Source: an optimization exercise on an open RTL-to-GDS flow (aim: small area and a short achievable clock period). Production flows keep margins and buffers that such runs may drop. RTL that was checked went through simulation tests only; none was proved equivalent to the original. Some runs may be left out. An edit can pass the tests and still lose a function that they never use. No functional check of the RTL was part of runs 2 to 4 and 8. Power and IR drop assume default switching activity.

**Run 1: signal wires on met4**

Scale bar: 100 microns. Cells faint in the background.
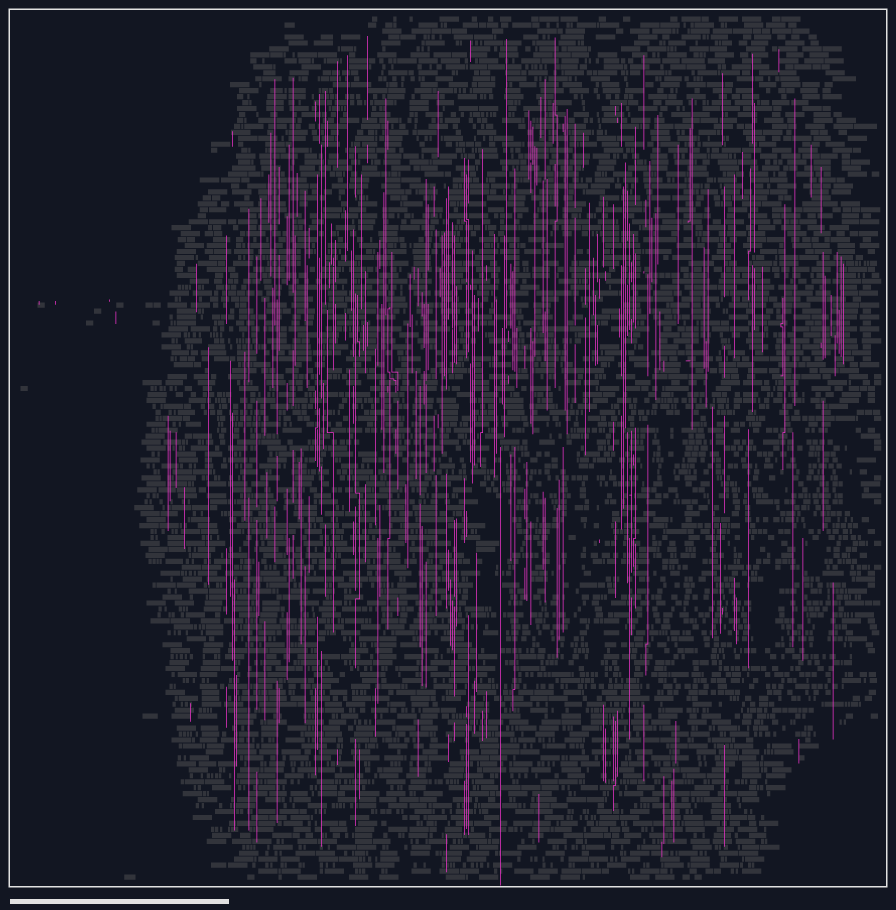
**Run 1: signal wires on met1**

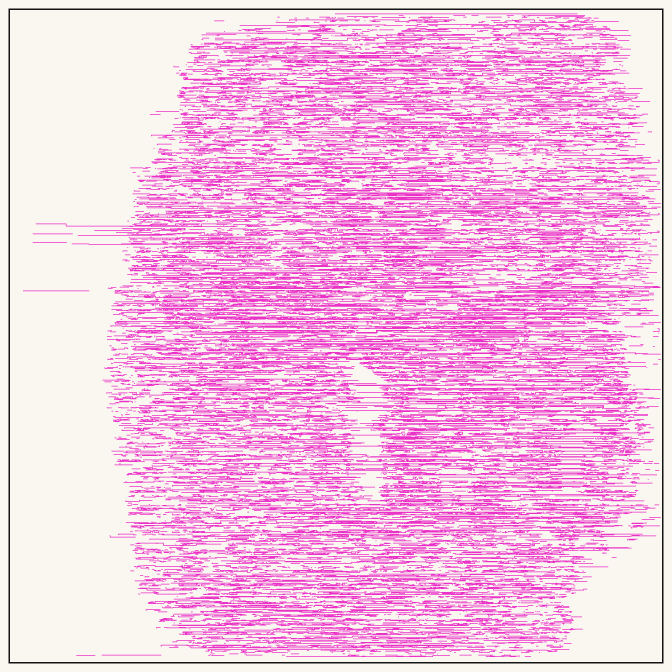
**Run 1: placement density heat map**

40 x 40 tiles, from dark blue (low) to red (high), 0 to 100% covered.
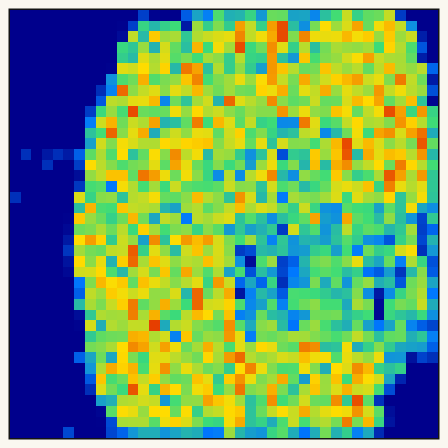
<file path="design/flow/config.mk">
export PLATFORM = sky130hd
export DESIGN_NAME = panda_exec
export DESIGN_NICKNAME = panda_exec
export VERILOG_FILES = /design/flow/design.v
export SDC_FILE = /design/flow/constraint.sdc
export NUM_CORES = 4
export LEC_CHECK = 0
export CAP_MARGIN = 20
export CORE_MARGIN = 2
export CORE_UTILIZATION = 40
export SLEW_MARGIN = 20
</file>
<file path="design/flow/constraint.sdc">
create_clock -name core_clock -period 7.5 [get_ports {clk_i}]
set_input_delay 1.5000 -clock core_clock [delete_from_list [all_inputs] [get_ports {clk_i}]]
set_output_delay 1.5000 -clock core_clock [all_outputs]
set_load 0.01 [all_outputs]
</file>
<file path="design/flow/design.v">
package panda_pkg;
  typedef enum logic [3:0] {
    ALU_ADD,
    ALU_SUB,
    ALU_AND,
    ALU_OR,
    ALU_XOR,
    ALU_SLL,
    ALU_SRL,
    ALU_SRA,
    ALU_EQ,
    ALU_NE,
    ALU_LT,
    ALU_LTU,
    ALU_GE,
    ALU_GEU
  } alu_operator_e;
  typedef enum logic [6:0] {
    OPCODE_LOAD     = 7'b0000011,
    OPCODE_MISC_MEM = 7'b0001111,
    OPCODE_OP_IMM   = 7'b0010011,
    OPCODE_AUIPC    = 7'b0010111,
    OPCODE_STORE    = 7'b0100011,
    OPCODE_OP       = 7'b0110011,
    OPCODE_LUI      = 7'b0110111,
    OPCODE_BRANCH   = 7'b1100011,
    OPCODE_JALR     = 7'b1100111,
    OPCODE_JAL      = 7'b1101111,
    OPCODE_SYSTEM   = 7'b1110011
  } opcode_e;
endpackage
module panda_adder #(
  parameter int unsigned Width = 32
) (
  input  logic [Width-1:0] operand_a_i,
  input  logic [Width-1:0] operand_b_i,
  input  logic             subtract_i,
  output logic [Width-1:0] result_o
);
  logic [Width:0] operand_a_ext;
  logic [Width:0] operand_b_ext;
  logic [Width:0] result_ext;
  assign operand_a_ext = {operand_a_i, 1'b1};
  assign operand_b_ext = {operand_b_i ^ {Width{subtract_i}}, subtract_i};
  assign result_ext    = $unsigned(operand_a_ext) + $unsigned(operand_b_ext);
  assign result_o      = result_ext[Width:1];
endmodule
module panda_comparator_sub #(
  parameter int unsigned Width = 32
) (
  input  logic [Width-1:0] sub_result_i,  
  input  logic             msb_a_i,       
  input  logic             msb_b_i,       
  input  logic             sign_i,        
  output logic             is_equal_o,    
  output logic             is_less_o      
);
  assign is_equal_o = sub_result_i == {Width{1'b0}};
  always_comb begin
    if (msb_a_i ^ msb_b_i) begin
      is_less_o = msb_b_i ^ sign_i;
    end else begin
      is_less_o = sub_result_i[Width-1];
    end
  end
endmodule
module panda_shifter #(
  parameter int unsigned Width       = 32,
  parameter int unsigned AmountWidth = $clog2(Width)
) (
  input  logic                   left_i,
  input  logic                   arithmetic_i,
  input  logic [      Width-1:0] operand_i,
  input  logic [AmountWidth-1:0] amount_i,
  output logic [      Width-1:0] result_o
);
  logic [Width-1:0] operand_rev;
  logic [  Width:0] operand_ext;
  logic [  Width:0] result_ext;
  logic [Width-1:0] result_rev;
  for (genvar i = 0; i < Width; i++) begin
    assign operand_rev[i] = operand_i[Width-1-i];
  end
  assign operand_ext[Width-1:0] = left_i ? operand_rev : operand_i;
  assign operand_ext[Width] = arithmetic_i & operand_ext[Width-1];
  assign result_ext         = $signed(operand_ext) >>> amount_i;
  for (genvar i = 0; i < Width; i++) begin
    assign result_rev[i] = result_ext[Width-1-i];
  end
  assign result_o = left_i ? result_rev : result_ext[Width-1:0];
endmodule
module panda_alu #(
  parameter int unsigned Width = 32
) (
  input  panda_pkg::alu_operator_e operator_i,
  input  logic [Width-1:0]         operand_a_i,
  input  logic [Width-1:0]         operand_b_i,
  output logic [Width-1:0]         result_o
);
  logic             adder_sub;
  logic [Width-1:0] adder_result;
  always_comb begin
    adder_sub = 1'b0;
    unique case (operator_i)
      panda_pkg::ALU_SUB,
      panda_pkg::ALU_EQ,
      panda_pkg::ALU_NE,
      panda_pkg::ALU_LT,
      panda_pkg::ALU_LTU,
      panda_pkg::ALU_GE,
      panda_pkg::ALU_GEU : adder_sub = 1'b1;
      default : ;
    endcase
  end
  panda_adder #(
    .Width(Width)
  ) i_adder (
    .operand_a_i(operand_a_i ),
    .operand_b_i(operand_b_i ),
    .subtract_i (adder_sub   ),
    .result_o   (adder_result)
  );
  logic cmp_signed;
  logic is_equal;
  logic is_less;
  logic cmp_result;
  always_comb begin
    cmp_signed = 1'b0;
    unique case (operator_i)
      panda_pkg::ALU_LT,
      panda_pkg::ALU_GE  : cmp_signed = 1'b1;
      default : ;
    endcase
  end
  panda_comparator_sub #(
    .Width(Width)
  ) i_comparator (
    .sub_result_i(adder_result        ),
    .msb_a_i     (operand_a_i[Width-1]),
    .msb_b_i     (operand_b_i[Width-1]),
    .sign_i      (cmp_signed          ),
    .is_equal_o  (is_equal            ),
    .is_less_o   (is_less             )
  );
  always_comb begin
    cmp_result = is_equal;
    unique case (operator_i)
      panda_pkg::ALU_EQ  : cmp_result = is_equal;
      panda_pkg::ALU_NE  : cmp_result = ~is_equal;
      panda_pkg::ALU_LT,
      panda_pkg::ALU_LTU : cmp_result = is_less;
      panda_pkg::ALU_GE,
      panda_pkg::ALU_GEU : cmp_result = ~is_less;
      default : ;
    endcase
  end
  logic                     shift_left;
  logic                     shift_arithmetic;
  logic [$clog2(Width)-1:0] shift_amount;
  logic [        Width-1:0] shift_result;
  assign shift_left       = operator_i == panda_pkg::ALU_SLL;
  assign shift_arithmetic = operator_i == panda_pkg::ALU_SRA;
  assign shift_amount     = operand_b_i[$clog2(Width)-1:0];
  panda_shifter #(
    .Width(Width)
  ) i_shifter (
    .left_i      (shift_left      ),
    .arithmetic_i(shift_arithmetic),
    .operand_i   (operand_a_i     ),
    .amount_i    (shift_amount    ),
    .result_o    (shift_result    )
  );
  always_comb begin : proc_result_mux
    result_o = '0;
    unique case (operator_i)
      panda_pkg::ALU_ADD,
      panda_pkg::ALU_SUB : result_o = adder_result;
      panda_pkg::ALU_AND : result_o = operand_a_i & operand_b_i;
      panda_pkg::ALU_OR  : result_o = operand_a_i | operand_b_i;
      panda_pkg::ALU_XOR : result_o = operand_a_i ^ operand_b_i;
      panda_pkg::ALU_SLL,
      panda_pkg::ALU_SRL,
      panda_pkg::ALU_SRA : result_o = shift_result;
      panda_pkg::ALU_EQ,
      panda_pkg::ALU_NE,
      panda_pkg::ALU_LT,
      panda_pkg::ALU_LTU,
      panda_pkg::ALU_GE,
      panda_pkg::ALU_GEU : result_o = {{Width-1{1'b0}}, cmp_result};
      default : ;
    endcase
  end : proc_result_mux
endmodule
module panda_register_file #(
  parameter int unsigned Width = 32,
  parameter int unsigned Depth = 32
) (
  input  logic                     clk_i,
  input  logic                     rst_ni,
  input  logic [$clog2(Depth)-1:0] rs1_addr_i,
  output logic [        Width-1:0] rs1_data_o,
  input  logic [$clog2(Depth)-1:0] rs2_addr_i,
  output logic [        Width-1:0] rs2_data_o,
  input  logic [$clog2(Depth)-1:0] rd_addr_i,
  input  logic [        Width-1:0] rd_data_i,
  input  logic                     rd_we_i
);
  logic [Depth-1:0][Width-1:0] registers;
  logic [Depth-1:1][Width-1:0] registers_tmp;
  logic [Depth-1:0]            we;
  assign registers[0]         = '0;
  assign registers[Depth-1:1] = registers_tmp;
  assign rs1_data_o = registers[rs1_addr_i];
  assign rs2_data_o = registers[rs2_addr_i];
  assign we = ({{Depth-1{1'b0}}, 1'b1} << rd_addr_i) & {Depth{rd_we_i}};
  always_ff @(posedge clk_i or negedge rst_ni) begin
    if (~rst_ni) begin
      registers_tmp <= '0;
    end else begin
      for (int i = 1; i < Depth; i++) begin
        if (we[i]) begin
          registers_tmp[i] <= rd_data_i;
        end
      end
    end
  end
endmodule
module panda_exec (
  input  logic        clk_i,
  input  logic        rst_ni,
  input  logic [ 3:0] operator_i,
  input  logic [ 4:0] rs1_addr_i,
  input  logic [ 4:0] rs2_addr_i,
  input  logic [ 4:0] rd_addr_i,
  input  logic        rd_we_i,
  input  logic        use_imm_i,
  input  logic [31:0] imm_i,
  output logic [31:0] result_o
);
  logic [31:0] rs1_data;
  logic [31:0] rs2_data;
  logic [31:0] operand_b;
  logic [31:0] alu_result;
  logic [31:0] result_q;
  panda_register_file #(
    .Width(32),
    .Depth(32)
  ) i_register_file (
    .clk_i     (clk_i     ),
    .rst_ni    (rst_ni    ),
    .rs1_addr_i(rs1_addr_i),
    .rs1_data_o(rs1_data  ),
    .rs2_addr_i(rs2_addr_i),
    .rs2_data_o(rs2_data  ),
    .rd_addr_i (rd_addr_i ),
    .rd_data_i (alu_result),
    .rd_we_i   (rd_we_i   )
  );
  assign operand_b = use_imm_i ? imm_i : rs2_data;
  panda_alu #(
    .Width(32)
  ) i_alu (
    .operator_i (panda_pkg::alu_operator_e'(operator_i)),
    .operand_a_i(rs1_data  ),
    .operand_b_i(operand_b ),
    .result_o   (alu_result)
  );
  always_ff @(posedge clk_i or negedge rst_ni) begin
    if (~rst_ni) begin
      result_q <= '0;
    end else begin
      result_q <= alu_result;
    end
  end
  assign result_o = result_q;
endmodule
</file>
<file path="design/flow/run.sh">
#!/bin/bash
# synth_recipe.tcl (not shown) runs the flow's synth.tcl, then flattens the netlist and writes it again
# the make line also repeats each setting of config.mk as NAME=value (left out here)
make -C /OpenROAD-flow-scripts/flow DESIGN_CONFIG=/design/flow/config.mk WORK_HOME=/design/flow/orfs CLKGATE_MAP_FILE= SYNTH_SCRIPT=/design/flow/synth_recipe.tcl finish
</file>
==> notes.md, run 1 <==
* Most common cell after layout, fill and taps aside: dfrtp_1
* Antenna viol nets, final at 0
* Yosys top cell area share at 0.409
* Crit path max-delay family: compound AO/OA/AOI/OAI gates
* Vias per inst at 6.46
* Worst slew margin at 0.161
* Tap cells at 2058
* Compound-Gate Fraction of Synth Area at 0.154
* Area after DPL at around 71000 sq um
* CP most frequent cell: buf_4
* Largest net degree at the start of global routing at 180
* P_int at between 0.01 and 0.015 W
* CTS tree: yes
* Clock group share of total power at 0.296
* M1 WL at 104000 microns
* Count leader, synth: dfrtp_1
* Total power at 0.0204 W
* LEAKAGE at 31.9 nW
* Slew Limit Fails at 0
* Crit path max fanout at 32
* Dominant cells by area after synthesis: dfrtp_1, mux4_2, o21ai_0
* Clock root cell: clkbuf_16
* Clk pwr at 0.00606 W
* Setup crit end: i_register_file.registers_tmp[32]
* Syn avg cell area at 10.6 sq um
* Most flop-heavy register: i_register_file.registers_tmp
* CP endpoint kind: flip-flop
* Critical path arrival at approximately 8000 ps
* Clock buf count at 143
* WHS at 496 ps
* Synthesized instance count at 5897
* Status: timing/DRC/antenna clean
* Non-clk buf share at 0.0987
* Worst Path Buf+Inv at 7
* Critical path, cell by cell: buf_8 -> buf_4 -> buf_12 -> mux4_2 -> mux4_2 -> mux2i_4 -> buf_4 -> o21ai_0 -> xnor2_1 -> buf_4 -> ha_1 -> a21o_1 -> a221o_1 -> buf_4 -> o41ai_1 -> o32ai_1 -> or4_1 -> nor4_4 -> a311oi_2 -> or4b_1 -> buf_12 -> a41oi_1
* EDFF count, synth at 0
* Post-synth ARST share at 1.00
* Design area at 74900 sq um
* H-tree Lvls at 3
* Comb pwr share at 0.335
* Die X at around 400 microns
* Worst reg2reg startpoint: i_register_file.registers_tmp[456]
* Startpoint types: input pin
* Gr usage total at 0.327
* Post-Layout Cell Count at 8366
* Setup crit start: rs2_addr_i[0]
* Post-synthesis mux area share at 0.262
* Setup TNS at 0 ps
* Final Cycle Share at 0.967
* Pwr dens at 273 nW/um^2
* Reg power frac at 0.369
* GR Util met1 at 0.443
* Largest family of logic cells by synthesized area: multiplexers
* Vias in the first global route at 52400
Back to the opening pictures, 'signal wires on met4':
share of all routed wire: 5.9%
main direction: vertical
wire length on this layer: 15400 microns
Vias: 54100
drt total wl: 262000 microns

Back to the opening pictures, 'signal wires on met1':
longest straight run: 149 microns
share of all routed wire: 40%
main direction: horizontal

Back to the opening pictures, 'placement density heat map':
nearly empty tiles: 20%
emptiest ninth of the die: top left
fullest tile: 93%
mean over tiles: 45%
tiles over 75% full: 13%
Core ar.: 156000 sq um
Starting Density: 0.402
Core Util, Final: 0.480

**Run 1: logic cells by family**

Scale bar: 100 microns.
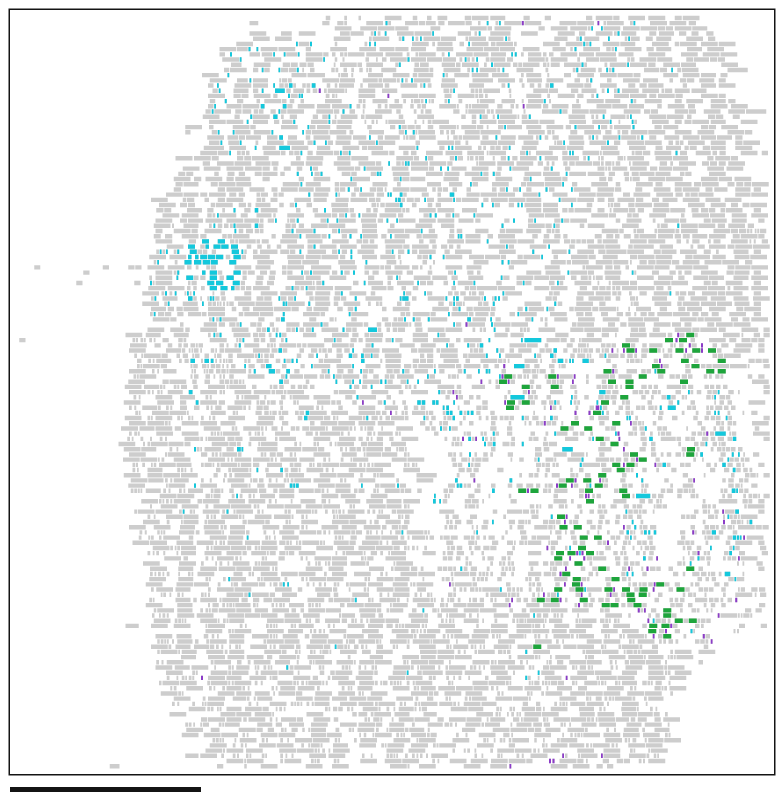

--- run 2 (changed files replaced; the others as in run 1) ---
==> design/flow/design.v <==
package panda_pkg;
  typedef enum logic [3:0] {
    ALU_ADD,
    ALU_SUB,
    ALU_AND,
    ALU_OR,
    ALU_XOR,
    ALU_SLL,
    ALU_SRL,
    ALU_SRA,
    ALU_EQ,
    ALU_NE,
    ALU_LT,
    ALU_LTU,
    ALU_GE,
    ALU_GEU
  } alu_operator_e;
  typedef enum logic [6:0] {
    OPCODE_LOAD     = 7'b0000011,
    OPCODE_MISC_MEM = 7'b0001111,
    OPCODE_OP_IMM   = 7'b0010011,
    OPCODE_AUIPC    = 7'b0010111,
    OPCODE_STORE    = 7'b0100011,
    OPCODE_OP       = 7'b0110011,
    OPCODE_LUI      = 7'b0110111,
    OPCODE_BRANCH   = 7'b1100011,
    OPCODE_JALR     = 7'b1100111,
    OPCODE_JAL      = 7'b1101111,
    OPCODE_SYSTEM   = 7'b1110011
  } opcode_e;
endpackage
module panda_adder #(
  parameter int unsigned Width = 32
) (
  input  logic [Width-1:0] operand_a_i,
  input  logic [Width-1:0] operand_b_i,
  input  logic             subtract_i,
  output logic [Width-1:0] result_o
);
  logic [Width:0] operand_a_ext;
  logic [Width:0] operand_b_ext;
  logic [Width:0] result_ext;
  assign operand_a_ext = {operand_a_i, 1'b1};
  assign operand_b_ext = {operand_b_i ^ {Width{subtract_i}}, subtract_i};
  assign result_ext    = $unsigned(operand_a_ext) + $unsigned(operand_b_ext);
  assign result_o      = result_ext[Width:1];
endmodule
module panda_comparator_sub #(
  parameter int unsigned Width = 32
) (
  input  logic [Width-1:0] sub_result_i,  
  input  logic             msb_a_i,       
  input  logic             msb_b_i,       
  input  logic             sign_i,        
  output logic             is_equal_o,    
  output logic             is_less_o      
);
  assign is_equal_o = sub_result_i == {Width{1'b0}};
  always_comb begin
    if (msb_a_i ^ msb_b_i) begin
      is_less_o = msb_b_i ^ sign_i;
    end else begin
      is_less_o = sub_result_i[Width-1];
    end
  end
endmodule
module panda_shifter #(
  parameter int unsigned Width       = 32,
  parameter int unsigned AmountWidth = $clog2(Width)
) (
  input  logic                   left_i,
  input  logic                   arithmetic_i,
  input  logic [      Width-1:0] operand_i,
  input  logic [AmountWidth-1:0] amount_i,
  output logic [      Width-1:0] result_o
);
  logic [Width-1:0] operand_rev;
  logic [  Width:0] operand_ext;
  logic [  Width:0] result_ext;
  logic [Width-1:0] result_rev;
  for (genvar i = 0; i < Width; i++) begin
    assign operand_rev[i] = operand_i[Width-1-i];
  end
  assign operand_ext[Width-1:0] = left_i ? operand_rev : operand_i;
  assign operand_ext[Width] = arithmetic_i & operand_ext[Width-1];
  assign result_ext         = $signed(operand_ext) >>> amount_i;
  for (genvar i = 0; i < Width; i++) begin
    assign result_rev[i] = result_ext[Width-1-i];
  end
  assign result_o = left_i ? result_rev : result_ext[Width-1:0];
endmodule
module panda_alu (
  input  logic [ 3:0] operator_i,
  input  logic [31:0] operand_a_i,
  input  logic [31:0] operand_b_i,
  output logic [31:0] result_o
);
  logic [3:0] op;
  assign op = operator_i;
  logic        adder_sub;
  logic [31:0] adder_result;
  logic        carry;
  logic [33:0] adder_ext;
  assign adder_sub = (op == panda_pkg::ALU_SUB) | op[3];
  assign adder_ext = {1'b0, operand_a_i, 1'b1} +
                     {1'b0, operand_b_i ^ {32{adder_sub}}, adder_sub};
  assign adder_result = adder_ext[32:1];
  assign carry        = adder_ext[33];
  logic is_equal, is_less_u, is_less_s, cmp_result;
  assign is_equal  = operand_a_i == operand_b_i;
  assign is_less_u = ~carry;
  assign is_less_s = is_less_u ^ operand_a_i[31] ^ operand_b_i[31];
  always_comb begin
    unique case (op[2:0])
      3'd0:    cmp_result = is_equal;
      3'd1:    cmp_result = ~is_equal;
      3'd2:    cmp_result = is_less_s;
      3'd3:    cmp_result = is_less_u;
      3'd4:    cmp_result = ~is_less_s;
      3'd5:    cmp_result = ~is_less_u;
      default: cmp_result = 1'b0;
    endcase
  end
  logic [31:0] shift_result;
  panda_shifter #(.Width(32)) i_shifter (
    .left_i      (op == panda_pkg::ALU_SLL),
    .arithmetic_i(op == panda_pkg::ALU_SRA),
    .operand_i   (operand_a_i             ),
    .amount_i    (operand_b_i[4:0]        ),
    .result_o    (shift_result            )
  );
  always_comb begin
    result_o = '0;
    unique case (op)
      panda_pkg::ALU_ADD,
      panda_pkg::ALU_SUB : result_o = adder_result;
      panda_pkg::ALU_AND : result_o = operand_a_i & operand_b_i;
      panda_pkg::ALU_OR  : result_o = operand_a_i | operand_b_i;
      panda_pkg::ALU_XOR : result_o = operand_a_i ^ operand_b_i;
      panda_pkg::ALU_SLL,
      panda_pkg::ALU_SRL,
      panda_pkg::ALU_SRA : result_o = shift_result;
      panda_pkg::ALU_EQ,
      panda_pkg::ALU_NE,
      panda_pkg::ALU_LT,
      panda_pkg::ALU_LTU,
      panda_pkg::ALU_GE,
      panda_pkg::ALU_GEU : result_o = {31'b0, cmp_result};
      default : ;
    endcase
  end
endmodule
module panda_register_file (
  input  logic        clk_i,
  input  logic        rst_ni,
  input  logic [ 4:0] rs1_addr_i,
  input  logic [ 4:0] rs2_addr_i,
  input  logic        use_imm_i,
  input  logic [31:0] imm_i,
  input  logic [ 4:0] rd_addr_i,
  input  logic        rd_we_i,
  input  logic [31:0] result_q_i,    
  output logic [31:0] operand_a_o,
  output logic [31:0] operand_b_o
);
  logic [31:1][31:0] regs_q;
  logic [31:1]       valid_q;
  logic [ 4:0]       wr_addr_q;
  logic              wr_en_q;
  logic [31:1]       wen;
  always_ff @(posedge clk_i or negedge rst_ni) begin
    if (~rst_ni) begin
      wr_en_q   <= 1'b0;
      wr_addr_q <= '0;
    end else begin
      wr_en_q   <= rd_we_i & (rd_addr_i != 5'd0);
      wr_addr_q <= rd_addr_i;
    end
  end
  for (genvar i = 1; i < 32; i++) begin : g_wen
    assign wen[i] = wr_en_q & (wr_addr_q == i);
  end
  always_ff @(posedge clk_i or negedge rst_ni) begin
    if (~rst_ni) begin
      valid_q <= '0;
    end else begin
      valid_q <= valid_q | wen;
    end
  end
  always_ff @(posedge clk_i) begin
    for (int i = 1; i < 32; i++) begin
      if (wen[i]) begin
        regs_q[i] <= result_q_i;
      end
    end
  end
  logic [31:1] sel1, sel2;
  logic        byp1, byp2;
  for (genvar i = 1; i < 32; i++) begin : g_sel
    assign sel1[i] = (rs1_addr_i == i) & valid_q[i] & ~wen[i];
    assign sel2[i] = (rs2_addr_i == i) & valid_q[i] & ~wen[i] & ~use_imm_i;
  end
  assign byp1 = wr_en_q & (rs1_addr_i == wr_addr_q);
  assign byp2 = wr_en_q & (rs2_addr_i == wr_addr_q) & ~use_imm_i;
  always_comb begin
    operand_a_o = {32{byp1}} & result_q_i;
    operand_b_o = ({32{byp2}} & result_q_i) | ({32{use_imm_i}} & imm_i);
    for (int i = 1; i < 32; i++) begin
      operand_a_o = operand_a_o | ({32{sel1[i]}} & regs_q[i]);
      operand_b_o = operand_b_o | ({32{sel2[i]}} & regs_q[i]);
    end
  end
endmodule
module panda_exec (
  input  logic        clk_i,
  input  logic        rst_ni,
  input  logic [ 3:0] operator_i,
  input  logic [ 4:0] rs1_addr_i,
  input  logic [ 4:0] rs2_addr_i,
  input  logic [ 4:0] rd_addr_i,
  input  logic        rd_we_i,
  input  logic        use_imm_i,
  input  logic [31:0] imm_i,
  output logic [31:0] result_o
);
  logic [31:0] operand_a;
  logic [31:0] operand_b;
  logic [31:0] alu_result;
  logic [31:0] result_q;
  panda_register_file i_register_file (
    .clk_i      (clk_i     ),
    .rst_ni     (rst_ni    ),
    .rs1_addr_i (rs1_addr_i),
    .rs2_addr_i (rs2_addr_i),
    .use_imm_i  (use_imm_i ),
    .imm_i      (imm_i     ),
    .rd_addr_i  (rd_addr_i ),
    .rd_we_i    (rd_we_i   ),
    .result_q_i (result_q  ),
    .operand_a_o(operand_a ),
    .operand_b_o(operand_b )
  );
  panda_alu i_alu (
    .operator_i (operator_i),
    .operand_a_i(operand_a ),
    .operand_b_i(operand_b ),
    .result_o   (alu_result)
  );
  always_ff @(posedge clk_i or negedge rst_ni) begin
    if (~rst_ni) begin
      result_q <= '0;
    end else begin
      result_q <= alu_result;
    end
  end
  assign result_o = result_q;
endmodule
**Run 2: logic cells by family**

Scale bar: 100 microns.
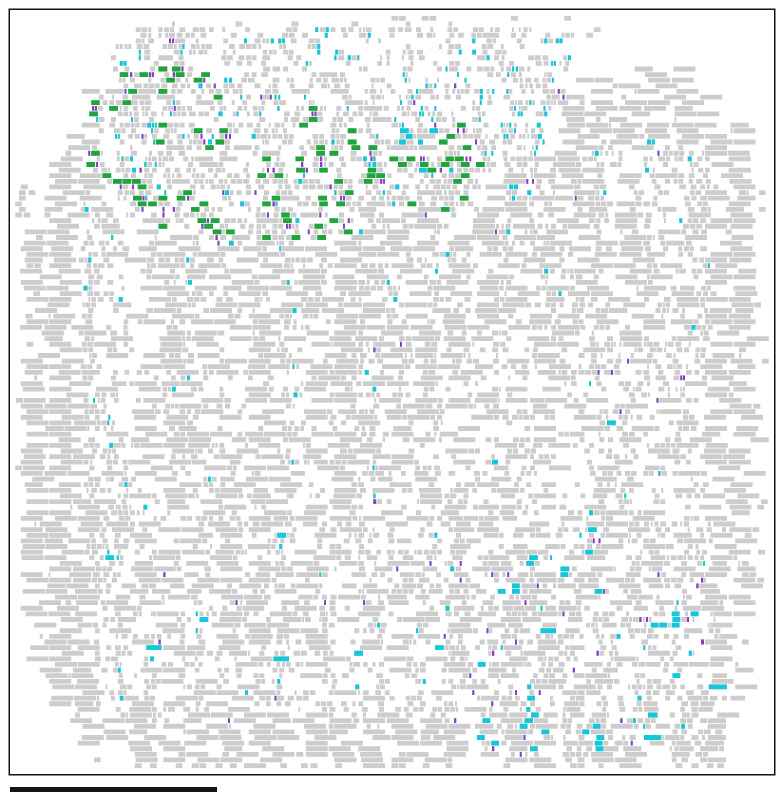
[cyan] NOR gates | cells: 265 | most used: nor2_1 | where: spread over the die
[green] adder and majority cells | cells: 96 | most used: ha_1
[purple] inverters | cells: 132 | most used: inv_1 | where: spread over the die

**Run 2: signal routing as the flow saved it**

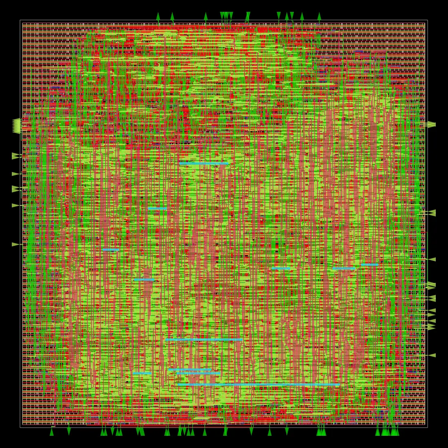
met3 WL: 64100 microns
Vias: 55800
M1 WL: 123000 microns

==> run 2 against run 1 <==
Effect of this change:
- clock skew down 7.0 ps
- critical path depth rose by 3
- sequential cell count up 37
- worst setup slack improved by 150 ps
- sequential power is 5.8% lower
- wire length is 36% higher
- via count is 3.2% higher
- synthesized cell count shrank 26%
- final cell count down 17%
- design area is 9.8% lower
- critical path type unchanged
- critical endpoint is now result_q[26]
==> notes.md, run 2 <==
* Post-Layout Cell Count at 6929
* Reg power frac at 0.424
* Largest net degree at the start of global routing at 63
* Gr usage total at 0.506
* Comb pwr share at 0.209
* Worst Path Buf+Inv at 6
* Critical path arrival at 7790 ps
* Most common cell after layout, fill and taps aside: edfxtp_1
* Post-synthesis mux area share at 0.00371
* Tap cells at 1768
* Count leader, synth: edfxtp_1
* Largest family of logic cells by synthesized area: compound AO/OA/AOI/OAI gates
* Startpoint types: input pin
* Total power at 0.0168 W
* CTS tree: yes
* Worst reg2reg startpoint: i_register_file.wr_addr_q[0]
* Crit path max-delay family: compound AO/OA/AOI/OAI gates
* Starting Density at 0.402
* Status: timing/DRC/antenna clean
* Pwr dens at 248 nW/um^2
* Most flop-heavy register: i_register_file.regs_q
* Clock root cell: clkbuf_16
* CP endpoint kind: flip-flop
* WHS at 498 ps
* Crit path max fanout at 9
* Area after DPL at around 63000 sq um
* Vias in the first global route at 50300
* H-tree Lvls at 3
* Yosys top cell area share at 0.556
* Design area at roughly 68000 sq um
* Antenna viol nets, final at 0
* Non-clk buf share at 0.125
* Synthesized instance count at between 4000 and 5000
* Clock buf count at 133
* LEAKAGE at between 20 and 25 nW
* P_int at ~0.011 W
* Post-synth ARST share at 0.0650
* Worst slew margin at 0.144
* Setup TNS at 0 ps
* Slew Limit Fails at 0
* Core ar. at approximately 130000 sq um
* Clock group share of total power at 0.367
* CP most frequent cell: buf_4
* Clk pwr at 0.00616 W
* Compound-Gate Fraction of Synth Area at 0.237
* Vias per inst at 8.06
* Core Util, Final at 0.508
* Setup crit start: rs2_addr_i[2]
**Run 2: signal wires on met1**

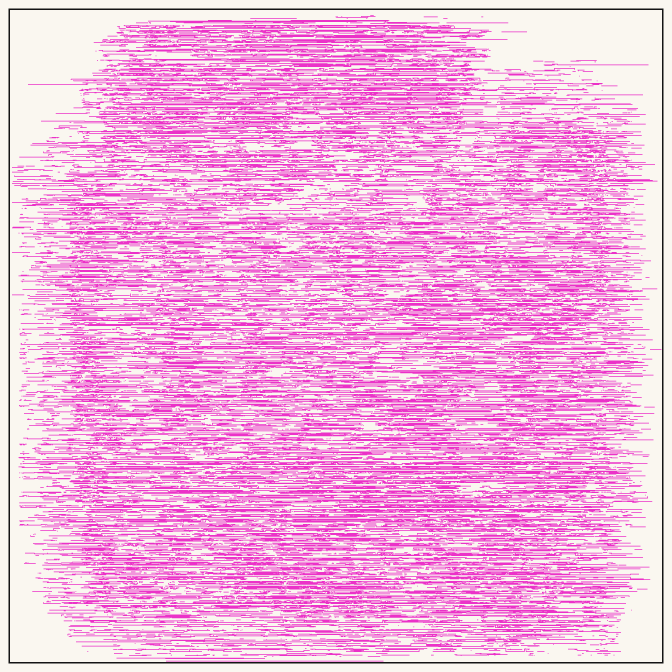
share of all routed wire: 35%
wire length on this layer: 123 mm
main direction: horizontal
nets with wire on the layer: 4921
longest straight run: 136 microns
GR Util met1: 0.640
drt total wl: 356000 microns

**Run 2: placement density heat map**

37 x 37 tiles, from dark blue (low) to red (high), 0 to 100% covered.
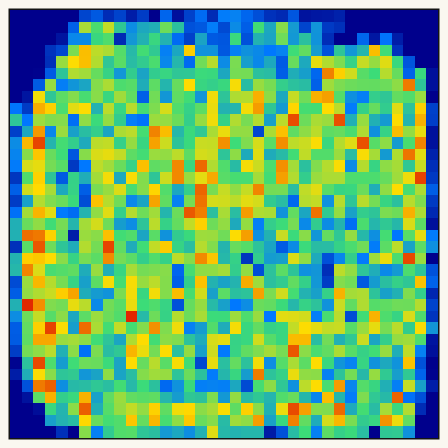

## Run 3: files that changed since run 2, shown whole
==> design/flow/design.v <==
package panda_pkg;
  typedef enum logic [3:0] {
    ALU_ADD,
    ALU_SUB,
    ALU_AND,
    ALU_OR,
    ALU_XOR,
    ALU_SLL,
    ALU_SRL,
    ALU_SRA,
    ALU_EQ,
    ALU_NE,
    ALU_LT,
    ALU_LTU,
    ALU_GE,
    ALU_GEU
  } alu_operator_e;
  typedef enum logic [6:0] {
    OPCODE_LOAD     = 7'b0000011,
    OPCODE_MISC_MEM = 7'b0001111,
    OPCODE_OP_IMM   = 7'b0010011,
    OPCODE_AUIPC    = 7'b0010111,
    OPCODE_STORE    = 7'b0100011,
    OPCODE_OP       = 7'b0110011,
    OPCODE_LUI      = 7'b0110111,
    OPCODE_BRANCH   = 7'b1100011,
    OPCODE_JALR     = 7'b1100111,
    OPCODE_JAL      = 7'b1101111,
    OPCODE_SYSTEM   = 7'b1110011
  } opcode_e;
endpackage
module panda_adder #(
  parameter int unsigned Width = 32
) (
  input  logic [Width-1:0] operand_a_i,
  input  logic [Width-1:0] operand_b_i,
  input  logic             subtract_i,
  output logic [Width-1:0] result_o
);
  logic [Width:0] operand_a_ext;
  logic [Width:0] operand_b_ext;
  logic [Width:0] result_ext;
  assign operand_a_ext = {operand_a_i, 1'b1};
  assign operand_b_ext = {operand_b_i ^ {Width{subtract_i}}, subtract_i};
  assign result_ext    = $unsigned(operand_a_ext) + $unsigned(operand_b_ext);
  assign result_o      = result_ext[Width:1];
endmodule
module panda_comparator_sub #(
  parameter int unsigned Width = 32
) (
  input  logic [Width-1:0] sub_result_i,  
  input  logic             msb_a_i,       
  input  logic             msb_b_i,       
  input  logic             sign_i,        
  output logic             is_equal_o,    
  output logic             is_less_o      
);
  assign is_equal_o = sub_result_i == {Width{1'b0}};
  always_comb begin
    if (msb_a_i ^ msb_b_i) begin
      is_less_o = msb_b_i ^ sign_i;
    end else begin
      is_less_o = sub_result_i[Width-1];
    end
  end
endmodule
module panda_shifter #(
  parameter int unsigned Width       = 32,
  parameter int unsigned AmountWidth = $clog2(Width)
) (
  input  logic                   left_i,
  input  logic                   arithmetic_i,
  input  logic [      Width-1:0] operand_i,
  input  logic [AmountWidth-1:0] amount_i,
  output logic [      Width-1:0] result_o
);
  logic [Width-1:0] operand_rev;
  logic [  Width:0] operand_ext;
  logic [  Width:0] result_ext;
  logic [Width-1:0] result_rev;
  for (genvar i = 0; i < Width; i++) begin
    assign operand_rev[i] = operand_i[Width-1-i];
  end
  assign operand_ext[Width-1:0] = left_i ? operand_rev : operand_i;
  assign operand_ext[Width] = arithmetic_i & operand_ext[Width-1];
  assign result_ext         = $signed(operand_ext) >>> amount_i;
  for (genvar i = 0; i < Width; i++) begin
    assign result_rev[i] = result_ext[Width-1-i];
  end
  assign result_o = left_i ? result_rev : result_ext[Width-1:0];
endmodule
module panda_alu (
  input  logic [ 3:0] operator_i,
  input  logic [31:0] operand_a_i,
  input  logic [31:0] operand_b_i,
  output logic [31:0] result_o
);
  logic [3:0] op;
  assign op = operator_i;
  logic adder_sub;
  assign adder_sub = (op == panda_pkg::ALU_SUB) | op[3];
  logic [31:0] bx, p, g;
  assign bx = operand_b_i ^ {32{adder_sub}};
  assign p  = operand_a_i ^ bx;
  assign g  = operand_a_i & bx;
  logic [32:0] gs [6];
  logic [32:0] ps [6];
  assign gs[0] = {g, adder_sub};
  assign ps[0] = {p, 1'b0};
  for (genvar l = 0; l < 5; l++) begin : g_lvl
    for (genvar i = 0; i < 33; i++) begin : g_bit
      if (i >= (1 << l)) begin : g_node
        assign gs[l+1][i] = gs[l][i] | (ps[l][i] & gs[l][i-(1<<l)]);
        assign ps[l+1][i] = ps[l][i] & ps[l][i-(1<<l)];
      end else begin : g_pass
        assign gs[l+1][i] = gs[l][i];
        assign ps[l+1][i] = ps[l][i];
      end
    end
  end
  logic [31:0] sum;
  logic        carry;
  assign sum   = p ^ gs[5][31:0];
  assign carry = gs[5][32] | (ps[5][32] & gs[5][0]);
  logic is_equal, is_less_u, is_less_s, cmp_result;
  assign is_equal  = &p;
  assign is_less_u = ~carry;
  assign is_less_s = is_less_u ^ operand_a_i[31] ^ operand_b_i[31];
  always_comb begin
    unique case (op[2:0])
      3'd0:    cmp_result = is_equal;
      3'd1:    cmp_result = ~is_equal;
      3'd2:    cmp_result = is_less_s;
      3'd3:    cmp_result = is_less_u;
      3'd4:    cmp_result = ~is_less_s;
      3'd5:    cmp_result = ~is_less_u;
      default: cmp_result = 1'b0;
    endcase
  end
  logic [31:0] shift_result;
  panda_shifter #(.Width(32)) i_shifter (
    .left_i      (op == panda_pkg::ALU_SLL),
    .arithmetic_i(op == panda_pkg::ALU_SRA),
    .operand_i   (operand_a_i             ),
    .amount_i    (operand_b_i[4:0]        ),
    .result_o    (shift_result            )
  );
  logic op_add, op_and, op_or, op_xor, op_shift, op_cmp;
  assign op_add   = (op == panda_pkg::ALU_ADD) | (op == panda_pkg::ALU_SUB);
  assign op_and   = op == panda_pkg::ALU_AND;
  assign op_or    = op == panda_pkg::ALU_OR;
  assign op_xor   = op == panda_pkg::ALU_XOR;
  assign op_shift = (op == panda_pkg::ALU_SLL) | (op == panda_pkg::ALU_SRL) |
                    (op == panda_pkg::ALU_SRA);
  assign op_cmp   = op[3] & ~(op[2] & op[1]);
  assign result_o = ({32{op_add}}   & sum)          |
                    ({32{op_and}}   & g)            |
                    ({32{op_or}}    & (g | p))      |
                    ({32{op_xor}}   & p)            |
                    ({32{op_shift}} & shift_result) |
                    {31'b0, op_cmp & cmp_result};
endmodule
module panda_rf_read #(
  parameter int N = 32
) (
  input  logic [N-1:0]       sel_i,
  input  logic [N-1:0][31:0] data_i,
  output logic [31:0]        data_o
);
  always_comb begin
    data_o = '0;
    for (int i = 0; i < N; i++) begin
      data_o = data_o | ({32{sel_i[i]}} & data_i[i]);
    end
  end
endmodule
module panda_exec (
  input  logic        clk_i,
  input  logic        rst_ni,
  input  logic [ 3:0] operator_i,
  input  logic [ 4:0] rs1_addr_i,
  input  logic [ 4:0] rs2_addr_i,
  input  logic [ 4:0] rd_addr_i,
  input  logic        rd_we_i,
  input  logic        use_imm_i,
  input  logic [31:0] imm_i,
  output logic [31:0] result_o
);
  logic [31:0]       operand_a;
  logic [31:0]       operand_b;
  logic [31:0]       alu_result;
  logic [31:0]       result_q;
  logic [31:1][31:0] regs_q;
  logic [31:1]       valid_q;
  logic [ 4:0]       wr_addr_q;
  logic              wr_en_q;
  logic [31:1]       wen;
  always_ff @(posedge clk_i or negedge rst_ni) begin
    if (~rst_ni) begin
      wr_en_q <= 1'b0;
    end else begin
      wr_en_q <= rd_we_i & (rd_addr_i != 5'd0);
    end
  end
  always_ff @(posedge clk_i) begin
    wr_addr_q <= rd_addr_i;
  end
  for (genvar i = 1; i < 32; i++) begin : g_wen
    assign wen[i] = wr_en_q & (wr_addr_q == i);
  end
  always_ff @(posedge clk_i or negedge rst_ni) begin
    if (~rst_ni) begin
      valid_q <= '0;
    end else begin
      valid_q <= valid_q | wen;
    end
  end
  always_ff @(posedge clk_i) begin
    for (int i = 1; i < 32; i++) begin
      if (wen[i]) begin
        regs_q[i] <= result_q;
      end
    end
  end
  logic [31:1] sel1, sel2;
  logic        byp1, byp2;
  for (genvar i = 1; i < 32; i++) begin : g_sel
    assign sel1[i] = (rs1_addr_i == i) & valid_q[i] & ~wen[i];
    assign sel2[i] = (rs2_addr_i == i) & valid_q[i] & ~wen[i] & ~use_imm_i;
  end
  assign byp1 = wr_en_q & (rs1_addr_i == wr_addr_q);
  assign byp2 = wr_en_q & (rs2_addr_i == wr_addr_q) & ~use_imm_i;
  panda_rf_read #(.N(32)) i_read_a (
    .sel_i ({sel1, byp1}),
    .data_i({regs_q, result_q}),
    .data_o(operand_a)
  );
  panda_rf_read #(.N(33)) i_read_b (
    .sel_i ({sel2, byp2, use_imm_i}),
    .data_i({regs_q, result_q, imm_i}),
    .data_o(operand_b)
  );
  panda_alu i_alu (
    .operator_i (operator_i),
    .operand_a_i(operand_a ),
    .operand_b_i(operand_b ),
    .result_o   (alu_result)
  );
  always_ff @(posedge clk_i or negedge rst_ni) begin
    if (~rst_ni) begin
      result_q <= '0;
    end else begin
      result_q <= alu_result;
    end
  end
  assign result_o = result_q;
endmodule
==> design/flow/config.mk <==
export PLATFORM = sky130hd
export DESIGN_NAME = panda_exec
export DESIGN_NICKNAME = panda_exec
export VERILOG_FILES = /design/flow/design.v
export SDC_FILE = /design/flow/constraint.sdc
export NUM_CORES = 4
export LEC_CHECK = 0
export ABC_CLOCK_PERIOD_IN_PS = 4000
export CAP_MARGIN = 20
export CORE_MARGIN = 2
export CORE_UTILIZATION = 40
export SETUP_SLACK_MARGIN = 3.0
export SLEW_MARGIN = 20
export SYNTH_HIERARCHICAL = 1
**Run 3: placement density heat map**

36 x 36 tiles, from dark blue (low) to red (high), 0 to 100% covered.
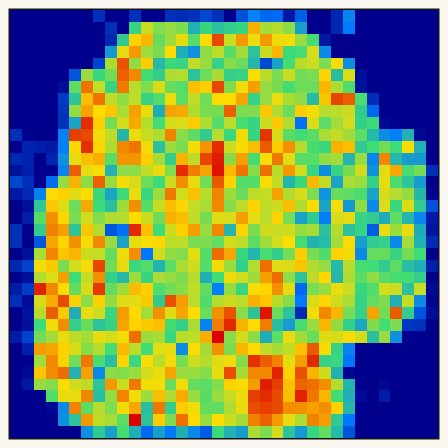
mean over tiles: 49%
tiles over 75% full: 20%
nearly empty tiles: 19%
fullest tile: 100%
emptiest ninth of the die: top right
Core Util, Final: 0.515
Starting Density: 0.402
Core ar.: 127000 sq um

**Run 3: signal wires on met1**

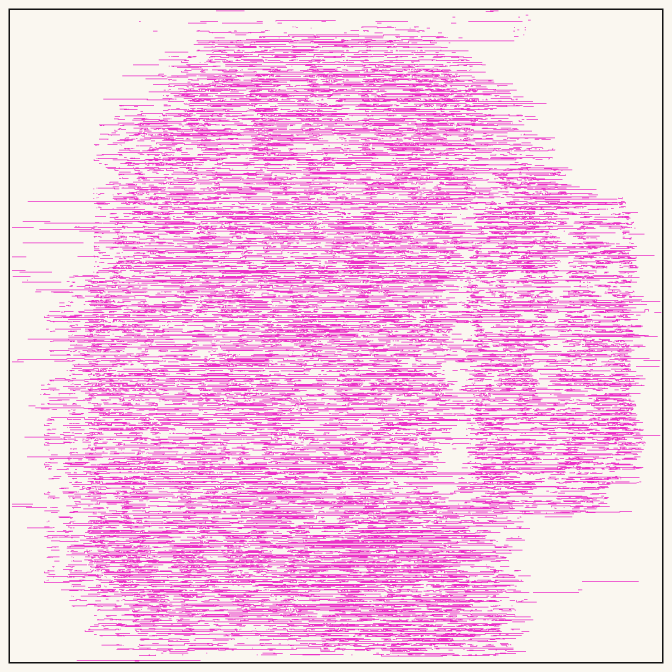
share of all routed wire: 32%
longest straight run: 128 microns
main direction: horizontal
nets with wire on the layer: 4243
Vias: 46700
GR Util met1: 0.471
drt total wl: 269000 microns

==> run 3 against run 2 <==
Effect of this change:
- still clean on timing, DRC and antenna
- total power is 5.1% lower
- wire length is 24% lower
- sequential cell count unchanged
- die area is 4.5% lower
- critical path type unchanged
==> notes.md, run 3 <==
* H-tree Lvls at 3
* Met3 WL at 47200 microns
* Setup TNS at 0 ps
* P_int at 0.0113 W
* Non-clk buf share at 0.115
* Setup crit end: result_q[9]
* Reg power frac at 0.436
* Startpoint types: input pin
* Vias in the first global route at around 44000
* CP endpoint kind: flip-flop
* Most common cell after layout, fill and taps aside: edfxtp_1
* Gr usage total at 0.399
* Clk pwr at 0.00563 W
* Vias per inst at 7.64
* Synthesized instance count at 3846
* Tap cells at about 1700
* Worst reg2reg startpoint: wr_addr_q[2]
* Dominant cells by area after synthesis: edfxtp_1, a22oi_1, dfrtp_1
* Status: timing/DRC/antenna clean
* EDFF count, synth at 992
* Compound-Gate Fraction of Synth Area at 0.196
* Clock root cell: clkbuf_16
* CTS tree: yes
* Count leader, synth: a22oi_1
* Clock buf count at 119
* Comb pwr share at 0.210
* Worst slew margin at 0.255
* M1 WL at 86300 microns
* Largest net degree at the start of global routing at 64
* Clock group share of total power at 0.354
* Critical path, cell by cell: buf_8 -> buf_8 -> nand2_4 -> or2_4 -> buf_12 -> buf_12 -> nor3_4 -> buf_12 -> buf_4 -> a22oi_1 -> nand4_1 -> or4_4 -> buf_6 -> mux2i_1 -> mux4_2 -> a22oi_2 -> o211ai_1 -> mux2i_1 -> buf_4 -> mux2i_1 -> o22ai_1 -> a21oi_1 -> o21ai_1 -> buf_4
* Antenna viol nets, final at 0
* Design area at 65500 sq um
* Worst Path Buf+Inv at 9
* Post-Layout Cell Count at 6107
* Post-synthesis mux area share at 0.0405
* Crit path max fanout at 10
* Syn avg cell area at about 13 sq um
* Crit path max-delay family: simple AND/OR/NAND/NOR gates
* LEAKAGE at approximately 22 nW
* Setup crit start: rs1_addr_i[0]
* Pwr dens at roughly 240 nW/um^2
* Most flop-heavy register: regs_q
* Area after DPL at between 50000 and 60000 sq um
* Total power at 0.0159 W
* Critical path arrival at 6240 ps
* Slew Limit Fails at 0
**Run 3: logic cells by family**

Scale bar: 100 microns.
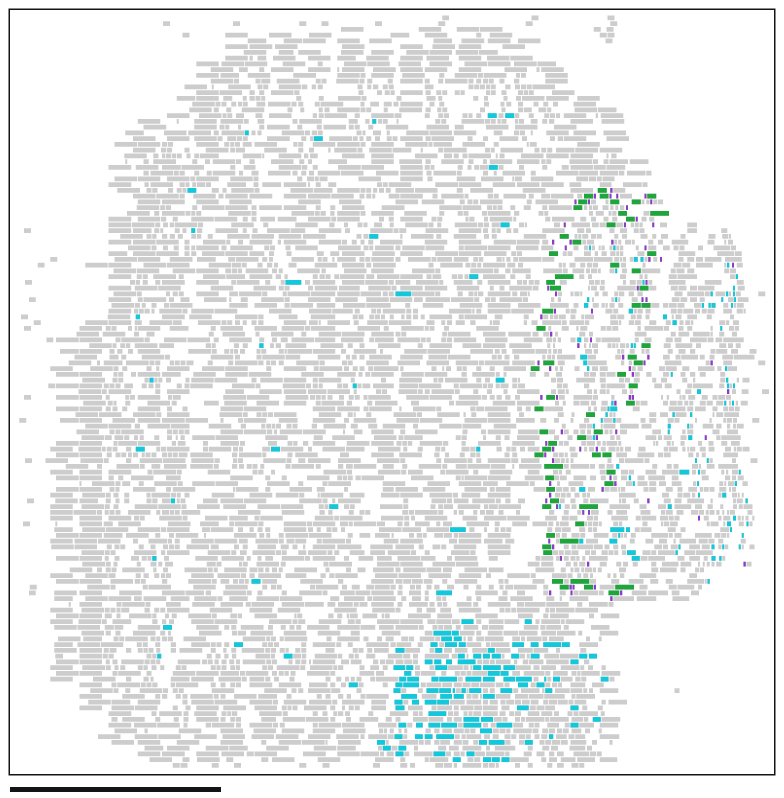
[green] adder and majority cells | cells: 64 | most used: ha_1
[cyan] NOR gates | cells: 223 | most used: nor2_1
[purple] inverters | cells: 80 | most used: inv_1

**Run 3: signal routing as the flow saved it**

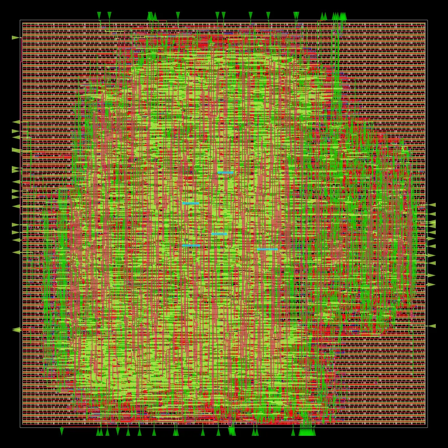

--- run 4 (diff from run 3) ---
--- a/design/flow/design.v
+++ b/design/flow/design.v
@@ -66,26 +66,21 @@
 endmodule
-module panda_shifter #(
-  parameter int unsigned Width       = 32,
-  parameter int unsigned AmountWidth = $clog2(Width)
-) (
-  input  logic                   left_i,
-  input  logic                   arithmetic_i,
-  input  logic [      Width-1:0] operand_i,
-  input  logic [AmountWidth-1:0] amount_i,
-  output logic [      Width-1:0] result_o
-);
-  logic [Width-1:0] operand_rev;
-  logic [  Width:0] operand_ext;
-  logic [  Width:0] result_ext;
-  logic [Width-1:0] result_rev;
-  for (genvar i = 0; i < Width; i++) begin
-    assign operand_rev[i] = operand_i[Width-1-i];
-  end
-  assign operand_ext[Width-1:0] = left_i ? operand_rev : operand_i;
-  assign operand_ext[Width] = arithmetic_i & operand_ext[Width-1];
-  assign result_ext         = $signed(operand_ext) >>> amount_i;
-  for (genvar i = 0; i < Width; i++) begin
-    assign result_rev[i] = result_ext[Width-1-i];
-  end
-  assign result_o = left_i ? result_rev : result_ext[Width-1:0];
+module panda_shifter (
+  input  logic        arithmetic_i,
+  input  logic [31:0] operand_i,
+  input  logic [ 4:0] amount_i,
+  output logic [31:0] left_o,
+  output logic [31:0] right_o
+);
+  logic fill;
+  assign fill = arithmetic_i & operand_i[31];
+  logic [31:0] l [6];
+  logic [31:0] r [6];
+  assign l[0] = operand_i;
+  assign r[0] = operand_i;
+  for (genvar s = 0; s < 5; s++) begin : g_stage
+    assign l[s+1] = amount_i[s] ? {l[s][31-(1<<s):0], {(1<<s){1'b0}}} : l[s];
+    assign r[s+1] = amount_i[s] ? {{(1<<s){fill}}, r[s][31:(1<<s)]} : r[s];
+  end
+  assign left_o  = l[5];
+  assign right_o = r[5];
 endmodule
@@ -139,5 +134,4 @@
   end
-  logic [31:0] shift_result;
-  panda_shifter #(.Width(32)) i_shifter (
-    .left_i      (op == panda_pkg::ALU_SLL),
+  logic [31:0] shift_left, shift_right;
+  panda_shifter i_shifter (
     .arithmetic_i(op == panda_pkg::ALU_SRA),
@@ -145,5 +139,6 @@
     .amount_i    (operand_b_i[4:0]        ),
-    .result_o    (shift_result            )
-  );
-  logic op_add, op_and, op_or, op_xor, op_shift, op_cmp;
+    .left_o      (shift_left              ),
+    .right_o     (shift_right             )
+  );
+  logic op_add, op_and, op_or, op_xor, op_sll, op_sr, op_cmp;
   assign op_add   = (op == panda_pkg::ALU_ADD) | (op == panda_pkg::ALU_SUB);
@@ -152,4 +147,4 @@
   assign op_xor   = op == panda_pkg::ALU_XOR;
-  assign op_shift = (op == panda_pkg::ALU_SLL) | (op == panda_pkg::ALU_SRL) |
-                    (op == panda_pkg::ALU_SRA);
+  assign op_sll   = op == panda_pkg::ALU_SLL;
+  assign op_sr    = (op == panda_pkg::ALU_SRL) | (op == panda_pkg::ALU_SRA);
   assign op_cmp   = op[3] & ~(op[2] & op[1]);
@@ -159,3 +154,4 @@
                     ({32{op_xor}}   & p)            |
-                    ({32{op_shift}} & shift_result) |
+                    ({32{op_sll}}   & shift_left)   |
+                    ({32{op_sr}}    & shift_right)  |
                     {31'b0, op_cmp & cmp_result};
**Run 4: signal routing as the flow saved it**

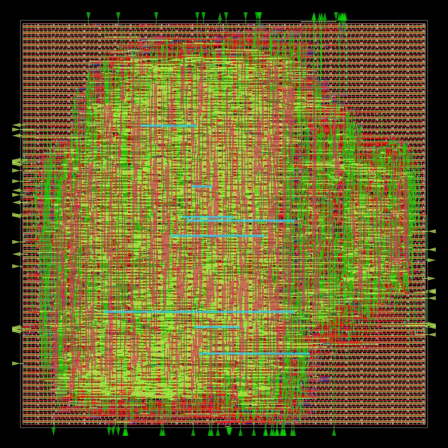
drt total wl: 280000 microns
met3 WL: 50500 microns
DR top layer: met5
M1 WL: 87700 microns
met2 WL post-DR: 111000 microns

**Run 4: placement density heat map**

36 x 36 tiles, from dark blue (low) to red (high), 0 to 100% covered.
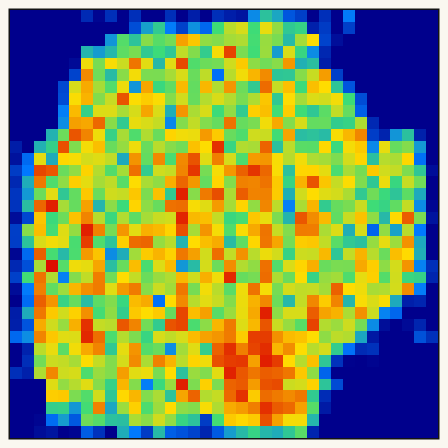
mean over tiles: 49%
fullest tile: 99%
tiles over 75% full: 24%
nearly empty tiles: 19%
Core Util, Final: 0.524
Starting Density: 0.402
Core ar.: 129000 sq um

**Run 4: logic cells by family**

Scale bar: 100 microns.
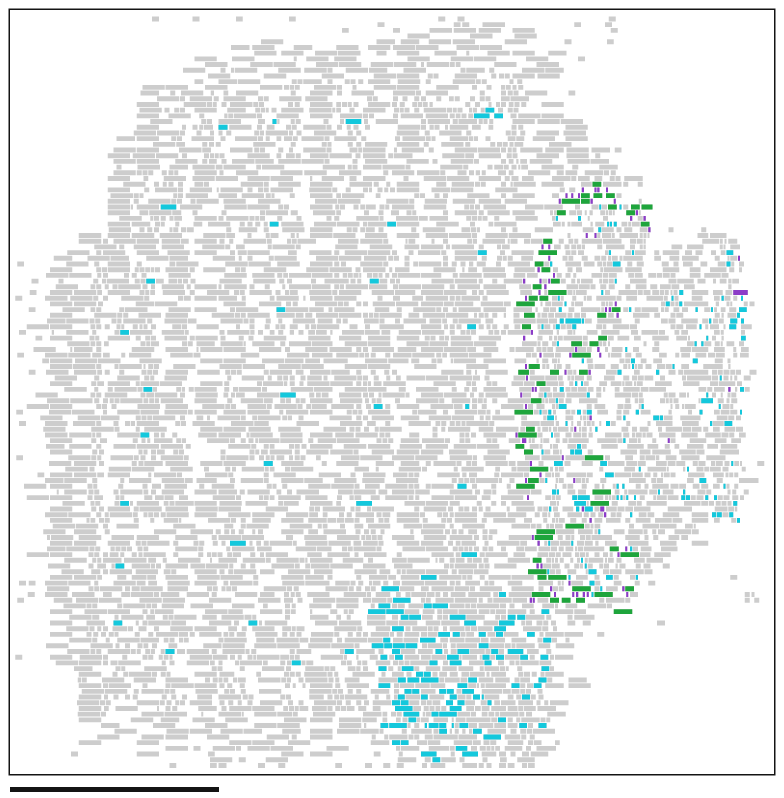
[green] adder and majority cells | cells: 64 | most used: ha_1
[cyan] NOR gates | cells: 272 | most used: nor2_1
[purple] inverters | cells: 81 | most used: inv_1

==> run 4 against run 3 <==
Effect of this change:
- largest power group unchanged
- design area rose by 3.5%
- core utilization rose by 0.92 points
- critical path type is now flip-flop to flip-flop
- still clean on timing, DRC and antenna
- total power rose by 1.2%
==> notes.md, run 4 <==
* Vias in the first global route at 45100
* Setup crit start: wr_addr_q[1]
* CP endpoint kind: flip-flop
* Clk pwr at 0.00550 W
* Largest family of logic cells by synthesized area: compound AO/OA/AOI/OAI gates
* Non-clk buf share at 0.116
* Status: timing/DRC/antenna clean
* Slew Limit Fails at 0
* Setup TNS at 0 ps
* CP most frequent cell: buf_6
* Pwr dens at 238 nW/um^2
* Startpoint types: flip-flop
* Count leader, synth: a22oi_1
* Post-Layout Cell Count at 6267
* Dominant cells by area after synthesis: edfxtp_1, a22oi_1, dfrtp_1
* CTS tree: yes
* Tap cells at 1742
* Clock root cell: clkbuf_16
* Critical path arrival at 5700 ps
* Vias at 48700
* Gr usage total at 0.404
* Most flop-heavy register: regs_q
* Reg power frac at 0.430
* Die X at 365 microns
* Clock group share of total power at 0.342
* Sequential share of the synthesized area at 0.605
* Setup crit end: result_q[2]
* WHS at 475 ps
* Yosys top cell area share at 0.572
* Comb pwr share at 0.228
* LEAKAGE at about 22 nW
* Synthesized instance count at 3981
* Worst Path Buf+Inv at 7
* Syn_nets at 4100
* Crit path max-delay family: simple AND/OR/NAND/NOR gates
* Worst slew margin at 0.211
* Syn avg cell area at 13.1 sq um
* Adder-Cell Fraction of Synth Area at 0.0154
* EDFF count, synth at ~990
* Post-synth ARST share at 0.0603
* Vias per inst at 7.78
* Compound-Gate Fraction of Synth Area at 0.203
* P_int at 0.0113 W
* Post-synthesis mux area share at 0.0416
* Most common cell after layout, fill and taps aside: edfxtp_1
* Critical path, cell by cell: or4b_4 -> o21ai_4 -> buf_6 -> buf_6 -> buf_6 -> nor3_4 -> buf_12 -> buf_12 -> buf_6 -> a22oi_2 -> nand4_1 -> or4_4 -> buf_12 -> mux4_2 -> mux2i_2 -> o32a_1 -> nand3_2 -> a221oi_2 -> o211ai_1
* Crit path max fanout at 6
* Worst reg2reg startpoint: wr_addr_q[1]
* Largest net degree at the start of global routing at 56
* H-tree Lvls at 3
**Run 4: signal wires on met1**

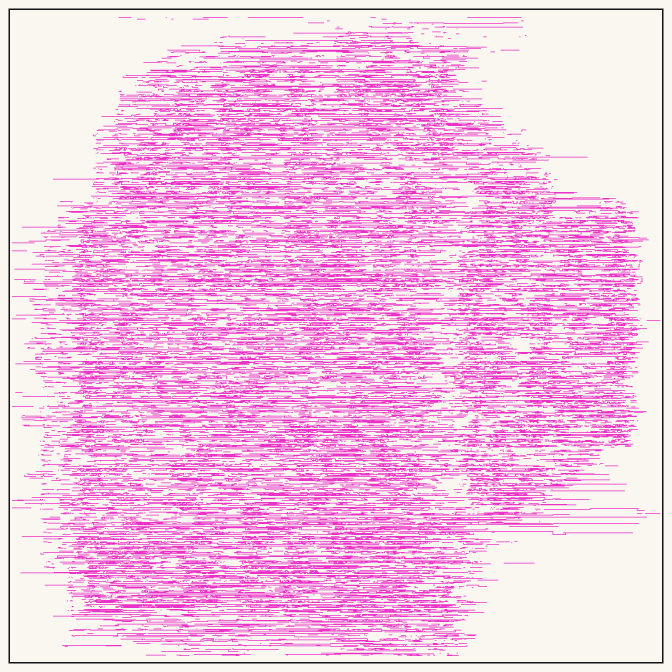

--- run 5 (diff from run 4) ---
--- a/design/flow/design.v
+++ b/design/flow/design.v
@@ -134,10 +134,15 @@
   end
+  logic        fill;
+  logic [31:0] shl [6];
+  logic [31:0] shr [6];
+  assign fill   = (op == panda_pkg::ALU_SRA) & operand_a_i[31];
+  assign shl[0] = operand_a_i;
+  assign shr[0] = operand_a_i;
+  for (genvar s = 0; s < 5; s++) begin : g_shift
+    assign shl[s+1] = operand_b_i[s] ? {shl[s][31-(1<<s):0], {(1<<s){1'b0}}} : shl[s];
+    assign shr[s+1] = operand_b_i[s] ? {{(1<<s){fill}}, shr[s][31:(1<<s)]} : shr[s];
+  end
   logic [31:0] shift_left, shift_right;
-  panda_shifter i_shifter (
-    .arithmetic_i(op == panda_pkg::ALU_SRA),
-    .operand_i   (operand_a_i             ),
-    .amount_i    (operand_b_i[4:0]        ),
-    .left_o      (shift_left              ),
-    .right_o     (shift_right             )
-  );
+  assign shift_left  = shl[5];
+  assign shift_right = shr[5];
   logic op_add, op_and, op_or, op_xor, op_sll, op_sr, op_cmp;
@@ -189,10 +194,17 @@
   logic [31:1][31:0] regs_q;
-  logic [31:1]       valid_q;
+  logic [31:1]       valid_q;    
+  logic [31:1]       pend_q;     
+  logic [31:1]       ready;      
   logic [ 4:0]       wr_addr_q;
   logic              wr_en_q;
-  logic [31:1]       wen;
   always_ff @(posedge clk_i or negedge rst_ni) begin
     if (~rst_ni) begin
+      pend_q  <= '0;
+      valid_q <= '0;
       wr_en_q <= 1'b0;
     end else begin
+      for (int i = 1; i < 32; i++) begin
+        pend_q[i] <= rd_we_i & (rd_addr_i == i);
+      end
+      valid_q <= valid_q | pend_q;
       wr_en_q <= rd_we_i & (rd_addr_i != 5'd0);
@@ -203,15 +215,5 @@
   end
-  for (genvar i = 1; i < 32; i++) begin : g_wen
-    assign wen[i] = wr_en_q & (wr_addr_q == i);
-  end
-  always_ff @(posedge clk_i or negedge rst_ni) begin
-    if (~rst_ni) begin
-      valid_q <= '0;
-    end else begin
-      valid_q <= valid_q | wen;
-    end
-  end
   always_ff @(posedge clk_i) begin
     for (int i = 1; i < 32; i++) begin
-      if (wen[i]) begin
+      if (pend_q[i]) begin
         regs_q[i] <= result_q;
@@ -220,2 +222,3 @@
   end
+  assign ready = valid_q & ~pend_q;
   logic [31:1] sel1, sel2;
@@ -223,4 +226,4 @@
   for (genvar i = 1; i < 32; i++) begin : g_sel
-    assign sel1[i] = (rs1_addr_i == i) & valid_q[i] & ~wen[i];
-    assign sel2[i] = (rs2_addr_i == i) & valid_q[i] & ~wen[i] & ~use_imm_i;
+    assign sel1[i] = (rs1_addr_i == i) & ready[i];
+    assign sel2[i] = (rs2_addr_i == i) & ready[i] & ~use_imm_i;
   end
--- a/design/flow/config.mk
+++ b/design/flow/config.mk
@@ -7,3 +7,2 @@
 export LEC_CHECK = 0
-export ABC_CLOCK_PERIOD_IN_PS = 4000
 export CAP_MARGIN = 20
@@ -11,2 +10,5 @@
 export CORE_UTILIZATION = 40
+export CTS_CLUSTER_DIAMETER = 80
+export CTS_CLUSTER_SIZE = 24
+export GPL_TIMING_DRIVEN = 0
 export SETUP_SLACK_MARGIN = 3.0
@@ -14 +16,2 @@
 export SYNTH_HIERARCHICAL = 1
+export TNS_END_PERCENT = 10
**Run 5: signal wires on met1**

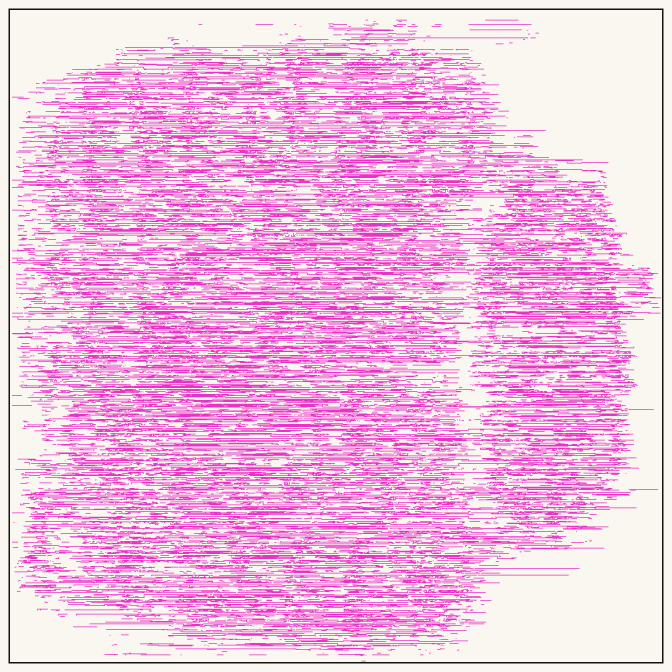
longest straight run: 121 microns
share of all routed wire: 33%
wire length on this layer: 96.7 mm

**Run 5: placement density heat map**

36 x 36 tiles, from dark blue (low) to red (high), 0 to 100% covered.
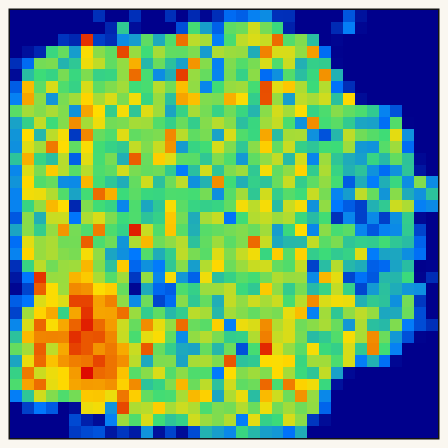
mean over tiles: 45%
tiles over 75% full: 12%
fullest tile: 99%

**Run 5: logic cells by family**

Scale bar: 100 microns.
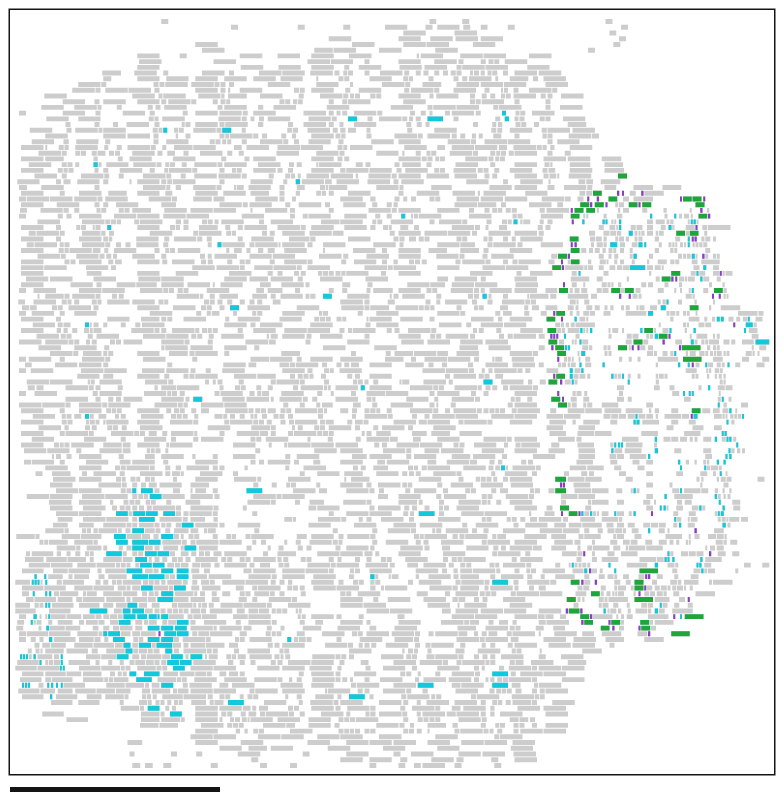
[cyan] NOR gates | cells: 266 | most used: nor2_1
[purple] inverters | cells: 76 | most used: inv_1
[green] adder and majority cells | cells: 65 | most used: ha_1
Post-Layout Cell Count: 5962
multi-input gate share of the layout cell area: 0.313
most common cell after layout, fill and taps aside: edfxtp_1

==> run 5 against run 4 <==
Effect of this change:
- total power down 14%
- still clean
- count of clock-buffer cells in the layout is 45 lower
- wire length grew 5.8%
==> notes.md, run 5 <==
* Clock buf count at 86
* CP most frequent cell: buf_4
* DR top layer: met5
* LEAKAGE at 20.6 nW
* Post-synthesis mux area share at 0.0397
* Crit path max fanout at 10
* CTS tree: yes
* Status: timing/DRC/antenna clean
* Most flop-heavy register: regs_q
* Final Cycle Share at 0.832
* Syn_nets at 3981
* Die X at 363 microns
* Area after DPL at 56400 sq um
* Setup crit start: rs1_addr_i[2]
* Setup crit end: result_q[0]
* Vias per inst at about 8
* Largest net degree at the start of global routing at just under 70
* Antenna viol nets, final at 0
* Core Util, Final at 0.484
* Critical path, cell by cell: dlygate4sd2_1 -> buf_6 -> nand3b_1 -> buf_4 -> nor3_4 -> buf_4 -> a22oi_1 -> nand4_1 -> or4_4 -> inv_2 -> ha_4 -> o21a_4 -> o22ai_4 -> a2bb2oi_4 -> o221ai_4 -> a2111oi_4 -> xnor2_2 -> o311ai_4
* CP endpoint kind: flip-flop
* Clk pwr at approximately 0.0037 W
* Reg power frac at 0.537
* Tap cells at ~1700
* Slew Limit Fails at 0
* Worst slew margin at 0.157
* M1 WL at 96700 microns
* Adder-Cell Fraction of Synth Area at 0.0158
* Total power at 0.0138 W
* Non-clk buf share at 0.0946
* Largest family of logic cells by synthesized area: compound AO/OA/AOI/OAI gates
* P_int at about 0.0095 W
* WHS at 474 ps
* Syn avg cell area at 13.4 sq um
* Worst reg2reg startpoint: pend_q[13]
* Setup TNS at 0 ps
* Yosys top cell area share at 0.577
* Post-synth ARST share at 0.0870
* Gr usage total at 0.439
* GR Util met1 at 0.525
* Worst Path Buf+Inv at 5
* Compound-Gate Fraction of Synth Area at 0.187
* Critical path arrival at 6810 ps
* Sequential share of the synthesized area at 0.625
* Clock root cell: clkbuf_16
* Dominant cells by area after synthesis: edfxtp_1, a22oi_1, dfrtp_1
* Met3 WL at between 50000 and 60000 microns
**Run 5: signal wires on met4**

Scale bar: 100 microns. Cells faint in the background.
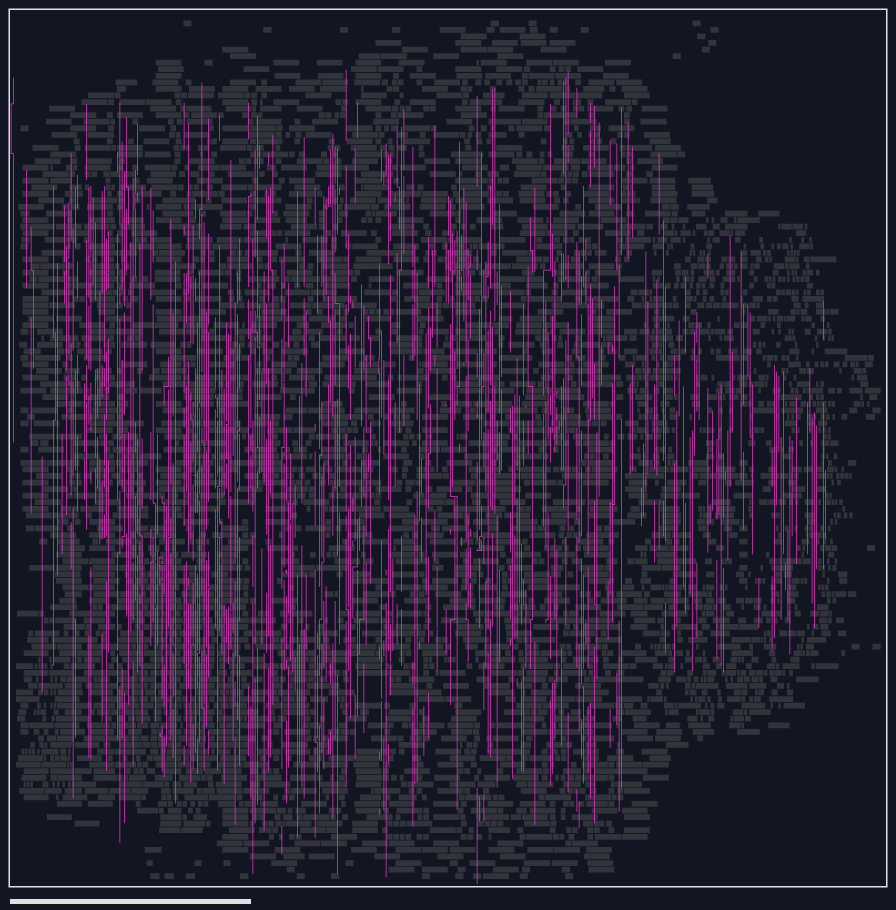

--- run 6 (diff from run 5) ---
--- a/design/flow/config.mk
+++ b/design/flow/config.mk
@@ -12,3 +12,2 @@
 export CTS_CLUSTER_SIZE = 24
-export GPL_TIMING_DRIVEN = 0
 export SETUP_SLACK_MARGIN = 3.0
**Run 6: signal wires on met4**

Scale bar: 100 microns. Cells faint in the background.
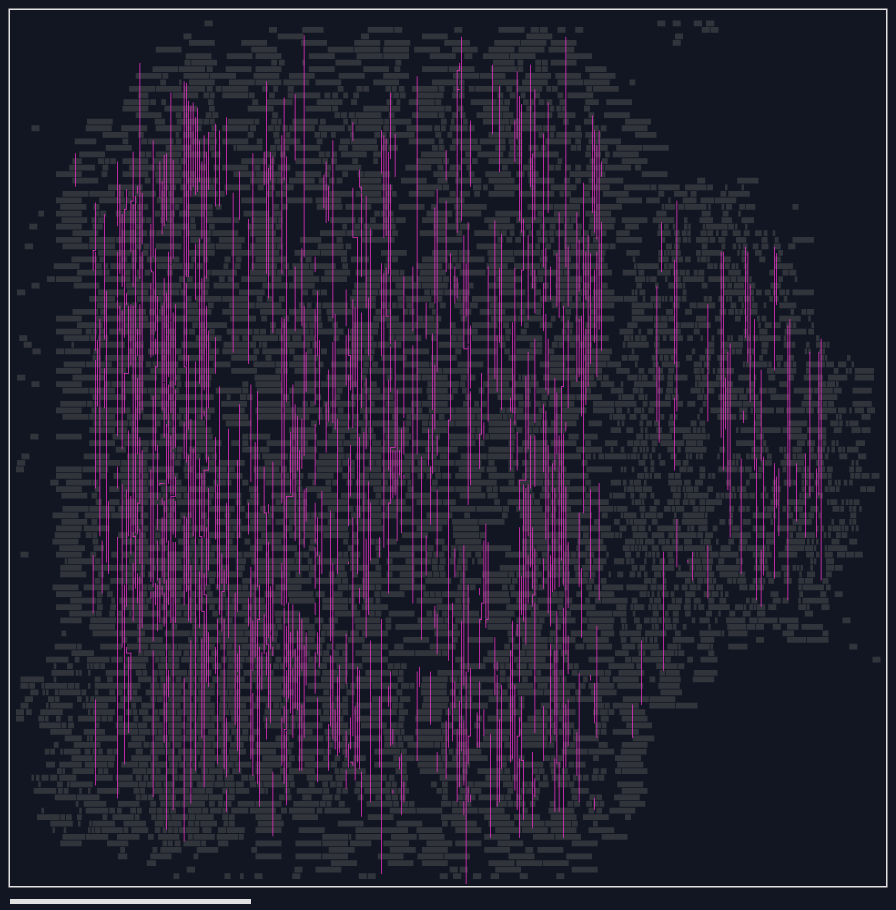
longest straight run: 169 microns
nets with wire on the layer: 241
drt total wl: 251000 microns
Vias: 44300

**Run 6: placement density heat map**

36 x 36 tiles, from dark blue (low) to red (high), 0 to 100% covered.
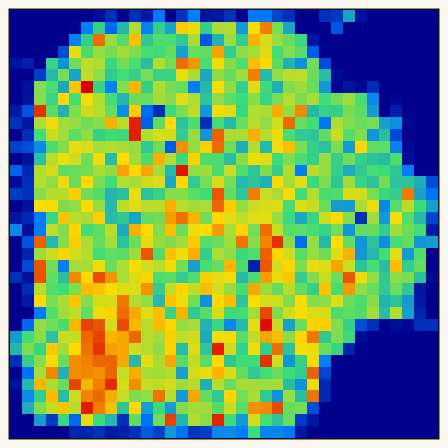
densest ninth of the die: middle
tiles over 75% full: 14%
mean over tiles: 46%
nearly empty tiles: 17%
fullest tile: 100%

==> run 6 against run 5 <==
Effect of this change:
- count of clock-buffer cells in the layout shrank 5
- design area up 0.82%
- maximum frequency grew 20%
- non-clock buffer count fell by 27
- still clean on timing, DRC and antenna
- critical path depth grew 3
- clock power about the same
==> notes.md, run 6 <==
* Clock root cell: clkbuf_16
* Worst slew margin at 0.267
* DR top layer: met5
* Slew @ Worst Pin at about 1100 ps
* Vias per inst at between 7 and 8
* Final Cycle Share at 0.694
* CP endpoint kind: flip-flop
* Synthesized instance count at 3861
* Crit path max fanout at 32
* Compound-Gate Fraction of Synth Area at 0.187
* Status: timing/DRC/antenna clean
* Most flop-heavy register: regs_q
* Top power group: registers
* Worst reg2reg startpoint: pend_q[27]
* Clock group share of total power at 0.270
* Tap cells at 1662
* GR Util met1 at 0.468
* Largest family of logic cells by synthesized area: compound AO/OA/AOI/OAI gates
* Setup crit end: result_q[13]
* Adder-Cell Fraction of Synth Area at 0.0158
* Clk pwr at roughly 0.0038 W
* Core ar. at approximately 130000 sq um
* Setup crit start: rs2_addr_i[3]
* Post-synth ARST share at 0.0870
* Pwr dens at 223 nW/um^2
* Total power at between 0.01 and 0.015 W
* Multi-input gate share of the layout cell area at 0.322
* Reg power frac at 0.510
* Met2 WL post-DR at 105000 microns
* Syn avg cell area at ~13 sq um
* Internal reg-to-reg setup slack at 2760 ps
* Largest net degree at the start of global routing at 72
* Design area at between 60000 and 70000 sq um
* Post-Layout Cell Count at 5893
* H-tree Lvls at 2
* Critical path, cell by cell: buf_4 -> nor2_2 -> nand2_8 -> nor3_4 -> buf_4 -> a22oi_1 -> nand4_1 -> nor4_4 -> nand2_4 -> buf_6 -> buf_16 -> mux4_2 -> mux2i_1 -> buf_4 -> nor2_1 -> a21oi_1 -> buf_4 -> nor2_1 -> a211oi_1 -> o221ai_1 -> buf_4
* Core Util, Final at 0.488
* Vias in the first global route at 42200
* LEAKAGE at 20.7 nW
* Clock buf count at 81
* Worst Path Buf+Inv at 7
* CTS clk-pin slew, worst paths at 100 ps
* Dominant cells by area after synthesis: edfxtp_1, a22oi_1, dfrtp_1
* EDFF count, synth at about 990
* P_int at 0.00972 W
* Non-clk buf share at 0.0919
* Sequential share of the synthesized area at 0.625
* WHS at around 470 ps
* Die X at around 360 microns
* Met3 WL at 40400 microns
* Most common cell after layout, fill and taps aside: edfxtp_1
* Post-synthesis mux area share at 0.0397
* Crit path max-delay family: buffers and inverters
* Syn_nets at 3981
* Slew Limit Fails at 0
* Yosys top cell area share at 0.577
* CP most frequent cell: buf_4
* Starting Density at 0.404
* Comb pwr share at 0.220
**Run 6: signal routing as the flow saved it**

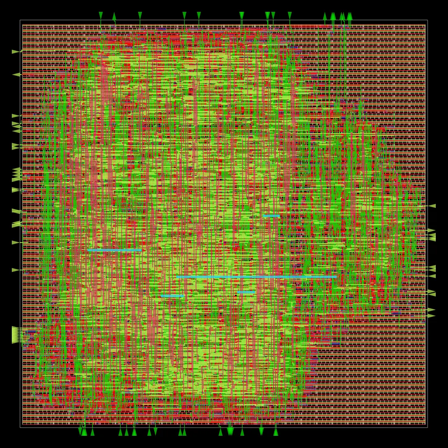
gr usage total: 0.370
M1 WL: 84700 microns

**Run 6: logic cells by family**

Scale bar: 100 microns.
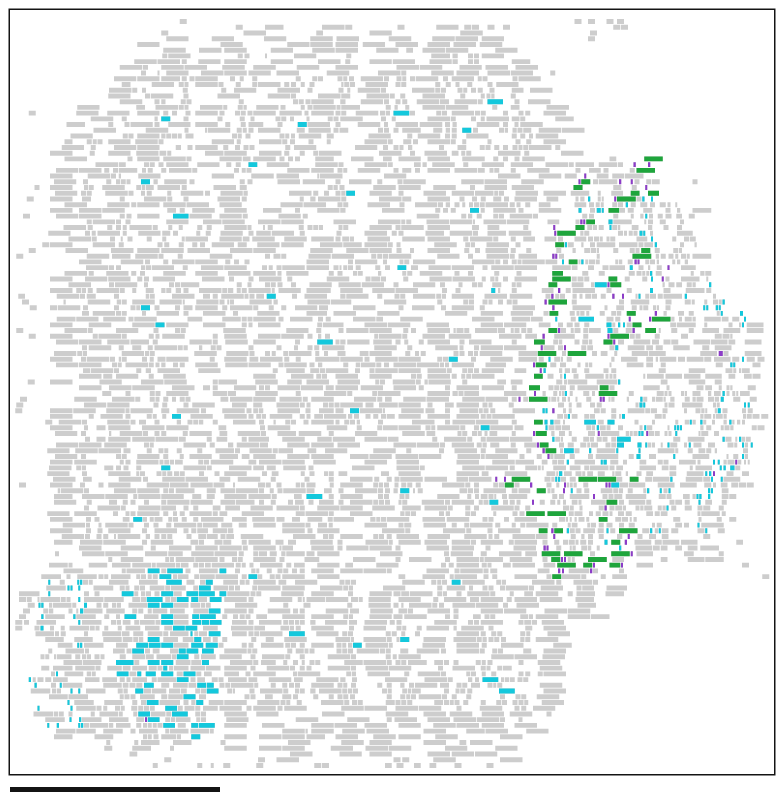

--- run 7 (diff from run 6) ---
--- a/design/flow/config.mk
+++ b/design/flow/config.mk
@@ -9,5 +9,6 @@
 export CORE_MARGIN = 2
-export CORE_UTILIZATION = 40
+export CORE_UTILIZATION = 50
 export CTS_CLUSTER_DIAMETER = 80
 export CTS_CLUSTER_SIZE = 24
+export PLACE_DENSITY = 0.75
 export SETUP_SLACK_MARGIN = 3.0
**Run 7: logic cells by family**

Scale bar: 100 microns.
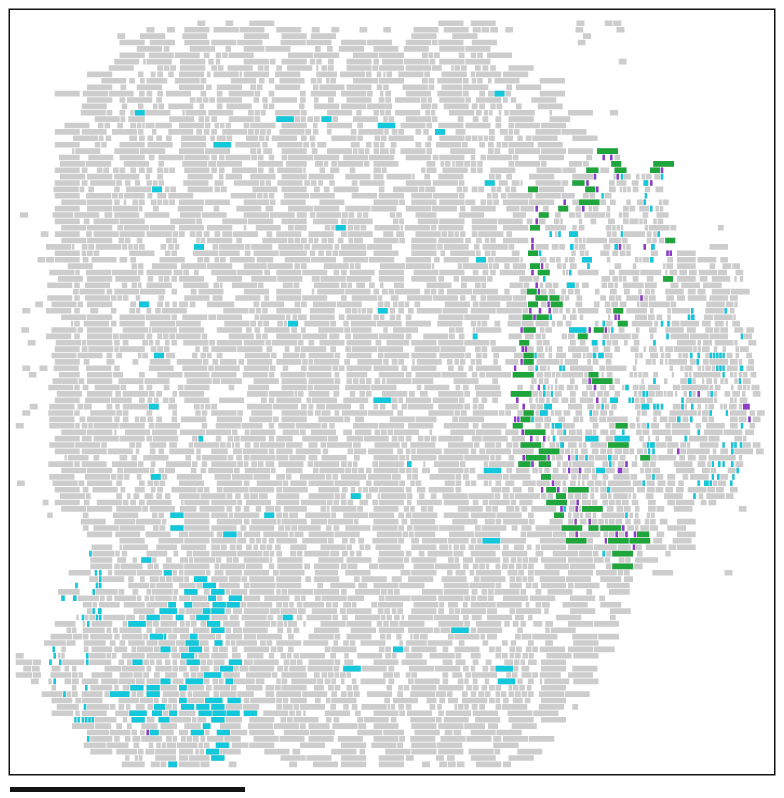
[purple] inverters | cells: 76 | most used: inv_1 | where: right middle
[green] adder and majority cells | cells: 65 | most used: ha_1
[cyan] NOR gates | cells: 266 | most used: nor2_1

**Run 7: placement density heat map**

33 x 33 tiles, from dark blue (low) to red (high), 0 to 100% covered.
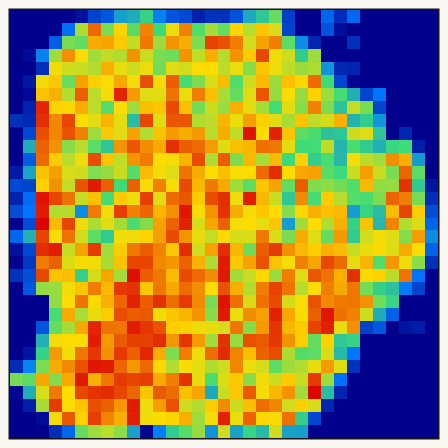
nearly empty tiles: 16%
emptiest ninth of the die: top right
mean over tiles: 57%
fullest tile: 100%
tiles over 75% full: 40%
Starting Density: 0.506
Core Util, Final: 0.611
Core ar.: 102000 sq um

**Run 7: signal wires on met1**

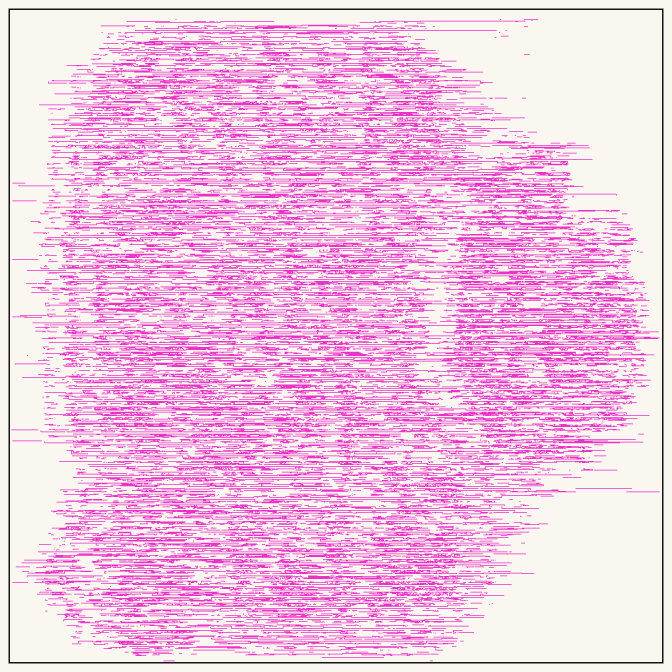
nets with wire on the layer: 4099
share of all routed wire: 30%
wire length on this layer: 73.0 mm
longest straight run: 131 microns

==> run 7 against run 6 <==
Effect of this change:
- still clean
- count of clock-buffer cells in the layout is 11 higher
- sequential cell count stayed put
- critical path depth is 3 lower
- worst setup slack worse by 81 ps
- register-to-register slack worse by 550 ps
- combinational power is 3% higher
- design area hardly changed
- clock skew is 8.4 ps lower
- clock power is 11% lower
==> notes.md, run 7 <==
* Sequential share of the synthesized area at 0.625
* Worst slew margin at 0.271
* Drt total wl at 242000 microns
* CP endpoint kind: flip-flop
* Crit path max-delay family: buffers and inverters
* Post-synthesis mux area share at 0.0397
* Final Cycle Share at 0.705
* Setup crit end: result_q[12]
* CTS clk-pin slew, worst paths at 100 ps
* Die X at 325 microns
* Total power at 0.0136 W
* Vias in the first global route at ~44000
* Met3 WL at 48600 microns
* Worst Path Buf+Inv at 6
* Syn_nets at around 4000
* Comb pwr share at 0.232
* LEAKAGE at between 20 and 25 nW
* Largest family of logic cells by synthesized area: compound AO/OA/AOI/OAI gates
* Worst reg2reg startpoint: pend_q[4]
* WHS at 473 ps
* EDFF count, synth at about 1000
* Pwr dens at 218 nW/um^2
* GR Util met1 at 0.524
* Top power group: registers
* Post-synth ARST share at 0.0870
* Tap cells at 1368
* H-tree Lvls at 2
* Setup TNS at 0 ps
* Design area at 62400 sq um
* Largest net degree at the start of global routing at 56
* Clk pwr at 0.00335 W
* CP most frequent cell: buf_4
* DR top layer: met5
* Met2 WL post-DR at ~94000 microns
* Status: timing/DRC/antenna clean
* P_int at 0.00959 W
* Slew Limit Fails at 0
* Adder-Cell Fraction of Synth Area at 0.0158
* Post-Layout Cell Count at 5609
* Crit path max fanout at 34
* Critical path, cell by cell: buf_4 -> nand2b_1 -> nor3_2 -> buf_6 -> bufbuf_16 -> a22oi_1 -> nand4_1 -> or4_4 -> buf_4 -> mux4_2 -> buf_4 -> mux2i_2 -> nor2_1 -> a21oi_1 -> o21ai_0 -> a21oi_1 -> o21ai_1 -> buf_4
* Non-clk buf share at 0.101
* Gr usage total at 0.441
* Clock buf count at 92
* CTS tree: yes
* Setup crit start: pend_q[4]
* Compound-Gate Fraction of Synth Area at 0.187
* Most flop-heavy register: regs_q
* Dominant cells by area after synthesis: edfxtp_1, a22oi_1, dfrtp_1
* Internal reg-to-reg setup slack at 2210 ps
* Reg power frac at 0.521
* Syn avg cell area at 13.4 sq um
* Vias at 46500
* M1 WL at around 73000 microns
* Area after DPL at 56100 sq um
* Clock group share of total power at 0.247
* Startpoint types: flip-flop
**Run 7: signal wires on met4**

Scale bar: 100 microns. Cells faint in the background.
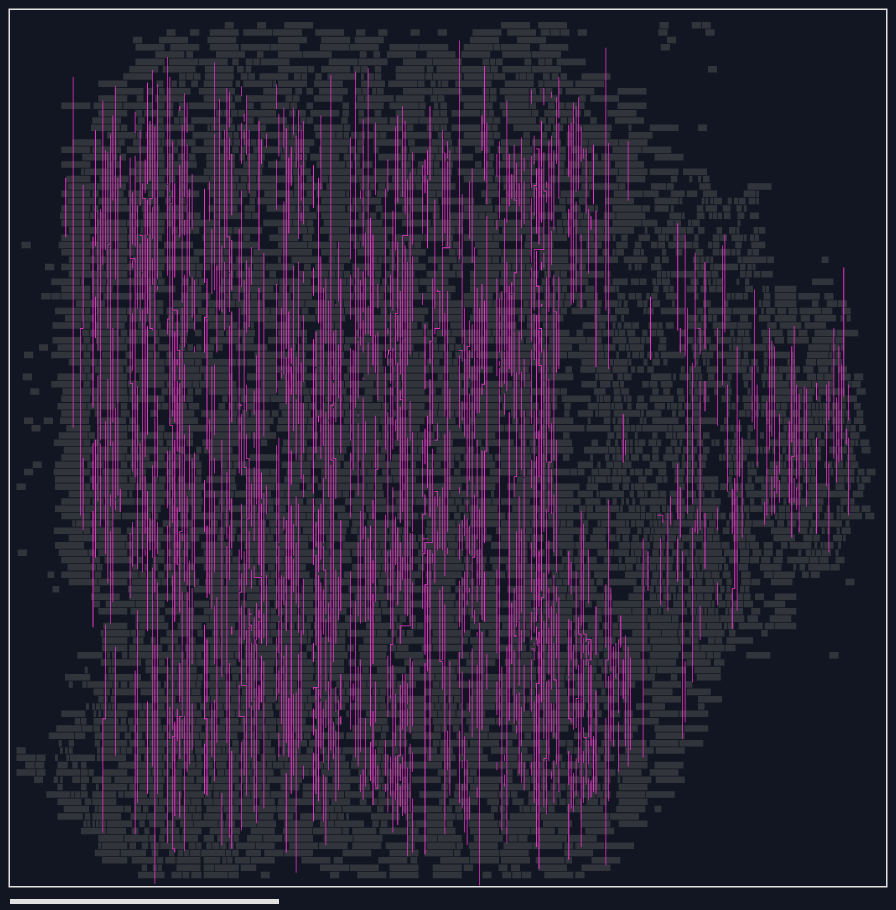

--- run 8 (diff from run 7) ---
--- a/design/flow/design.v
+++ b/design/flow/design.v
@@ -90,3 +90,7 @@
   input  logic [31:0] operand_b_i,
-  output logic [31:0] result_o
+  output logic [31:0] arith_o,
+  output logic [31:0] shift_left_o,
+  output logic [31:0] shift_right_o,
+  output logic        sel_left_o,
+  output logic        sel_right_o
 );
@@ -144,6 +148,5 @@
   end
-  logic [31:0] shift_left, shift_right;
-  assign shift_left  = shl[5];
-  assign shift_right = shr[5];
-  logic op_add, op_and, op_or, op_xor, op_sll, op_sr, op_cmp;
+  assign shift_left_o  = shl[5];
+  assign shift_right_o = shr[5];
+  logic op_add, op_and, op_or, op_xor, op_cmp;
   assign op_add   = (op == panda_pkg::ALU_ADD) | (op == panda_pkg::ALU_SUB);
@@ -152,12 +155,10 @@
   assign op_xor   = op == panda_pkg::ALU_XOR;
-  assign op_sll   = op == panda_pkg::ALU_SLL;
-  assign op_sr    = (op == panda_pkg::ALU_SRL) | (op == panda_pkg::ALU_SRA);
   assign op_cmp   = op[3] & ~(op[2] & op[1]);
-  assign result_o = ({32{op_add}}   & sum)          |
-                    ({32{op_and}}   & g)            |
-                    ({32{op_or}}    & (g | p))      |
-                    ({32{op_xor}}   & p)            |
-                    ({32{op_sll}}   & shift_left)   |
-                    ({32{op_sr}}    & shift_right)  |
-                    {31'b0, op_cmp & cmp_result};
+  assign sel_left_o  = op == panda_pkg::ALU_SLL;
+  assign sel_right_o = (op == panda_pkg::ALU_SRL) | (op == panda_pkg::ALU_SRA);
+  assign arith_o = ({32{op_add}} & sum)     |
+                   ({32{op_and}} & g)       |
+                   ({32{op_or}}  & (g | p)) |
+                   ({32{op_xor}} & p)       |
+                   {31'b0, op_cmp & cmp_result};
 endmodule
@@ -191,4 +192,3 @@
   logic [31:0]       operand_b;
-  logic [31:0]       alu_result;
-  logic [31:0]       result_q;
+  logic [31:0]       result_q;    
   logic [31:1][31:0] regs_q;
@@ -241,15 +241,34 @@
   );
+  logic [31:0] arith, shift_left, shift_right;
+  logic        sel_left, sel_right;
   panda_alu i_alu (
-    .operator_i (operator_i),
-    .operand_a_i(operand_a ),
-    .operand_b_i(operand_b ),
-    .result_o   (alu_result)
+    .operator_i   (operator_i ),
+    .operand_a_i  (operand_a  ),
+    .operand_b_i  (operand_b  ),
+    .arith_o      (arith      ),
+    .shift_left_o (shift_left ),
+    .shift_right_o(shift_right),
+    .sel_left_o   (sel_left   ),
+    .sel_right_o  (sel_right  )
   );
+  logic [31:0] arith_q, shift_left_q, shift_right_q;
+  logic        sel_left_q, sel_right_q;
   always_ff @(posedge clk_i or negedge rst_ni) begin
     if (~rst_ni) begin
-      result_q <= '0;
+      arith_q     <= '0;
+      sel_left_q  <= 1'b0;
+      sel_right_q <= 1'b0;
     end else begin
-      result_q <= alu_result;
-    end
-  end
+      arith_q     <= arith;
+      sel_left_q  <= sel_left;
+      sel_right_q <= sel_right;
+    end
+  end
+  always_ff @(posedge clk_i) begin
+    shift_left_q  <= shift_left;
+    shift_right_q <= shift_right;
+  end
+  assign result_q = arith_q |
+                    ({32{sel_left_q}}  & shift_left_q) |
+                    ({32{sel_right_q}} & shift_right_q);
   assign result_o = result_q;
--- a/design/flow/config.mk
+++ b/design/flow/config.mk
@@ -9,6 +9,5 @@
 export CORE_MARGIN = 2
-export CORE_UTILIZATION = 50
+export CORE_UTILIZATION = 40
 export CTS_CLUSTER_DIAMETER = 80
 export CTS_CLUSTER_SIZE = 24
-export PLACE_DENSITY = 0.75
 export SETUP_SLACK_MARGIN = 3.0
**Run 8: signal wires on met4**

Scale bar: 100 microns. Cells faint in the background.
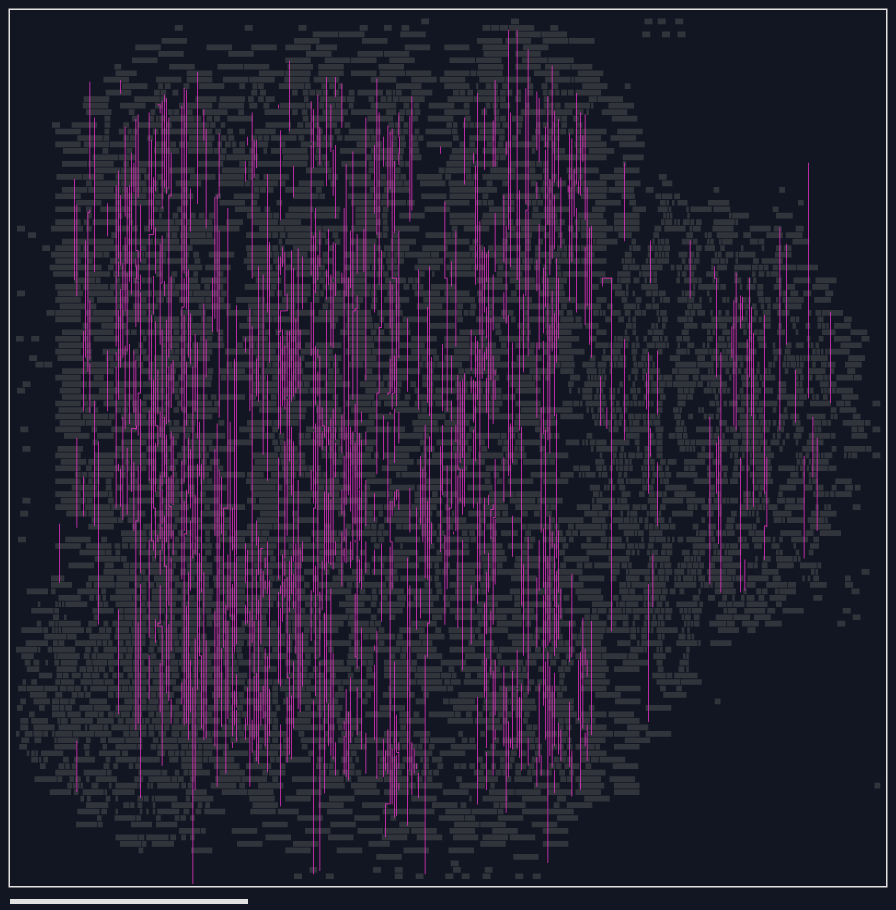
wire length on this layer: 22.7 mm
nets with wire on the layer: 289
share of all routed wire: 8.8%
longest straight run: 165 microns
main direction: vertical

**Run 8: signal wires on met1**

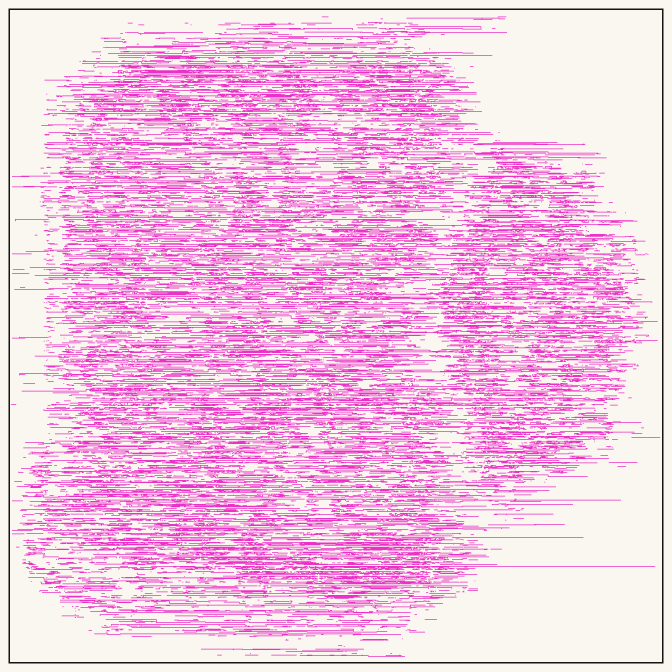
nets with wire on the layer: 4266
longest straight run: 140 microns
main direction: horizontal
share of all routed wire: 33%
wire length on this layer: 86.9 mm
GR Util met1: 0.462
drt total wl: 260000 microns
Vias: 46500

**Run 8: signal routing as the flow saved it**

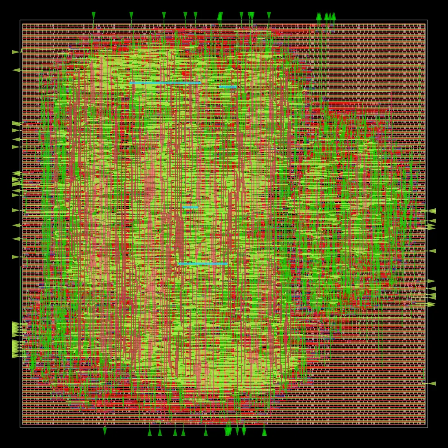
M1 WL: 86900 microns
WL/cell: 42.0 microns
met2 WL post-DR: 104000 microns

==> run 8 against run 7 <==
Effect of this change:
- still clean
- non-clock buffer count is 12 lower
- synthesized cell count is 5.0% higher
- maximum frequency fell by 4.9%
- wire length increased by 7.4%
- worst setup slack worse by 270 ps
- largest cell class unchanged
==> notes.md, run 8 <==
* Worst reg2reg startpoint: pend_q[9]
* Total power at ~0.015 W
* Starting Density at 0.403
* Pwr dens at 232 nW/um^2
* Post-synth ARST share at 0.0838
* CP most frequent cell: buf_4
* H-tree Lvls at 3
* Reg power frac at 0.511
* Clock group share of total power at 0.282
* Crit path max fanout at 14
* P_int at around 0.010 W
* Design area at 63700 sq um
* Sequential share of the synthesized area at 0.634
* Adder-Cell Fraction of Synth Area at 0.0154
* Core ar. at between 100000 and 150000 sq um
* Slew @ Worst Pin at between 1000 and 1500 ps
* Setup crit start: rs1_addr_i[2]
* CTS tree: yes
* Internal reg-to-reg setup slack at between 2000 and 2500 ps
* Largest net degree at the start of global routing at 108
* LEAKAGE at 21.3 nW
* Dominant cells by area after synthesis: edfxtp_1, a22oi_1, dfrtp_1
* Startpoint types: input pin
* Post-synthesis mux area share at 0.0237
* Compound-Gate Fraction of Synth Area at 0.196
* Count leader, synth: a22oi_1
* Syn_nets at 4173
* Clock root cell: clkbuf_16
* Crit path max-delay family: compound AO/OA/AOI/OAI gates
* Slew Limit Fails at 0
* Comb pwr share at 0.206
* Non-clk buf share at 0.0905
* Status: timing/DRC/antenna clean
* Multi-input gate share of the layout cell area at 0.308
* Clock buf count at 77
* Worst slew margin at 0.234
* CP endpoint kind: flip-flop
* Vias in the first global route at 43100
* Clk pwr at about 0.0042 W
* Worst Path Buf+Inv at 4
* Area after DPL at 57800 sq um
* Syn avg cell area at 13.1 sq um
* Synthesized instance count at 4053
* Vias per inst at ~7.5
* Top power group: registers
* Setup crit end: arith_q[0]
* WHS at ~470 ps
**Run 8: logic cells by family**

Scale bar: 100 microns.
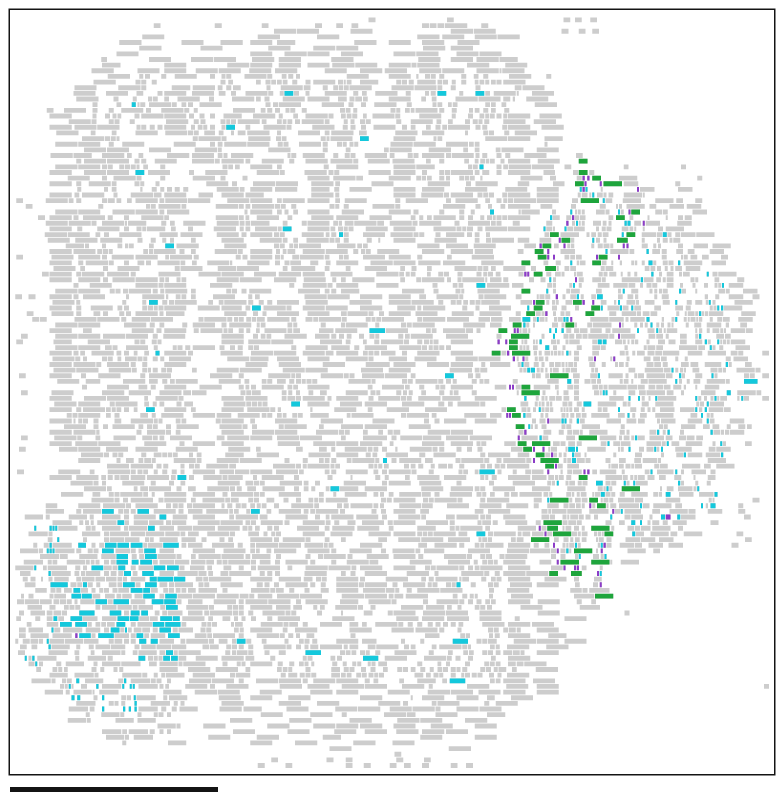

==> run 9: too many edits to list; what changed since run 8 <==
design/flow/design.v: 275 -> 387 lines; modules unchanged: 2
  panda_adder: edited, 16 -> 29 lines
  panda_adder_pg: new, 15 lines
  panda_adder_pfx_n2p: new, 18 lines
  panda_adder_pfx_p2n: new, 18 lines
  panda_shifter: edited, 20 -> 30 lines
  panda_shift_stage: new, 18 lines
  panda_alu: edited, 78 -> 56 lines
  panda_alu_decode: new, 23 lines
  panda_alu_compare: new, 15 lines
  panda_alu_select: new, 22 lines
  panda_exec: edited, 97 -> 79 lines
==> module panda_adder as of run 9 <==
module panda_adder (
  input  logic [31:0] operand_a_i,
  input  logic [31:0] operand_b_i,
  input  logic        subtract_i,
  output logic [31:0] p_o,
  output logic [31:0] g_o,
  output logic [31:0] sum_o,
  output logic        carry_o
);
  logic [31:0] pn, gn, gn0;
  panda_adder_pg i_pg (
    .operand_a_i(operand_a_i),
    .operand_b_i(operand_b_i),
    .subtract_i (subtract_i ),
    .pn_o       (pn         ),
    .gn_o       (gn         ),
    .gcn_o      (gn0        )
  );
  logic [31:0] g1, p1, g2n, p2n, g3, p3, g4n, p4n, g5, p5;
  panda_adder_pfx_n2p #(.D(1))  i_l1 (.gn_i(gn0), .pn_i(pn),  .g_o(g1),  .p_o(p1));
  panda_adder_pfx_p2n #(.D(2))  i_l2 (.g_i(g1),   .p_i(p1),   .gn_o(g2n), .pn_o(p2n));
  panda_adder_pfx_n2p #(.D(4))  i_l3 (.gn_i(g2n), .pn_i(p2n), .g_o(g3),  .p_o(p3));
  panda_adder_pfx_p2n #(.D(8))  i_l4 (.g_i(g3),   .p_i(p3),   .gn_o(g4n), .pn_o(p4n));
  panda_adder_pfx_n2p #(.D(16)) i_l5 (.gn_i(g4n), .pn_i(p4n), .g_o(g5),  .p_o(p5));
  assign sum_o   = ~pn ^ {g5[30:0], subtract_i};
  assign carry_o = g5[31];
  assign p_o     = ~pn;
  assign g_o     = ~gn;
endmodule
==> module panda_shift_stage as of run 9 <==
module panda_shift_stage #(
  parameter int D     = 1,
  parameter bit Left  = 1'b0,
  parameter bit InvIn = 1'b0
) (
  input  logic [31:0] data_i,
  input  logic        amount_i,
  input  logic        fill_i,
  output logic [31:0] data_o
);
  logic [31:0] shifted;
  if (Left) begin : g_left
    assign shifted = {data_i[31-D:0], {D{InvIn}}};
  end else begin : g_right
    assign shifted = {{D{fill_i}}, data_i[31:D]};
  end
  assign data_o = ~(amount_i ? shifted : data_i);
endmodule
==> module panda_alu_select as of run 9 <==
module panda_alu_select (
  input  logic [ 5:0] en_i,    
  input  logic [31:0] sum_i,
  input  logic [31:0] p_i,
  input  logic [31:0] g_i,
  input  logic [31:0] shift_left_ni,
  input  logic [31:0] shift_right_ni,
  input  logic        carry_i,
  input  logic        cmp1_i,
  input  logic        cmp0_i,
  output logic [31:0] result_o
);
  logic en_add, en_and, en_or, en_xor, en_sll, en_sr;
  assign {en_add, en_and, en_or, en_xor, en_sll, en_sr} = en_i;
  assign result_o = ({32{en_add}} & sum_i)           |
                    ({32{en_and}} & g_i)             |
                    ({32{en_or}}  & (g_i | p_i))     |
                    ({32{en_xor}} & p_i)             |
                    ({32{en_sll}} & ~shift_left_ni)  |
                    ({32{en_sr}}  & ~shift_right_ni) |
                    {31'b0, carry_i ? cmp1_i : cmp0_i};
endmodule
==> module panda_alu_decode as of run 9 <==
module panda_alu_decode (
  input  logic [ 3:0] operator_i,
  output logic        adder_sub_o,
  output logic        arithmetic_o,
  output logic [11:0] en_o    
);
  logic [3:0] op;
  assign op = operator_i;
  assign adder_sub_o  = (op == panda_pkg::ALU_SUB) | op[3];
  assign arithmetic_o = op == panda_pkg::ALU_SRA;
  assign en_o = {(op == panda_pkg::ALU_ADD) | (op == panda_pkg::ALU_SUB),
                 op == panda_pkg::ALU_AND,
                 op == panda_pkg::ALU_OR,
                 op == panda_pkg::ALU_XOR,
                 op == panda_pkg::ALU_SLL,
                 (op == panda_pkg::ALU_SRL) | (op == panda_pkg::ALU_SRA),
                 op == panda_pkg::ALU_EQ,
                 op == panda_pkg::ALU_NE,
                 op == panda_pkg::ALU_LT,
                 op == panda_pkg::ALU_LTU,
                 op == panda_pkg::ALU_GE,
                 op == panda_pkg::ALU_GEU};
endmodule
==> module panda_alu as of run 9 <==
module panda_alu (
  input  logic [ 3:0] operator_i,
  input  logic [31:0] operand_a_i,
  input  logic [31:0] operand_b_i,
  output logic [31:0] result_o
);
  logic adder_sub, arithmetic;
  logic en_add, en_and, en_or, en_xor, en_sll, en_sr;
  logic en_eq, en_ne, en_lt, en_ltu, en_ge, en_geu;
  panda_alu_decode i_decode (
    .operator_i  (operator_i),
    .adder_sub_o (adder_sub ),
    .arithmetic_o(arithmetic),
    .en_o        ({en_add, en_and, en_or, en_xor, en_sll, en_sr,
                   en_eq, en_ne, en_lt, en_ltu, en_ge, en_geu})
  );
  logic [31:0] p, g, sum;
  logic        carry;
  panda_adder i_adder (
    .operand_a_i(operand_a_i),
    .operand_b_i(operand_b_i),
    .subtract_i (adder_sub  ),
    .p_o        (p          ),
    .g_o        (g          ),
    .sum_o      (sum        ),
    .carry_o    (carry      )
  );
  logic [31:0] shift_left_n, shift_right_n;
  panda_shifter i_shifter (
    .arithmetic_i(arithmetic      ),
    .operand_i   (operand_a_i     ),
    .amount_i    (operand_b_i[4:0]),
    .left_no     (shift_left_n    ),
    .right_no    (shift_right_n   )
  );
  logic cmp1, cmp0;
  panda_alu_compare i_compare (
    .p_i    (p                                   ),
    .signs_i(operand_a_i[31] ^ operand_b_i[31]   ),
    .en_i   ({en_eq, en_ne, en_lt, en_ltu, en_ge, en_geu}),
    .cmp1_o (cmp1                                ),
    .cmp0_o (cmp0                                )
  );
  panda_alu_select i_select (
    .en_i         ({en_add, en_and, en_or, en_xor, en_sll, en_sr}),
    .sum_i        (sum          ),
    .p_i          (p            ),
    .g_i          (g            ),
    .shift_left_ni (shift_left_n ),
    .shift_right_ni(shift_right_n),
    .carry_i      (carry        ),
    .cmp1_i       (cmp1         ),
    .cmp0_i       (cmp0         ),
    .result_o     (result_o     )
  );
endmodule
==> module panda_adder_pfx_n2p as of run 9 <==
module panda_adder_pfx_n2p #(
  parameter int D = 1
) (
  input  logic [31:0] gn_i,
  input  logic [31:0] pn_i,
  output logic [31:0] g_o,
  output logic [31:0] p_o
);
  for (genvar i = 0; i < 32; i++) begin : g_node
    if (i >= D) begin : g_comb
      assign g_o[i] = ~(gn_i[i] & (pn_i[i] | gn_i[i-D]));
      assign p_o[i] = ~(pn_i[i] | pn_i[i-D]);
    end else begin : g_pass
      assign g_o[i] = ~gn_i[i];
      assign p_o[i] = ~pn_i[i];
    end
  end
endmodule
**Run 9: logic cells by family**

Scale bar: 100 microns.
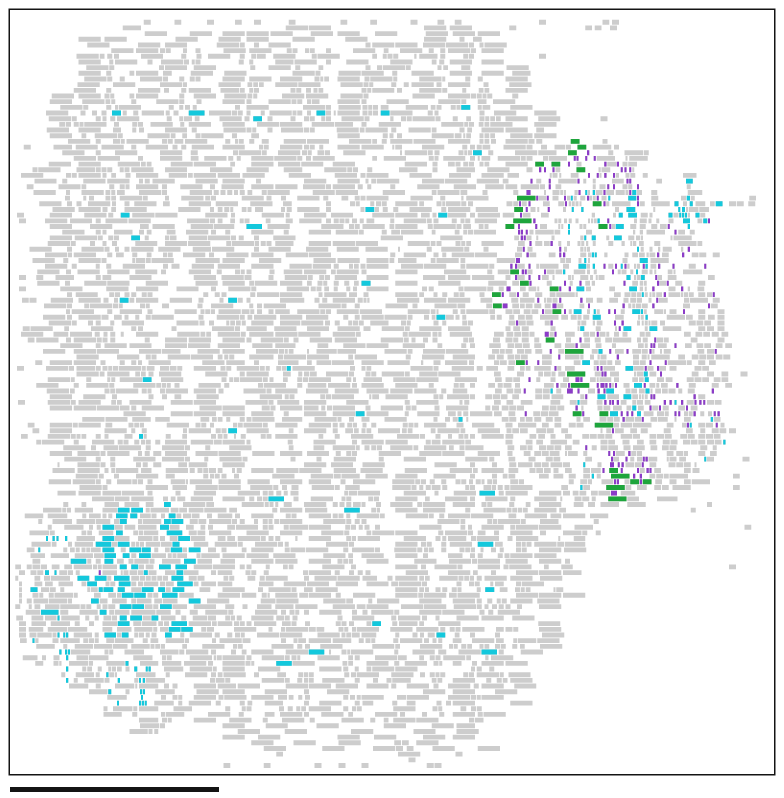
[green] adder and majority cells | cells: 32 | most used: ha_1
[purple] inverters | cells: 225 | most used: inv_1
[cyan] NOR gates | cells: 216 | most used: nor2_1

**Run 9: signal wires on met4**

Scale bar: 100 microns. Cells faint in the background.
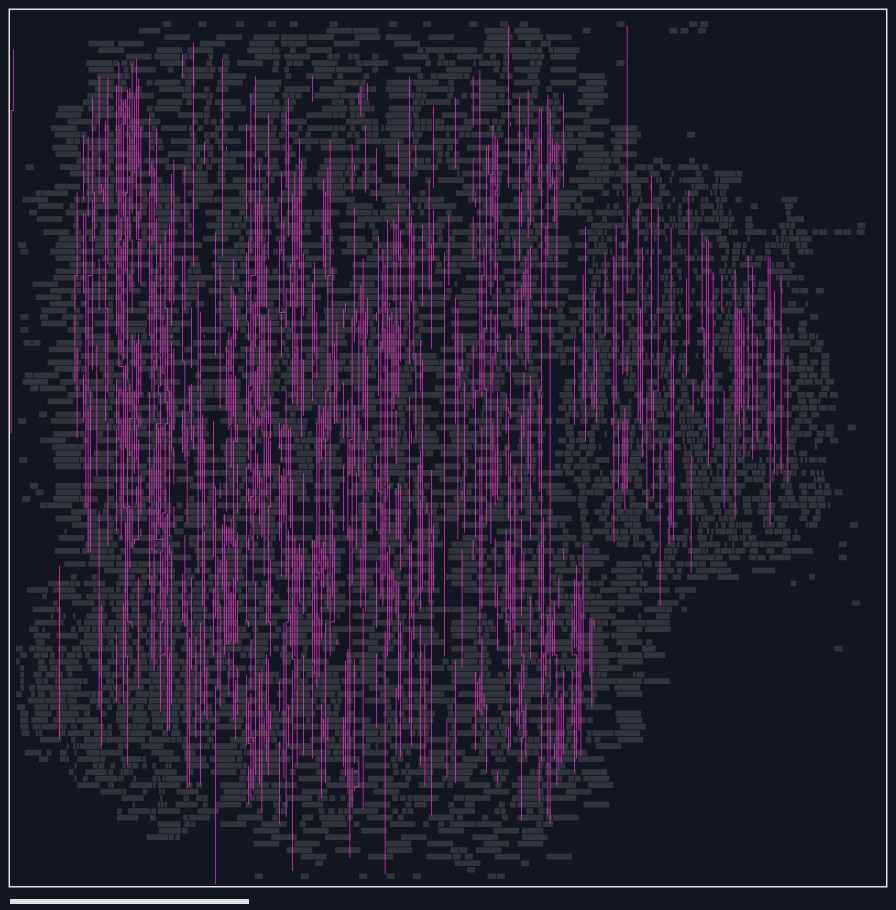
share of all routed wire: 9.3%
longest straight run: 169 microns
nets with wire on the layer: 269
Vias: 44800
drt total wl: 259000 microns

**Run 9: signal routing as the flow saved it**

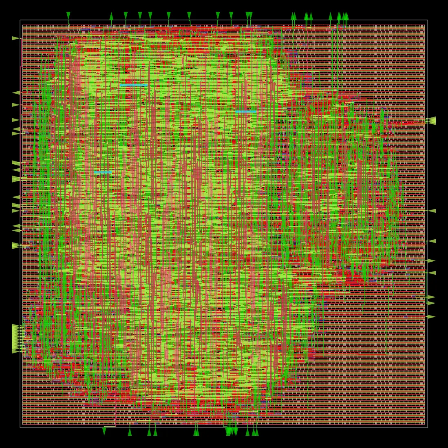
WL/cell: 43.0 microns
gr usage total: 0.370
met3 WL: 45600 microns
M1 WL: 85200 microns

==> run 9 against run 8 <==
Effect of this change:
- sequential share of layout area is 0.61 points lower
- wire length shrank 0.41%
- largest power group unchanged
- combinational power up 7.2%
- total power fell by 5.1%
- critical path depth is 1 higher
- clock skew fell by 11 ps
- maximum frequency increased by 9.7%
- still clean on timing, DRC and antenna
- largest cell class unchanged
==> notes.md, run 9 <==
* Critical path arrival at 5650 ps
* Area after DPL at 56200 sq um
* Fraction of layout cells with a size suffix above 1 at 0.223
* CP endpoint kind: flip-flop
* Clk pwr at between 0.003 and 0.004 W
* Total power at 0.0140 W
* Final net count at roughly 4300
* Non-clk buf share at 0.0848
* Clock group share of total power at 0.259
* Vias per inst at 7.45
* Drt drc at 0
* Crit path max-delay family: simple AND/OR/NAND/NOR gates
* Worst Path Buf+Inv at 6
* Die X at 366 microns
* Reg-to-reg critical path endpoint: result_q[18]
* Slew Limit Fails at 0
* H-tree Lvls at 2
* LEAKAGE at 21.1 nW
* CTS tree: yes
* Antenna viol nets, final at 0
* Most common cell after layout, fill and taps aside: edfxtp_1
* Top power group: registers
* Clock root cell: clkbuf_16
* CP max-delay cell: a222oi_1
* Core ar. at approximately 130000 sq um
* P_int at 0.00959 W
* Syn avg cell area at 13.1 sq um
* Slew @ Worst Pin at 1160 ps
* Clock buf count at 70
* WHS at ~470 ps
* Status: timing/DRC/antenna clean
* Startpoint types: input pin
* Design area at just over 60000 sq um
* Worst reg2reg startpoint: pend_q[16]
* Final Cycle Share at 0.676
* DR top layer: met5
* Most flop-heavy register: regs_q
* Comb pwr share at 0.233
* Sequential cell area at roughly 32000 sq um
* Post-Layout Cell Count at 6014
* Largest net degree at the start of global routing at 65
* GR Util met1 at 0.454
* Starting Density at 0.404
* Pwr dens at 226 nW/um^2
* Setup crit end: result_q[18]
* FFs & Latches at between 1000 and 1500
* Crit path max fanout at 13
* Internal reg-to-reg setup slack at 2640 ps
* Cells after DPL at 5741
* Syn_nets at 4085
* #MultiIn Comb at 2382
* Setup crit start: use_imm_i
* Synthesized instance count at 3998
* Worst slew margin at 0.230
* Critical path, cell by cell: buf_4 -> buf_12 -> and2b_4 -> nand2_4 -> nor4_4 -> buf_6 -> buf_12 -> a22oi_1 -> nand4_1 -> nor4_4 -> nand2_4 -> buf_12 -> mux2i_2 -> mux2i_2 -> mux2i_1 -> mux2i_1 -> mux2i_2 -> inv_1 -> a222oi_1 -> nand2_1
* Core Util, Final at 0.476
* Met2 WL post-DR at slightly above 100000 microns
* Multi-input gate share of the layout cell area at 0.315
* Vias in the first global route at 42300

==> notes/layouts.md <==
Pictures saved along the way, in no particular order.

Signal routing as the flow saved it.
picture 1
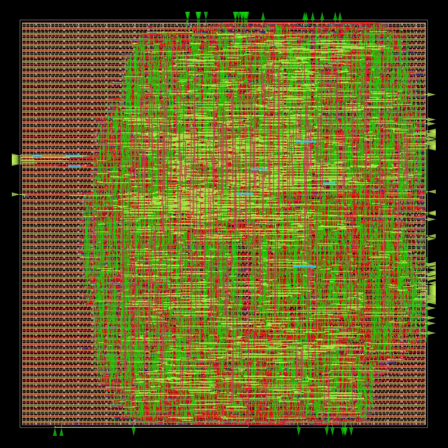
picture 2
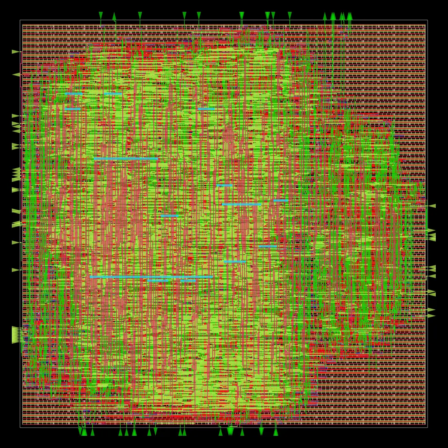
picture 3
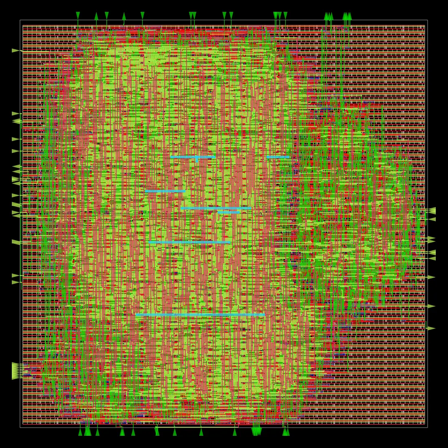
Picture 3 comes from run 7.
Picture 2 comes from run 5.
Picture 1 comes from run 1.


==> layout pictures side by side <==
Signal wires on met4.
Scale bar: 100 microns. Cells faint in the background.
shot_01.png
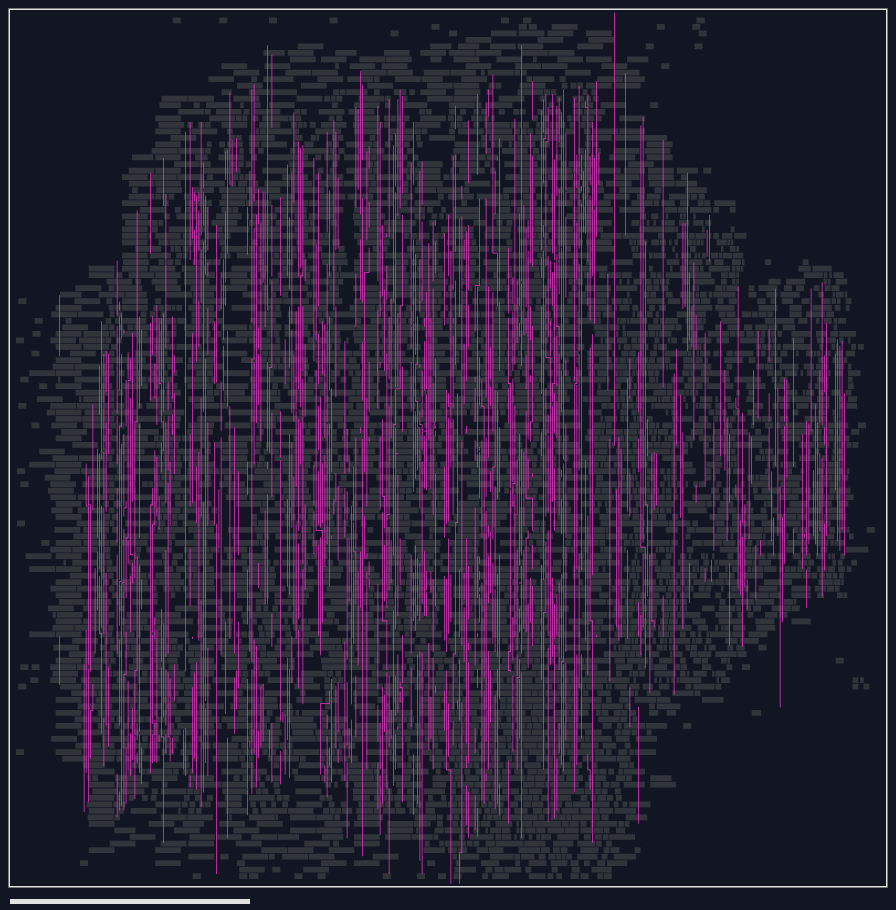
shot_02.png
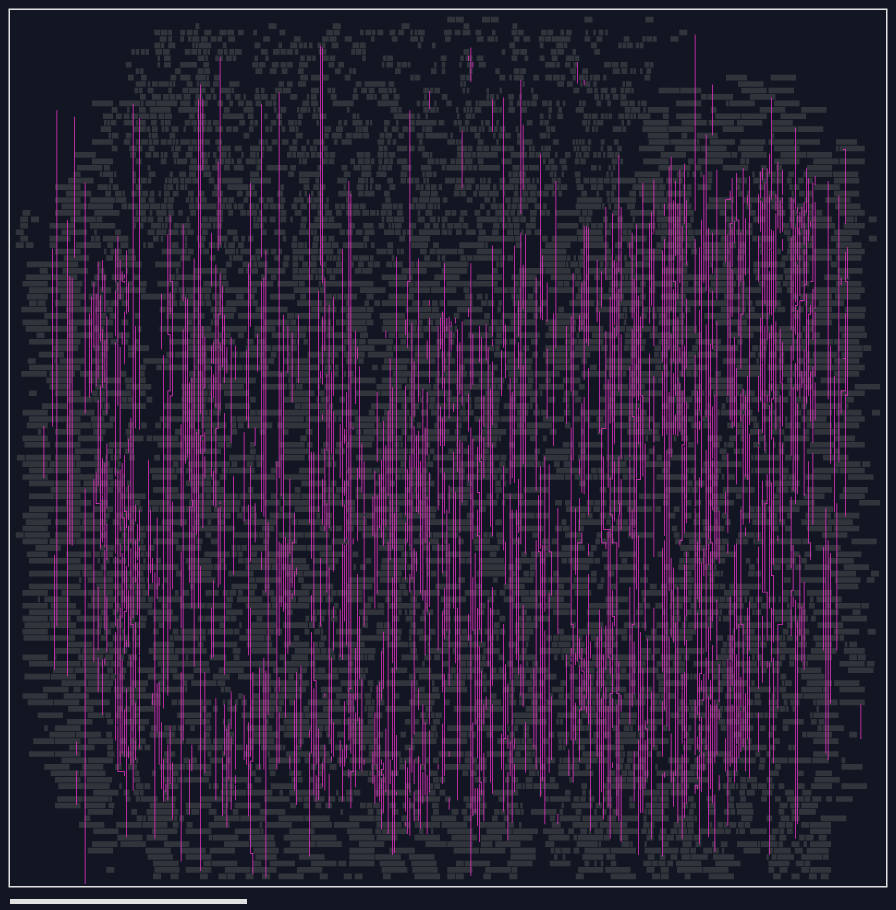
shot_02.png -> run 2
shot_01.png -> run 4

Key to shot_01.png:
wire length on this layer: 30.1 mm
longest straight run: 224 microns

-- port drivers added, routing unchanged --
In the flow no input, the clock included, has a driving cell. The finished layouts below were timed again as built, in two steps.
Step 1 assumes that a clkbuf_16 drives the clock port and a buf_2 every other input.
Step 2 times the ports against the registers' clock, not the clock port: input delays grow and output delays shrink by t, the midpoint of the rising clock arrivals with the driver on.
Slacks: ideal ports / drivers / drivers and shift; pairs: ideal ports / drivers.
| run | t (ns) | setup WS [ns] | hold WS [ns] |
|---|---|---|---|
| run 1 | 0.839 | 0.244 / 0.264 / -0.575 | 0.496 / 0.496 / 0.496 |
| run 2 | 0.891 | 0.397 / 0.427 / -0.426 | 0.498 / 0.498 / 0.498 |
| run 3 | 0.774 | 1.923 / 1.934 / 1.159 | 0.473 / 0.473 / 0.473 |
| run 4 | 0.810 | 2.265 / 2.265 / 1.504 | 0.475 / 0.475 / 0.475 |
| run 5 | 0.822 | 1.260 / 1.279 / 0.457 | 0.474 / 0.474 / 0.474 |
| run 6 | 0.807 | 2.295 / 2.336 / 1.528 | 0.469 / 0.469 / 0.469 |
| run 7 | 0.768 | 2.214 / 2.214 / 1.507 | 0.473 / 0.473 / 0.473 |
| run 8 | 0.775 | 1.941 / 1.997 / 1.222 | 0.467 / 0.467 / 0.467 |
| run 9 | 0.806 | 2.433 / 2.482 / 1.676 | 0.472 / 0.472 / 0.472 |
With both steps, setup timing fails in run 1 and run 2, where it was met with ideal ports. The setup slack of run 2, which loses most, moves by +0.030 ns with the drivers and by -0.823 ns with both steps.
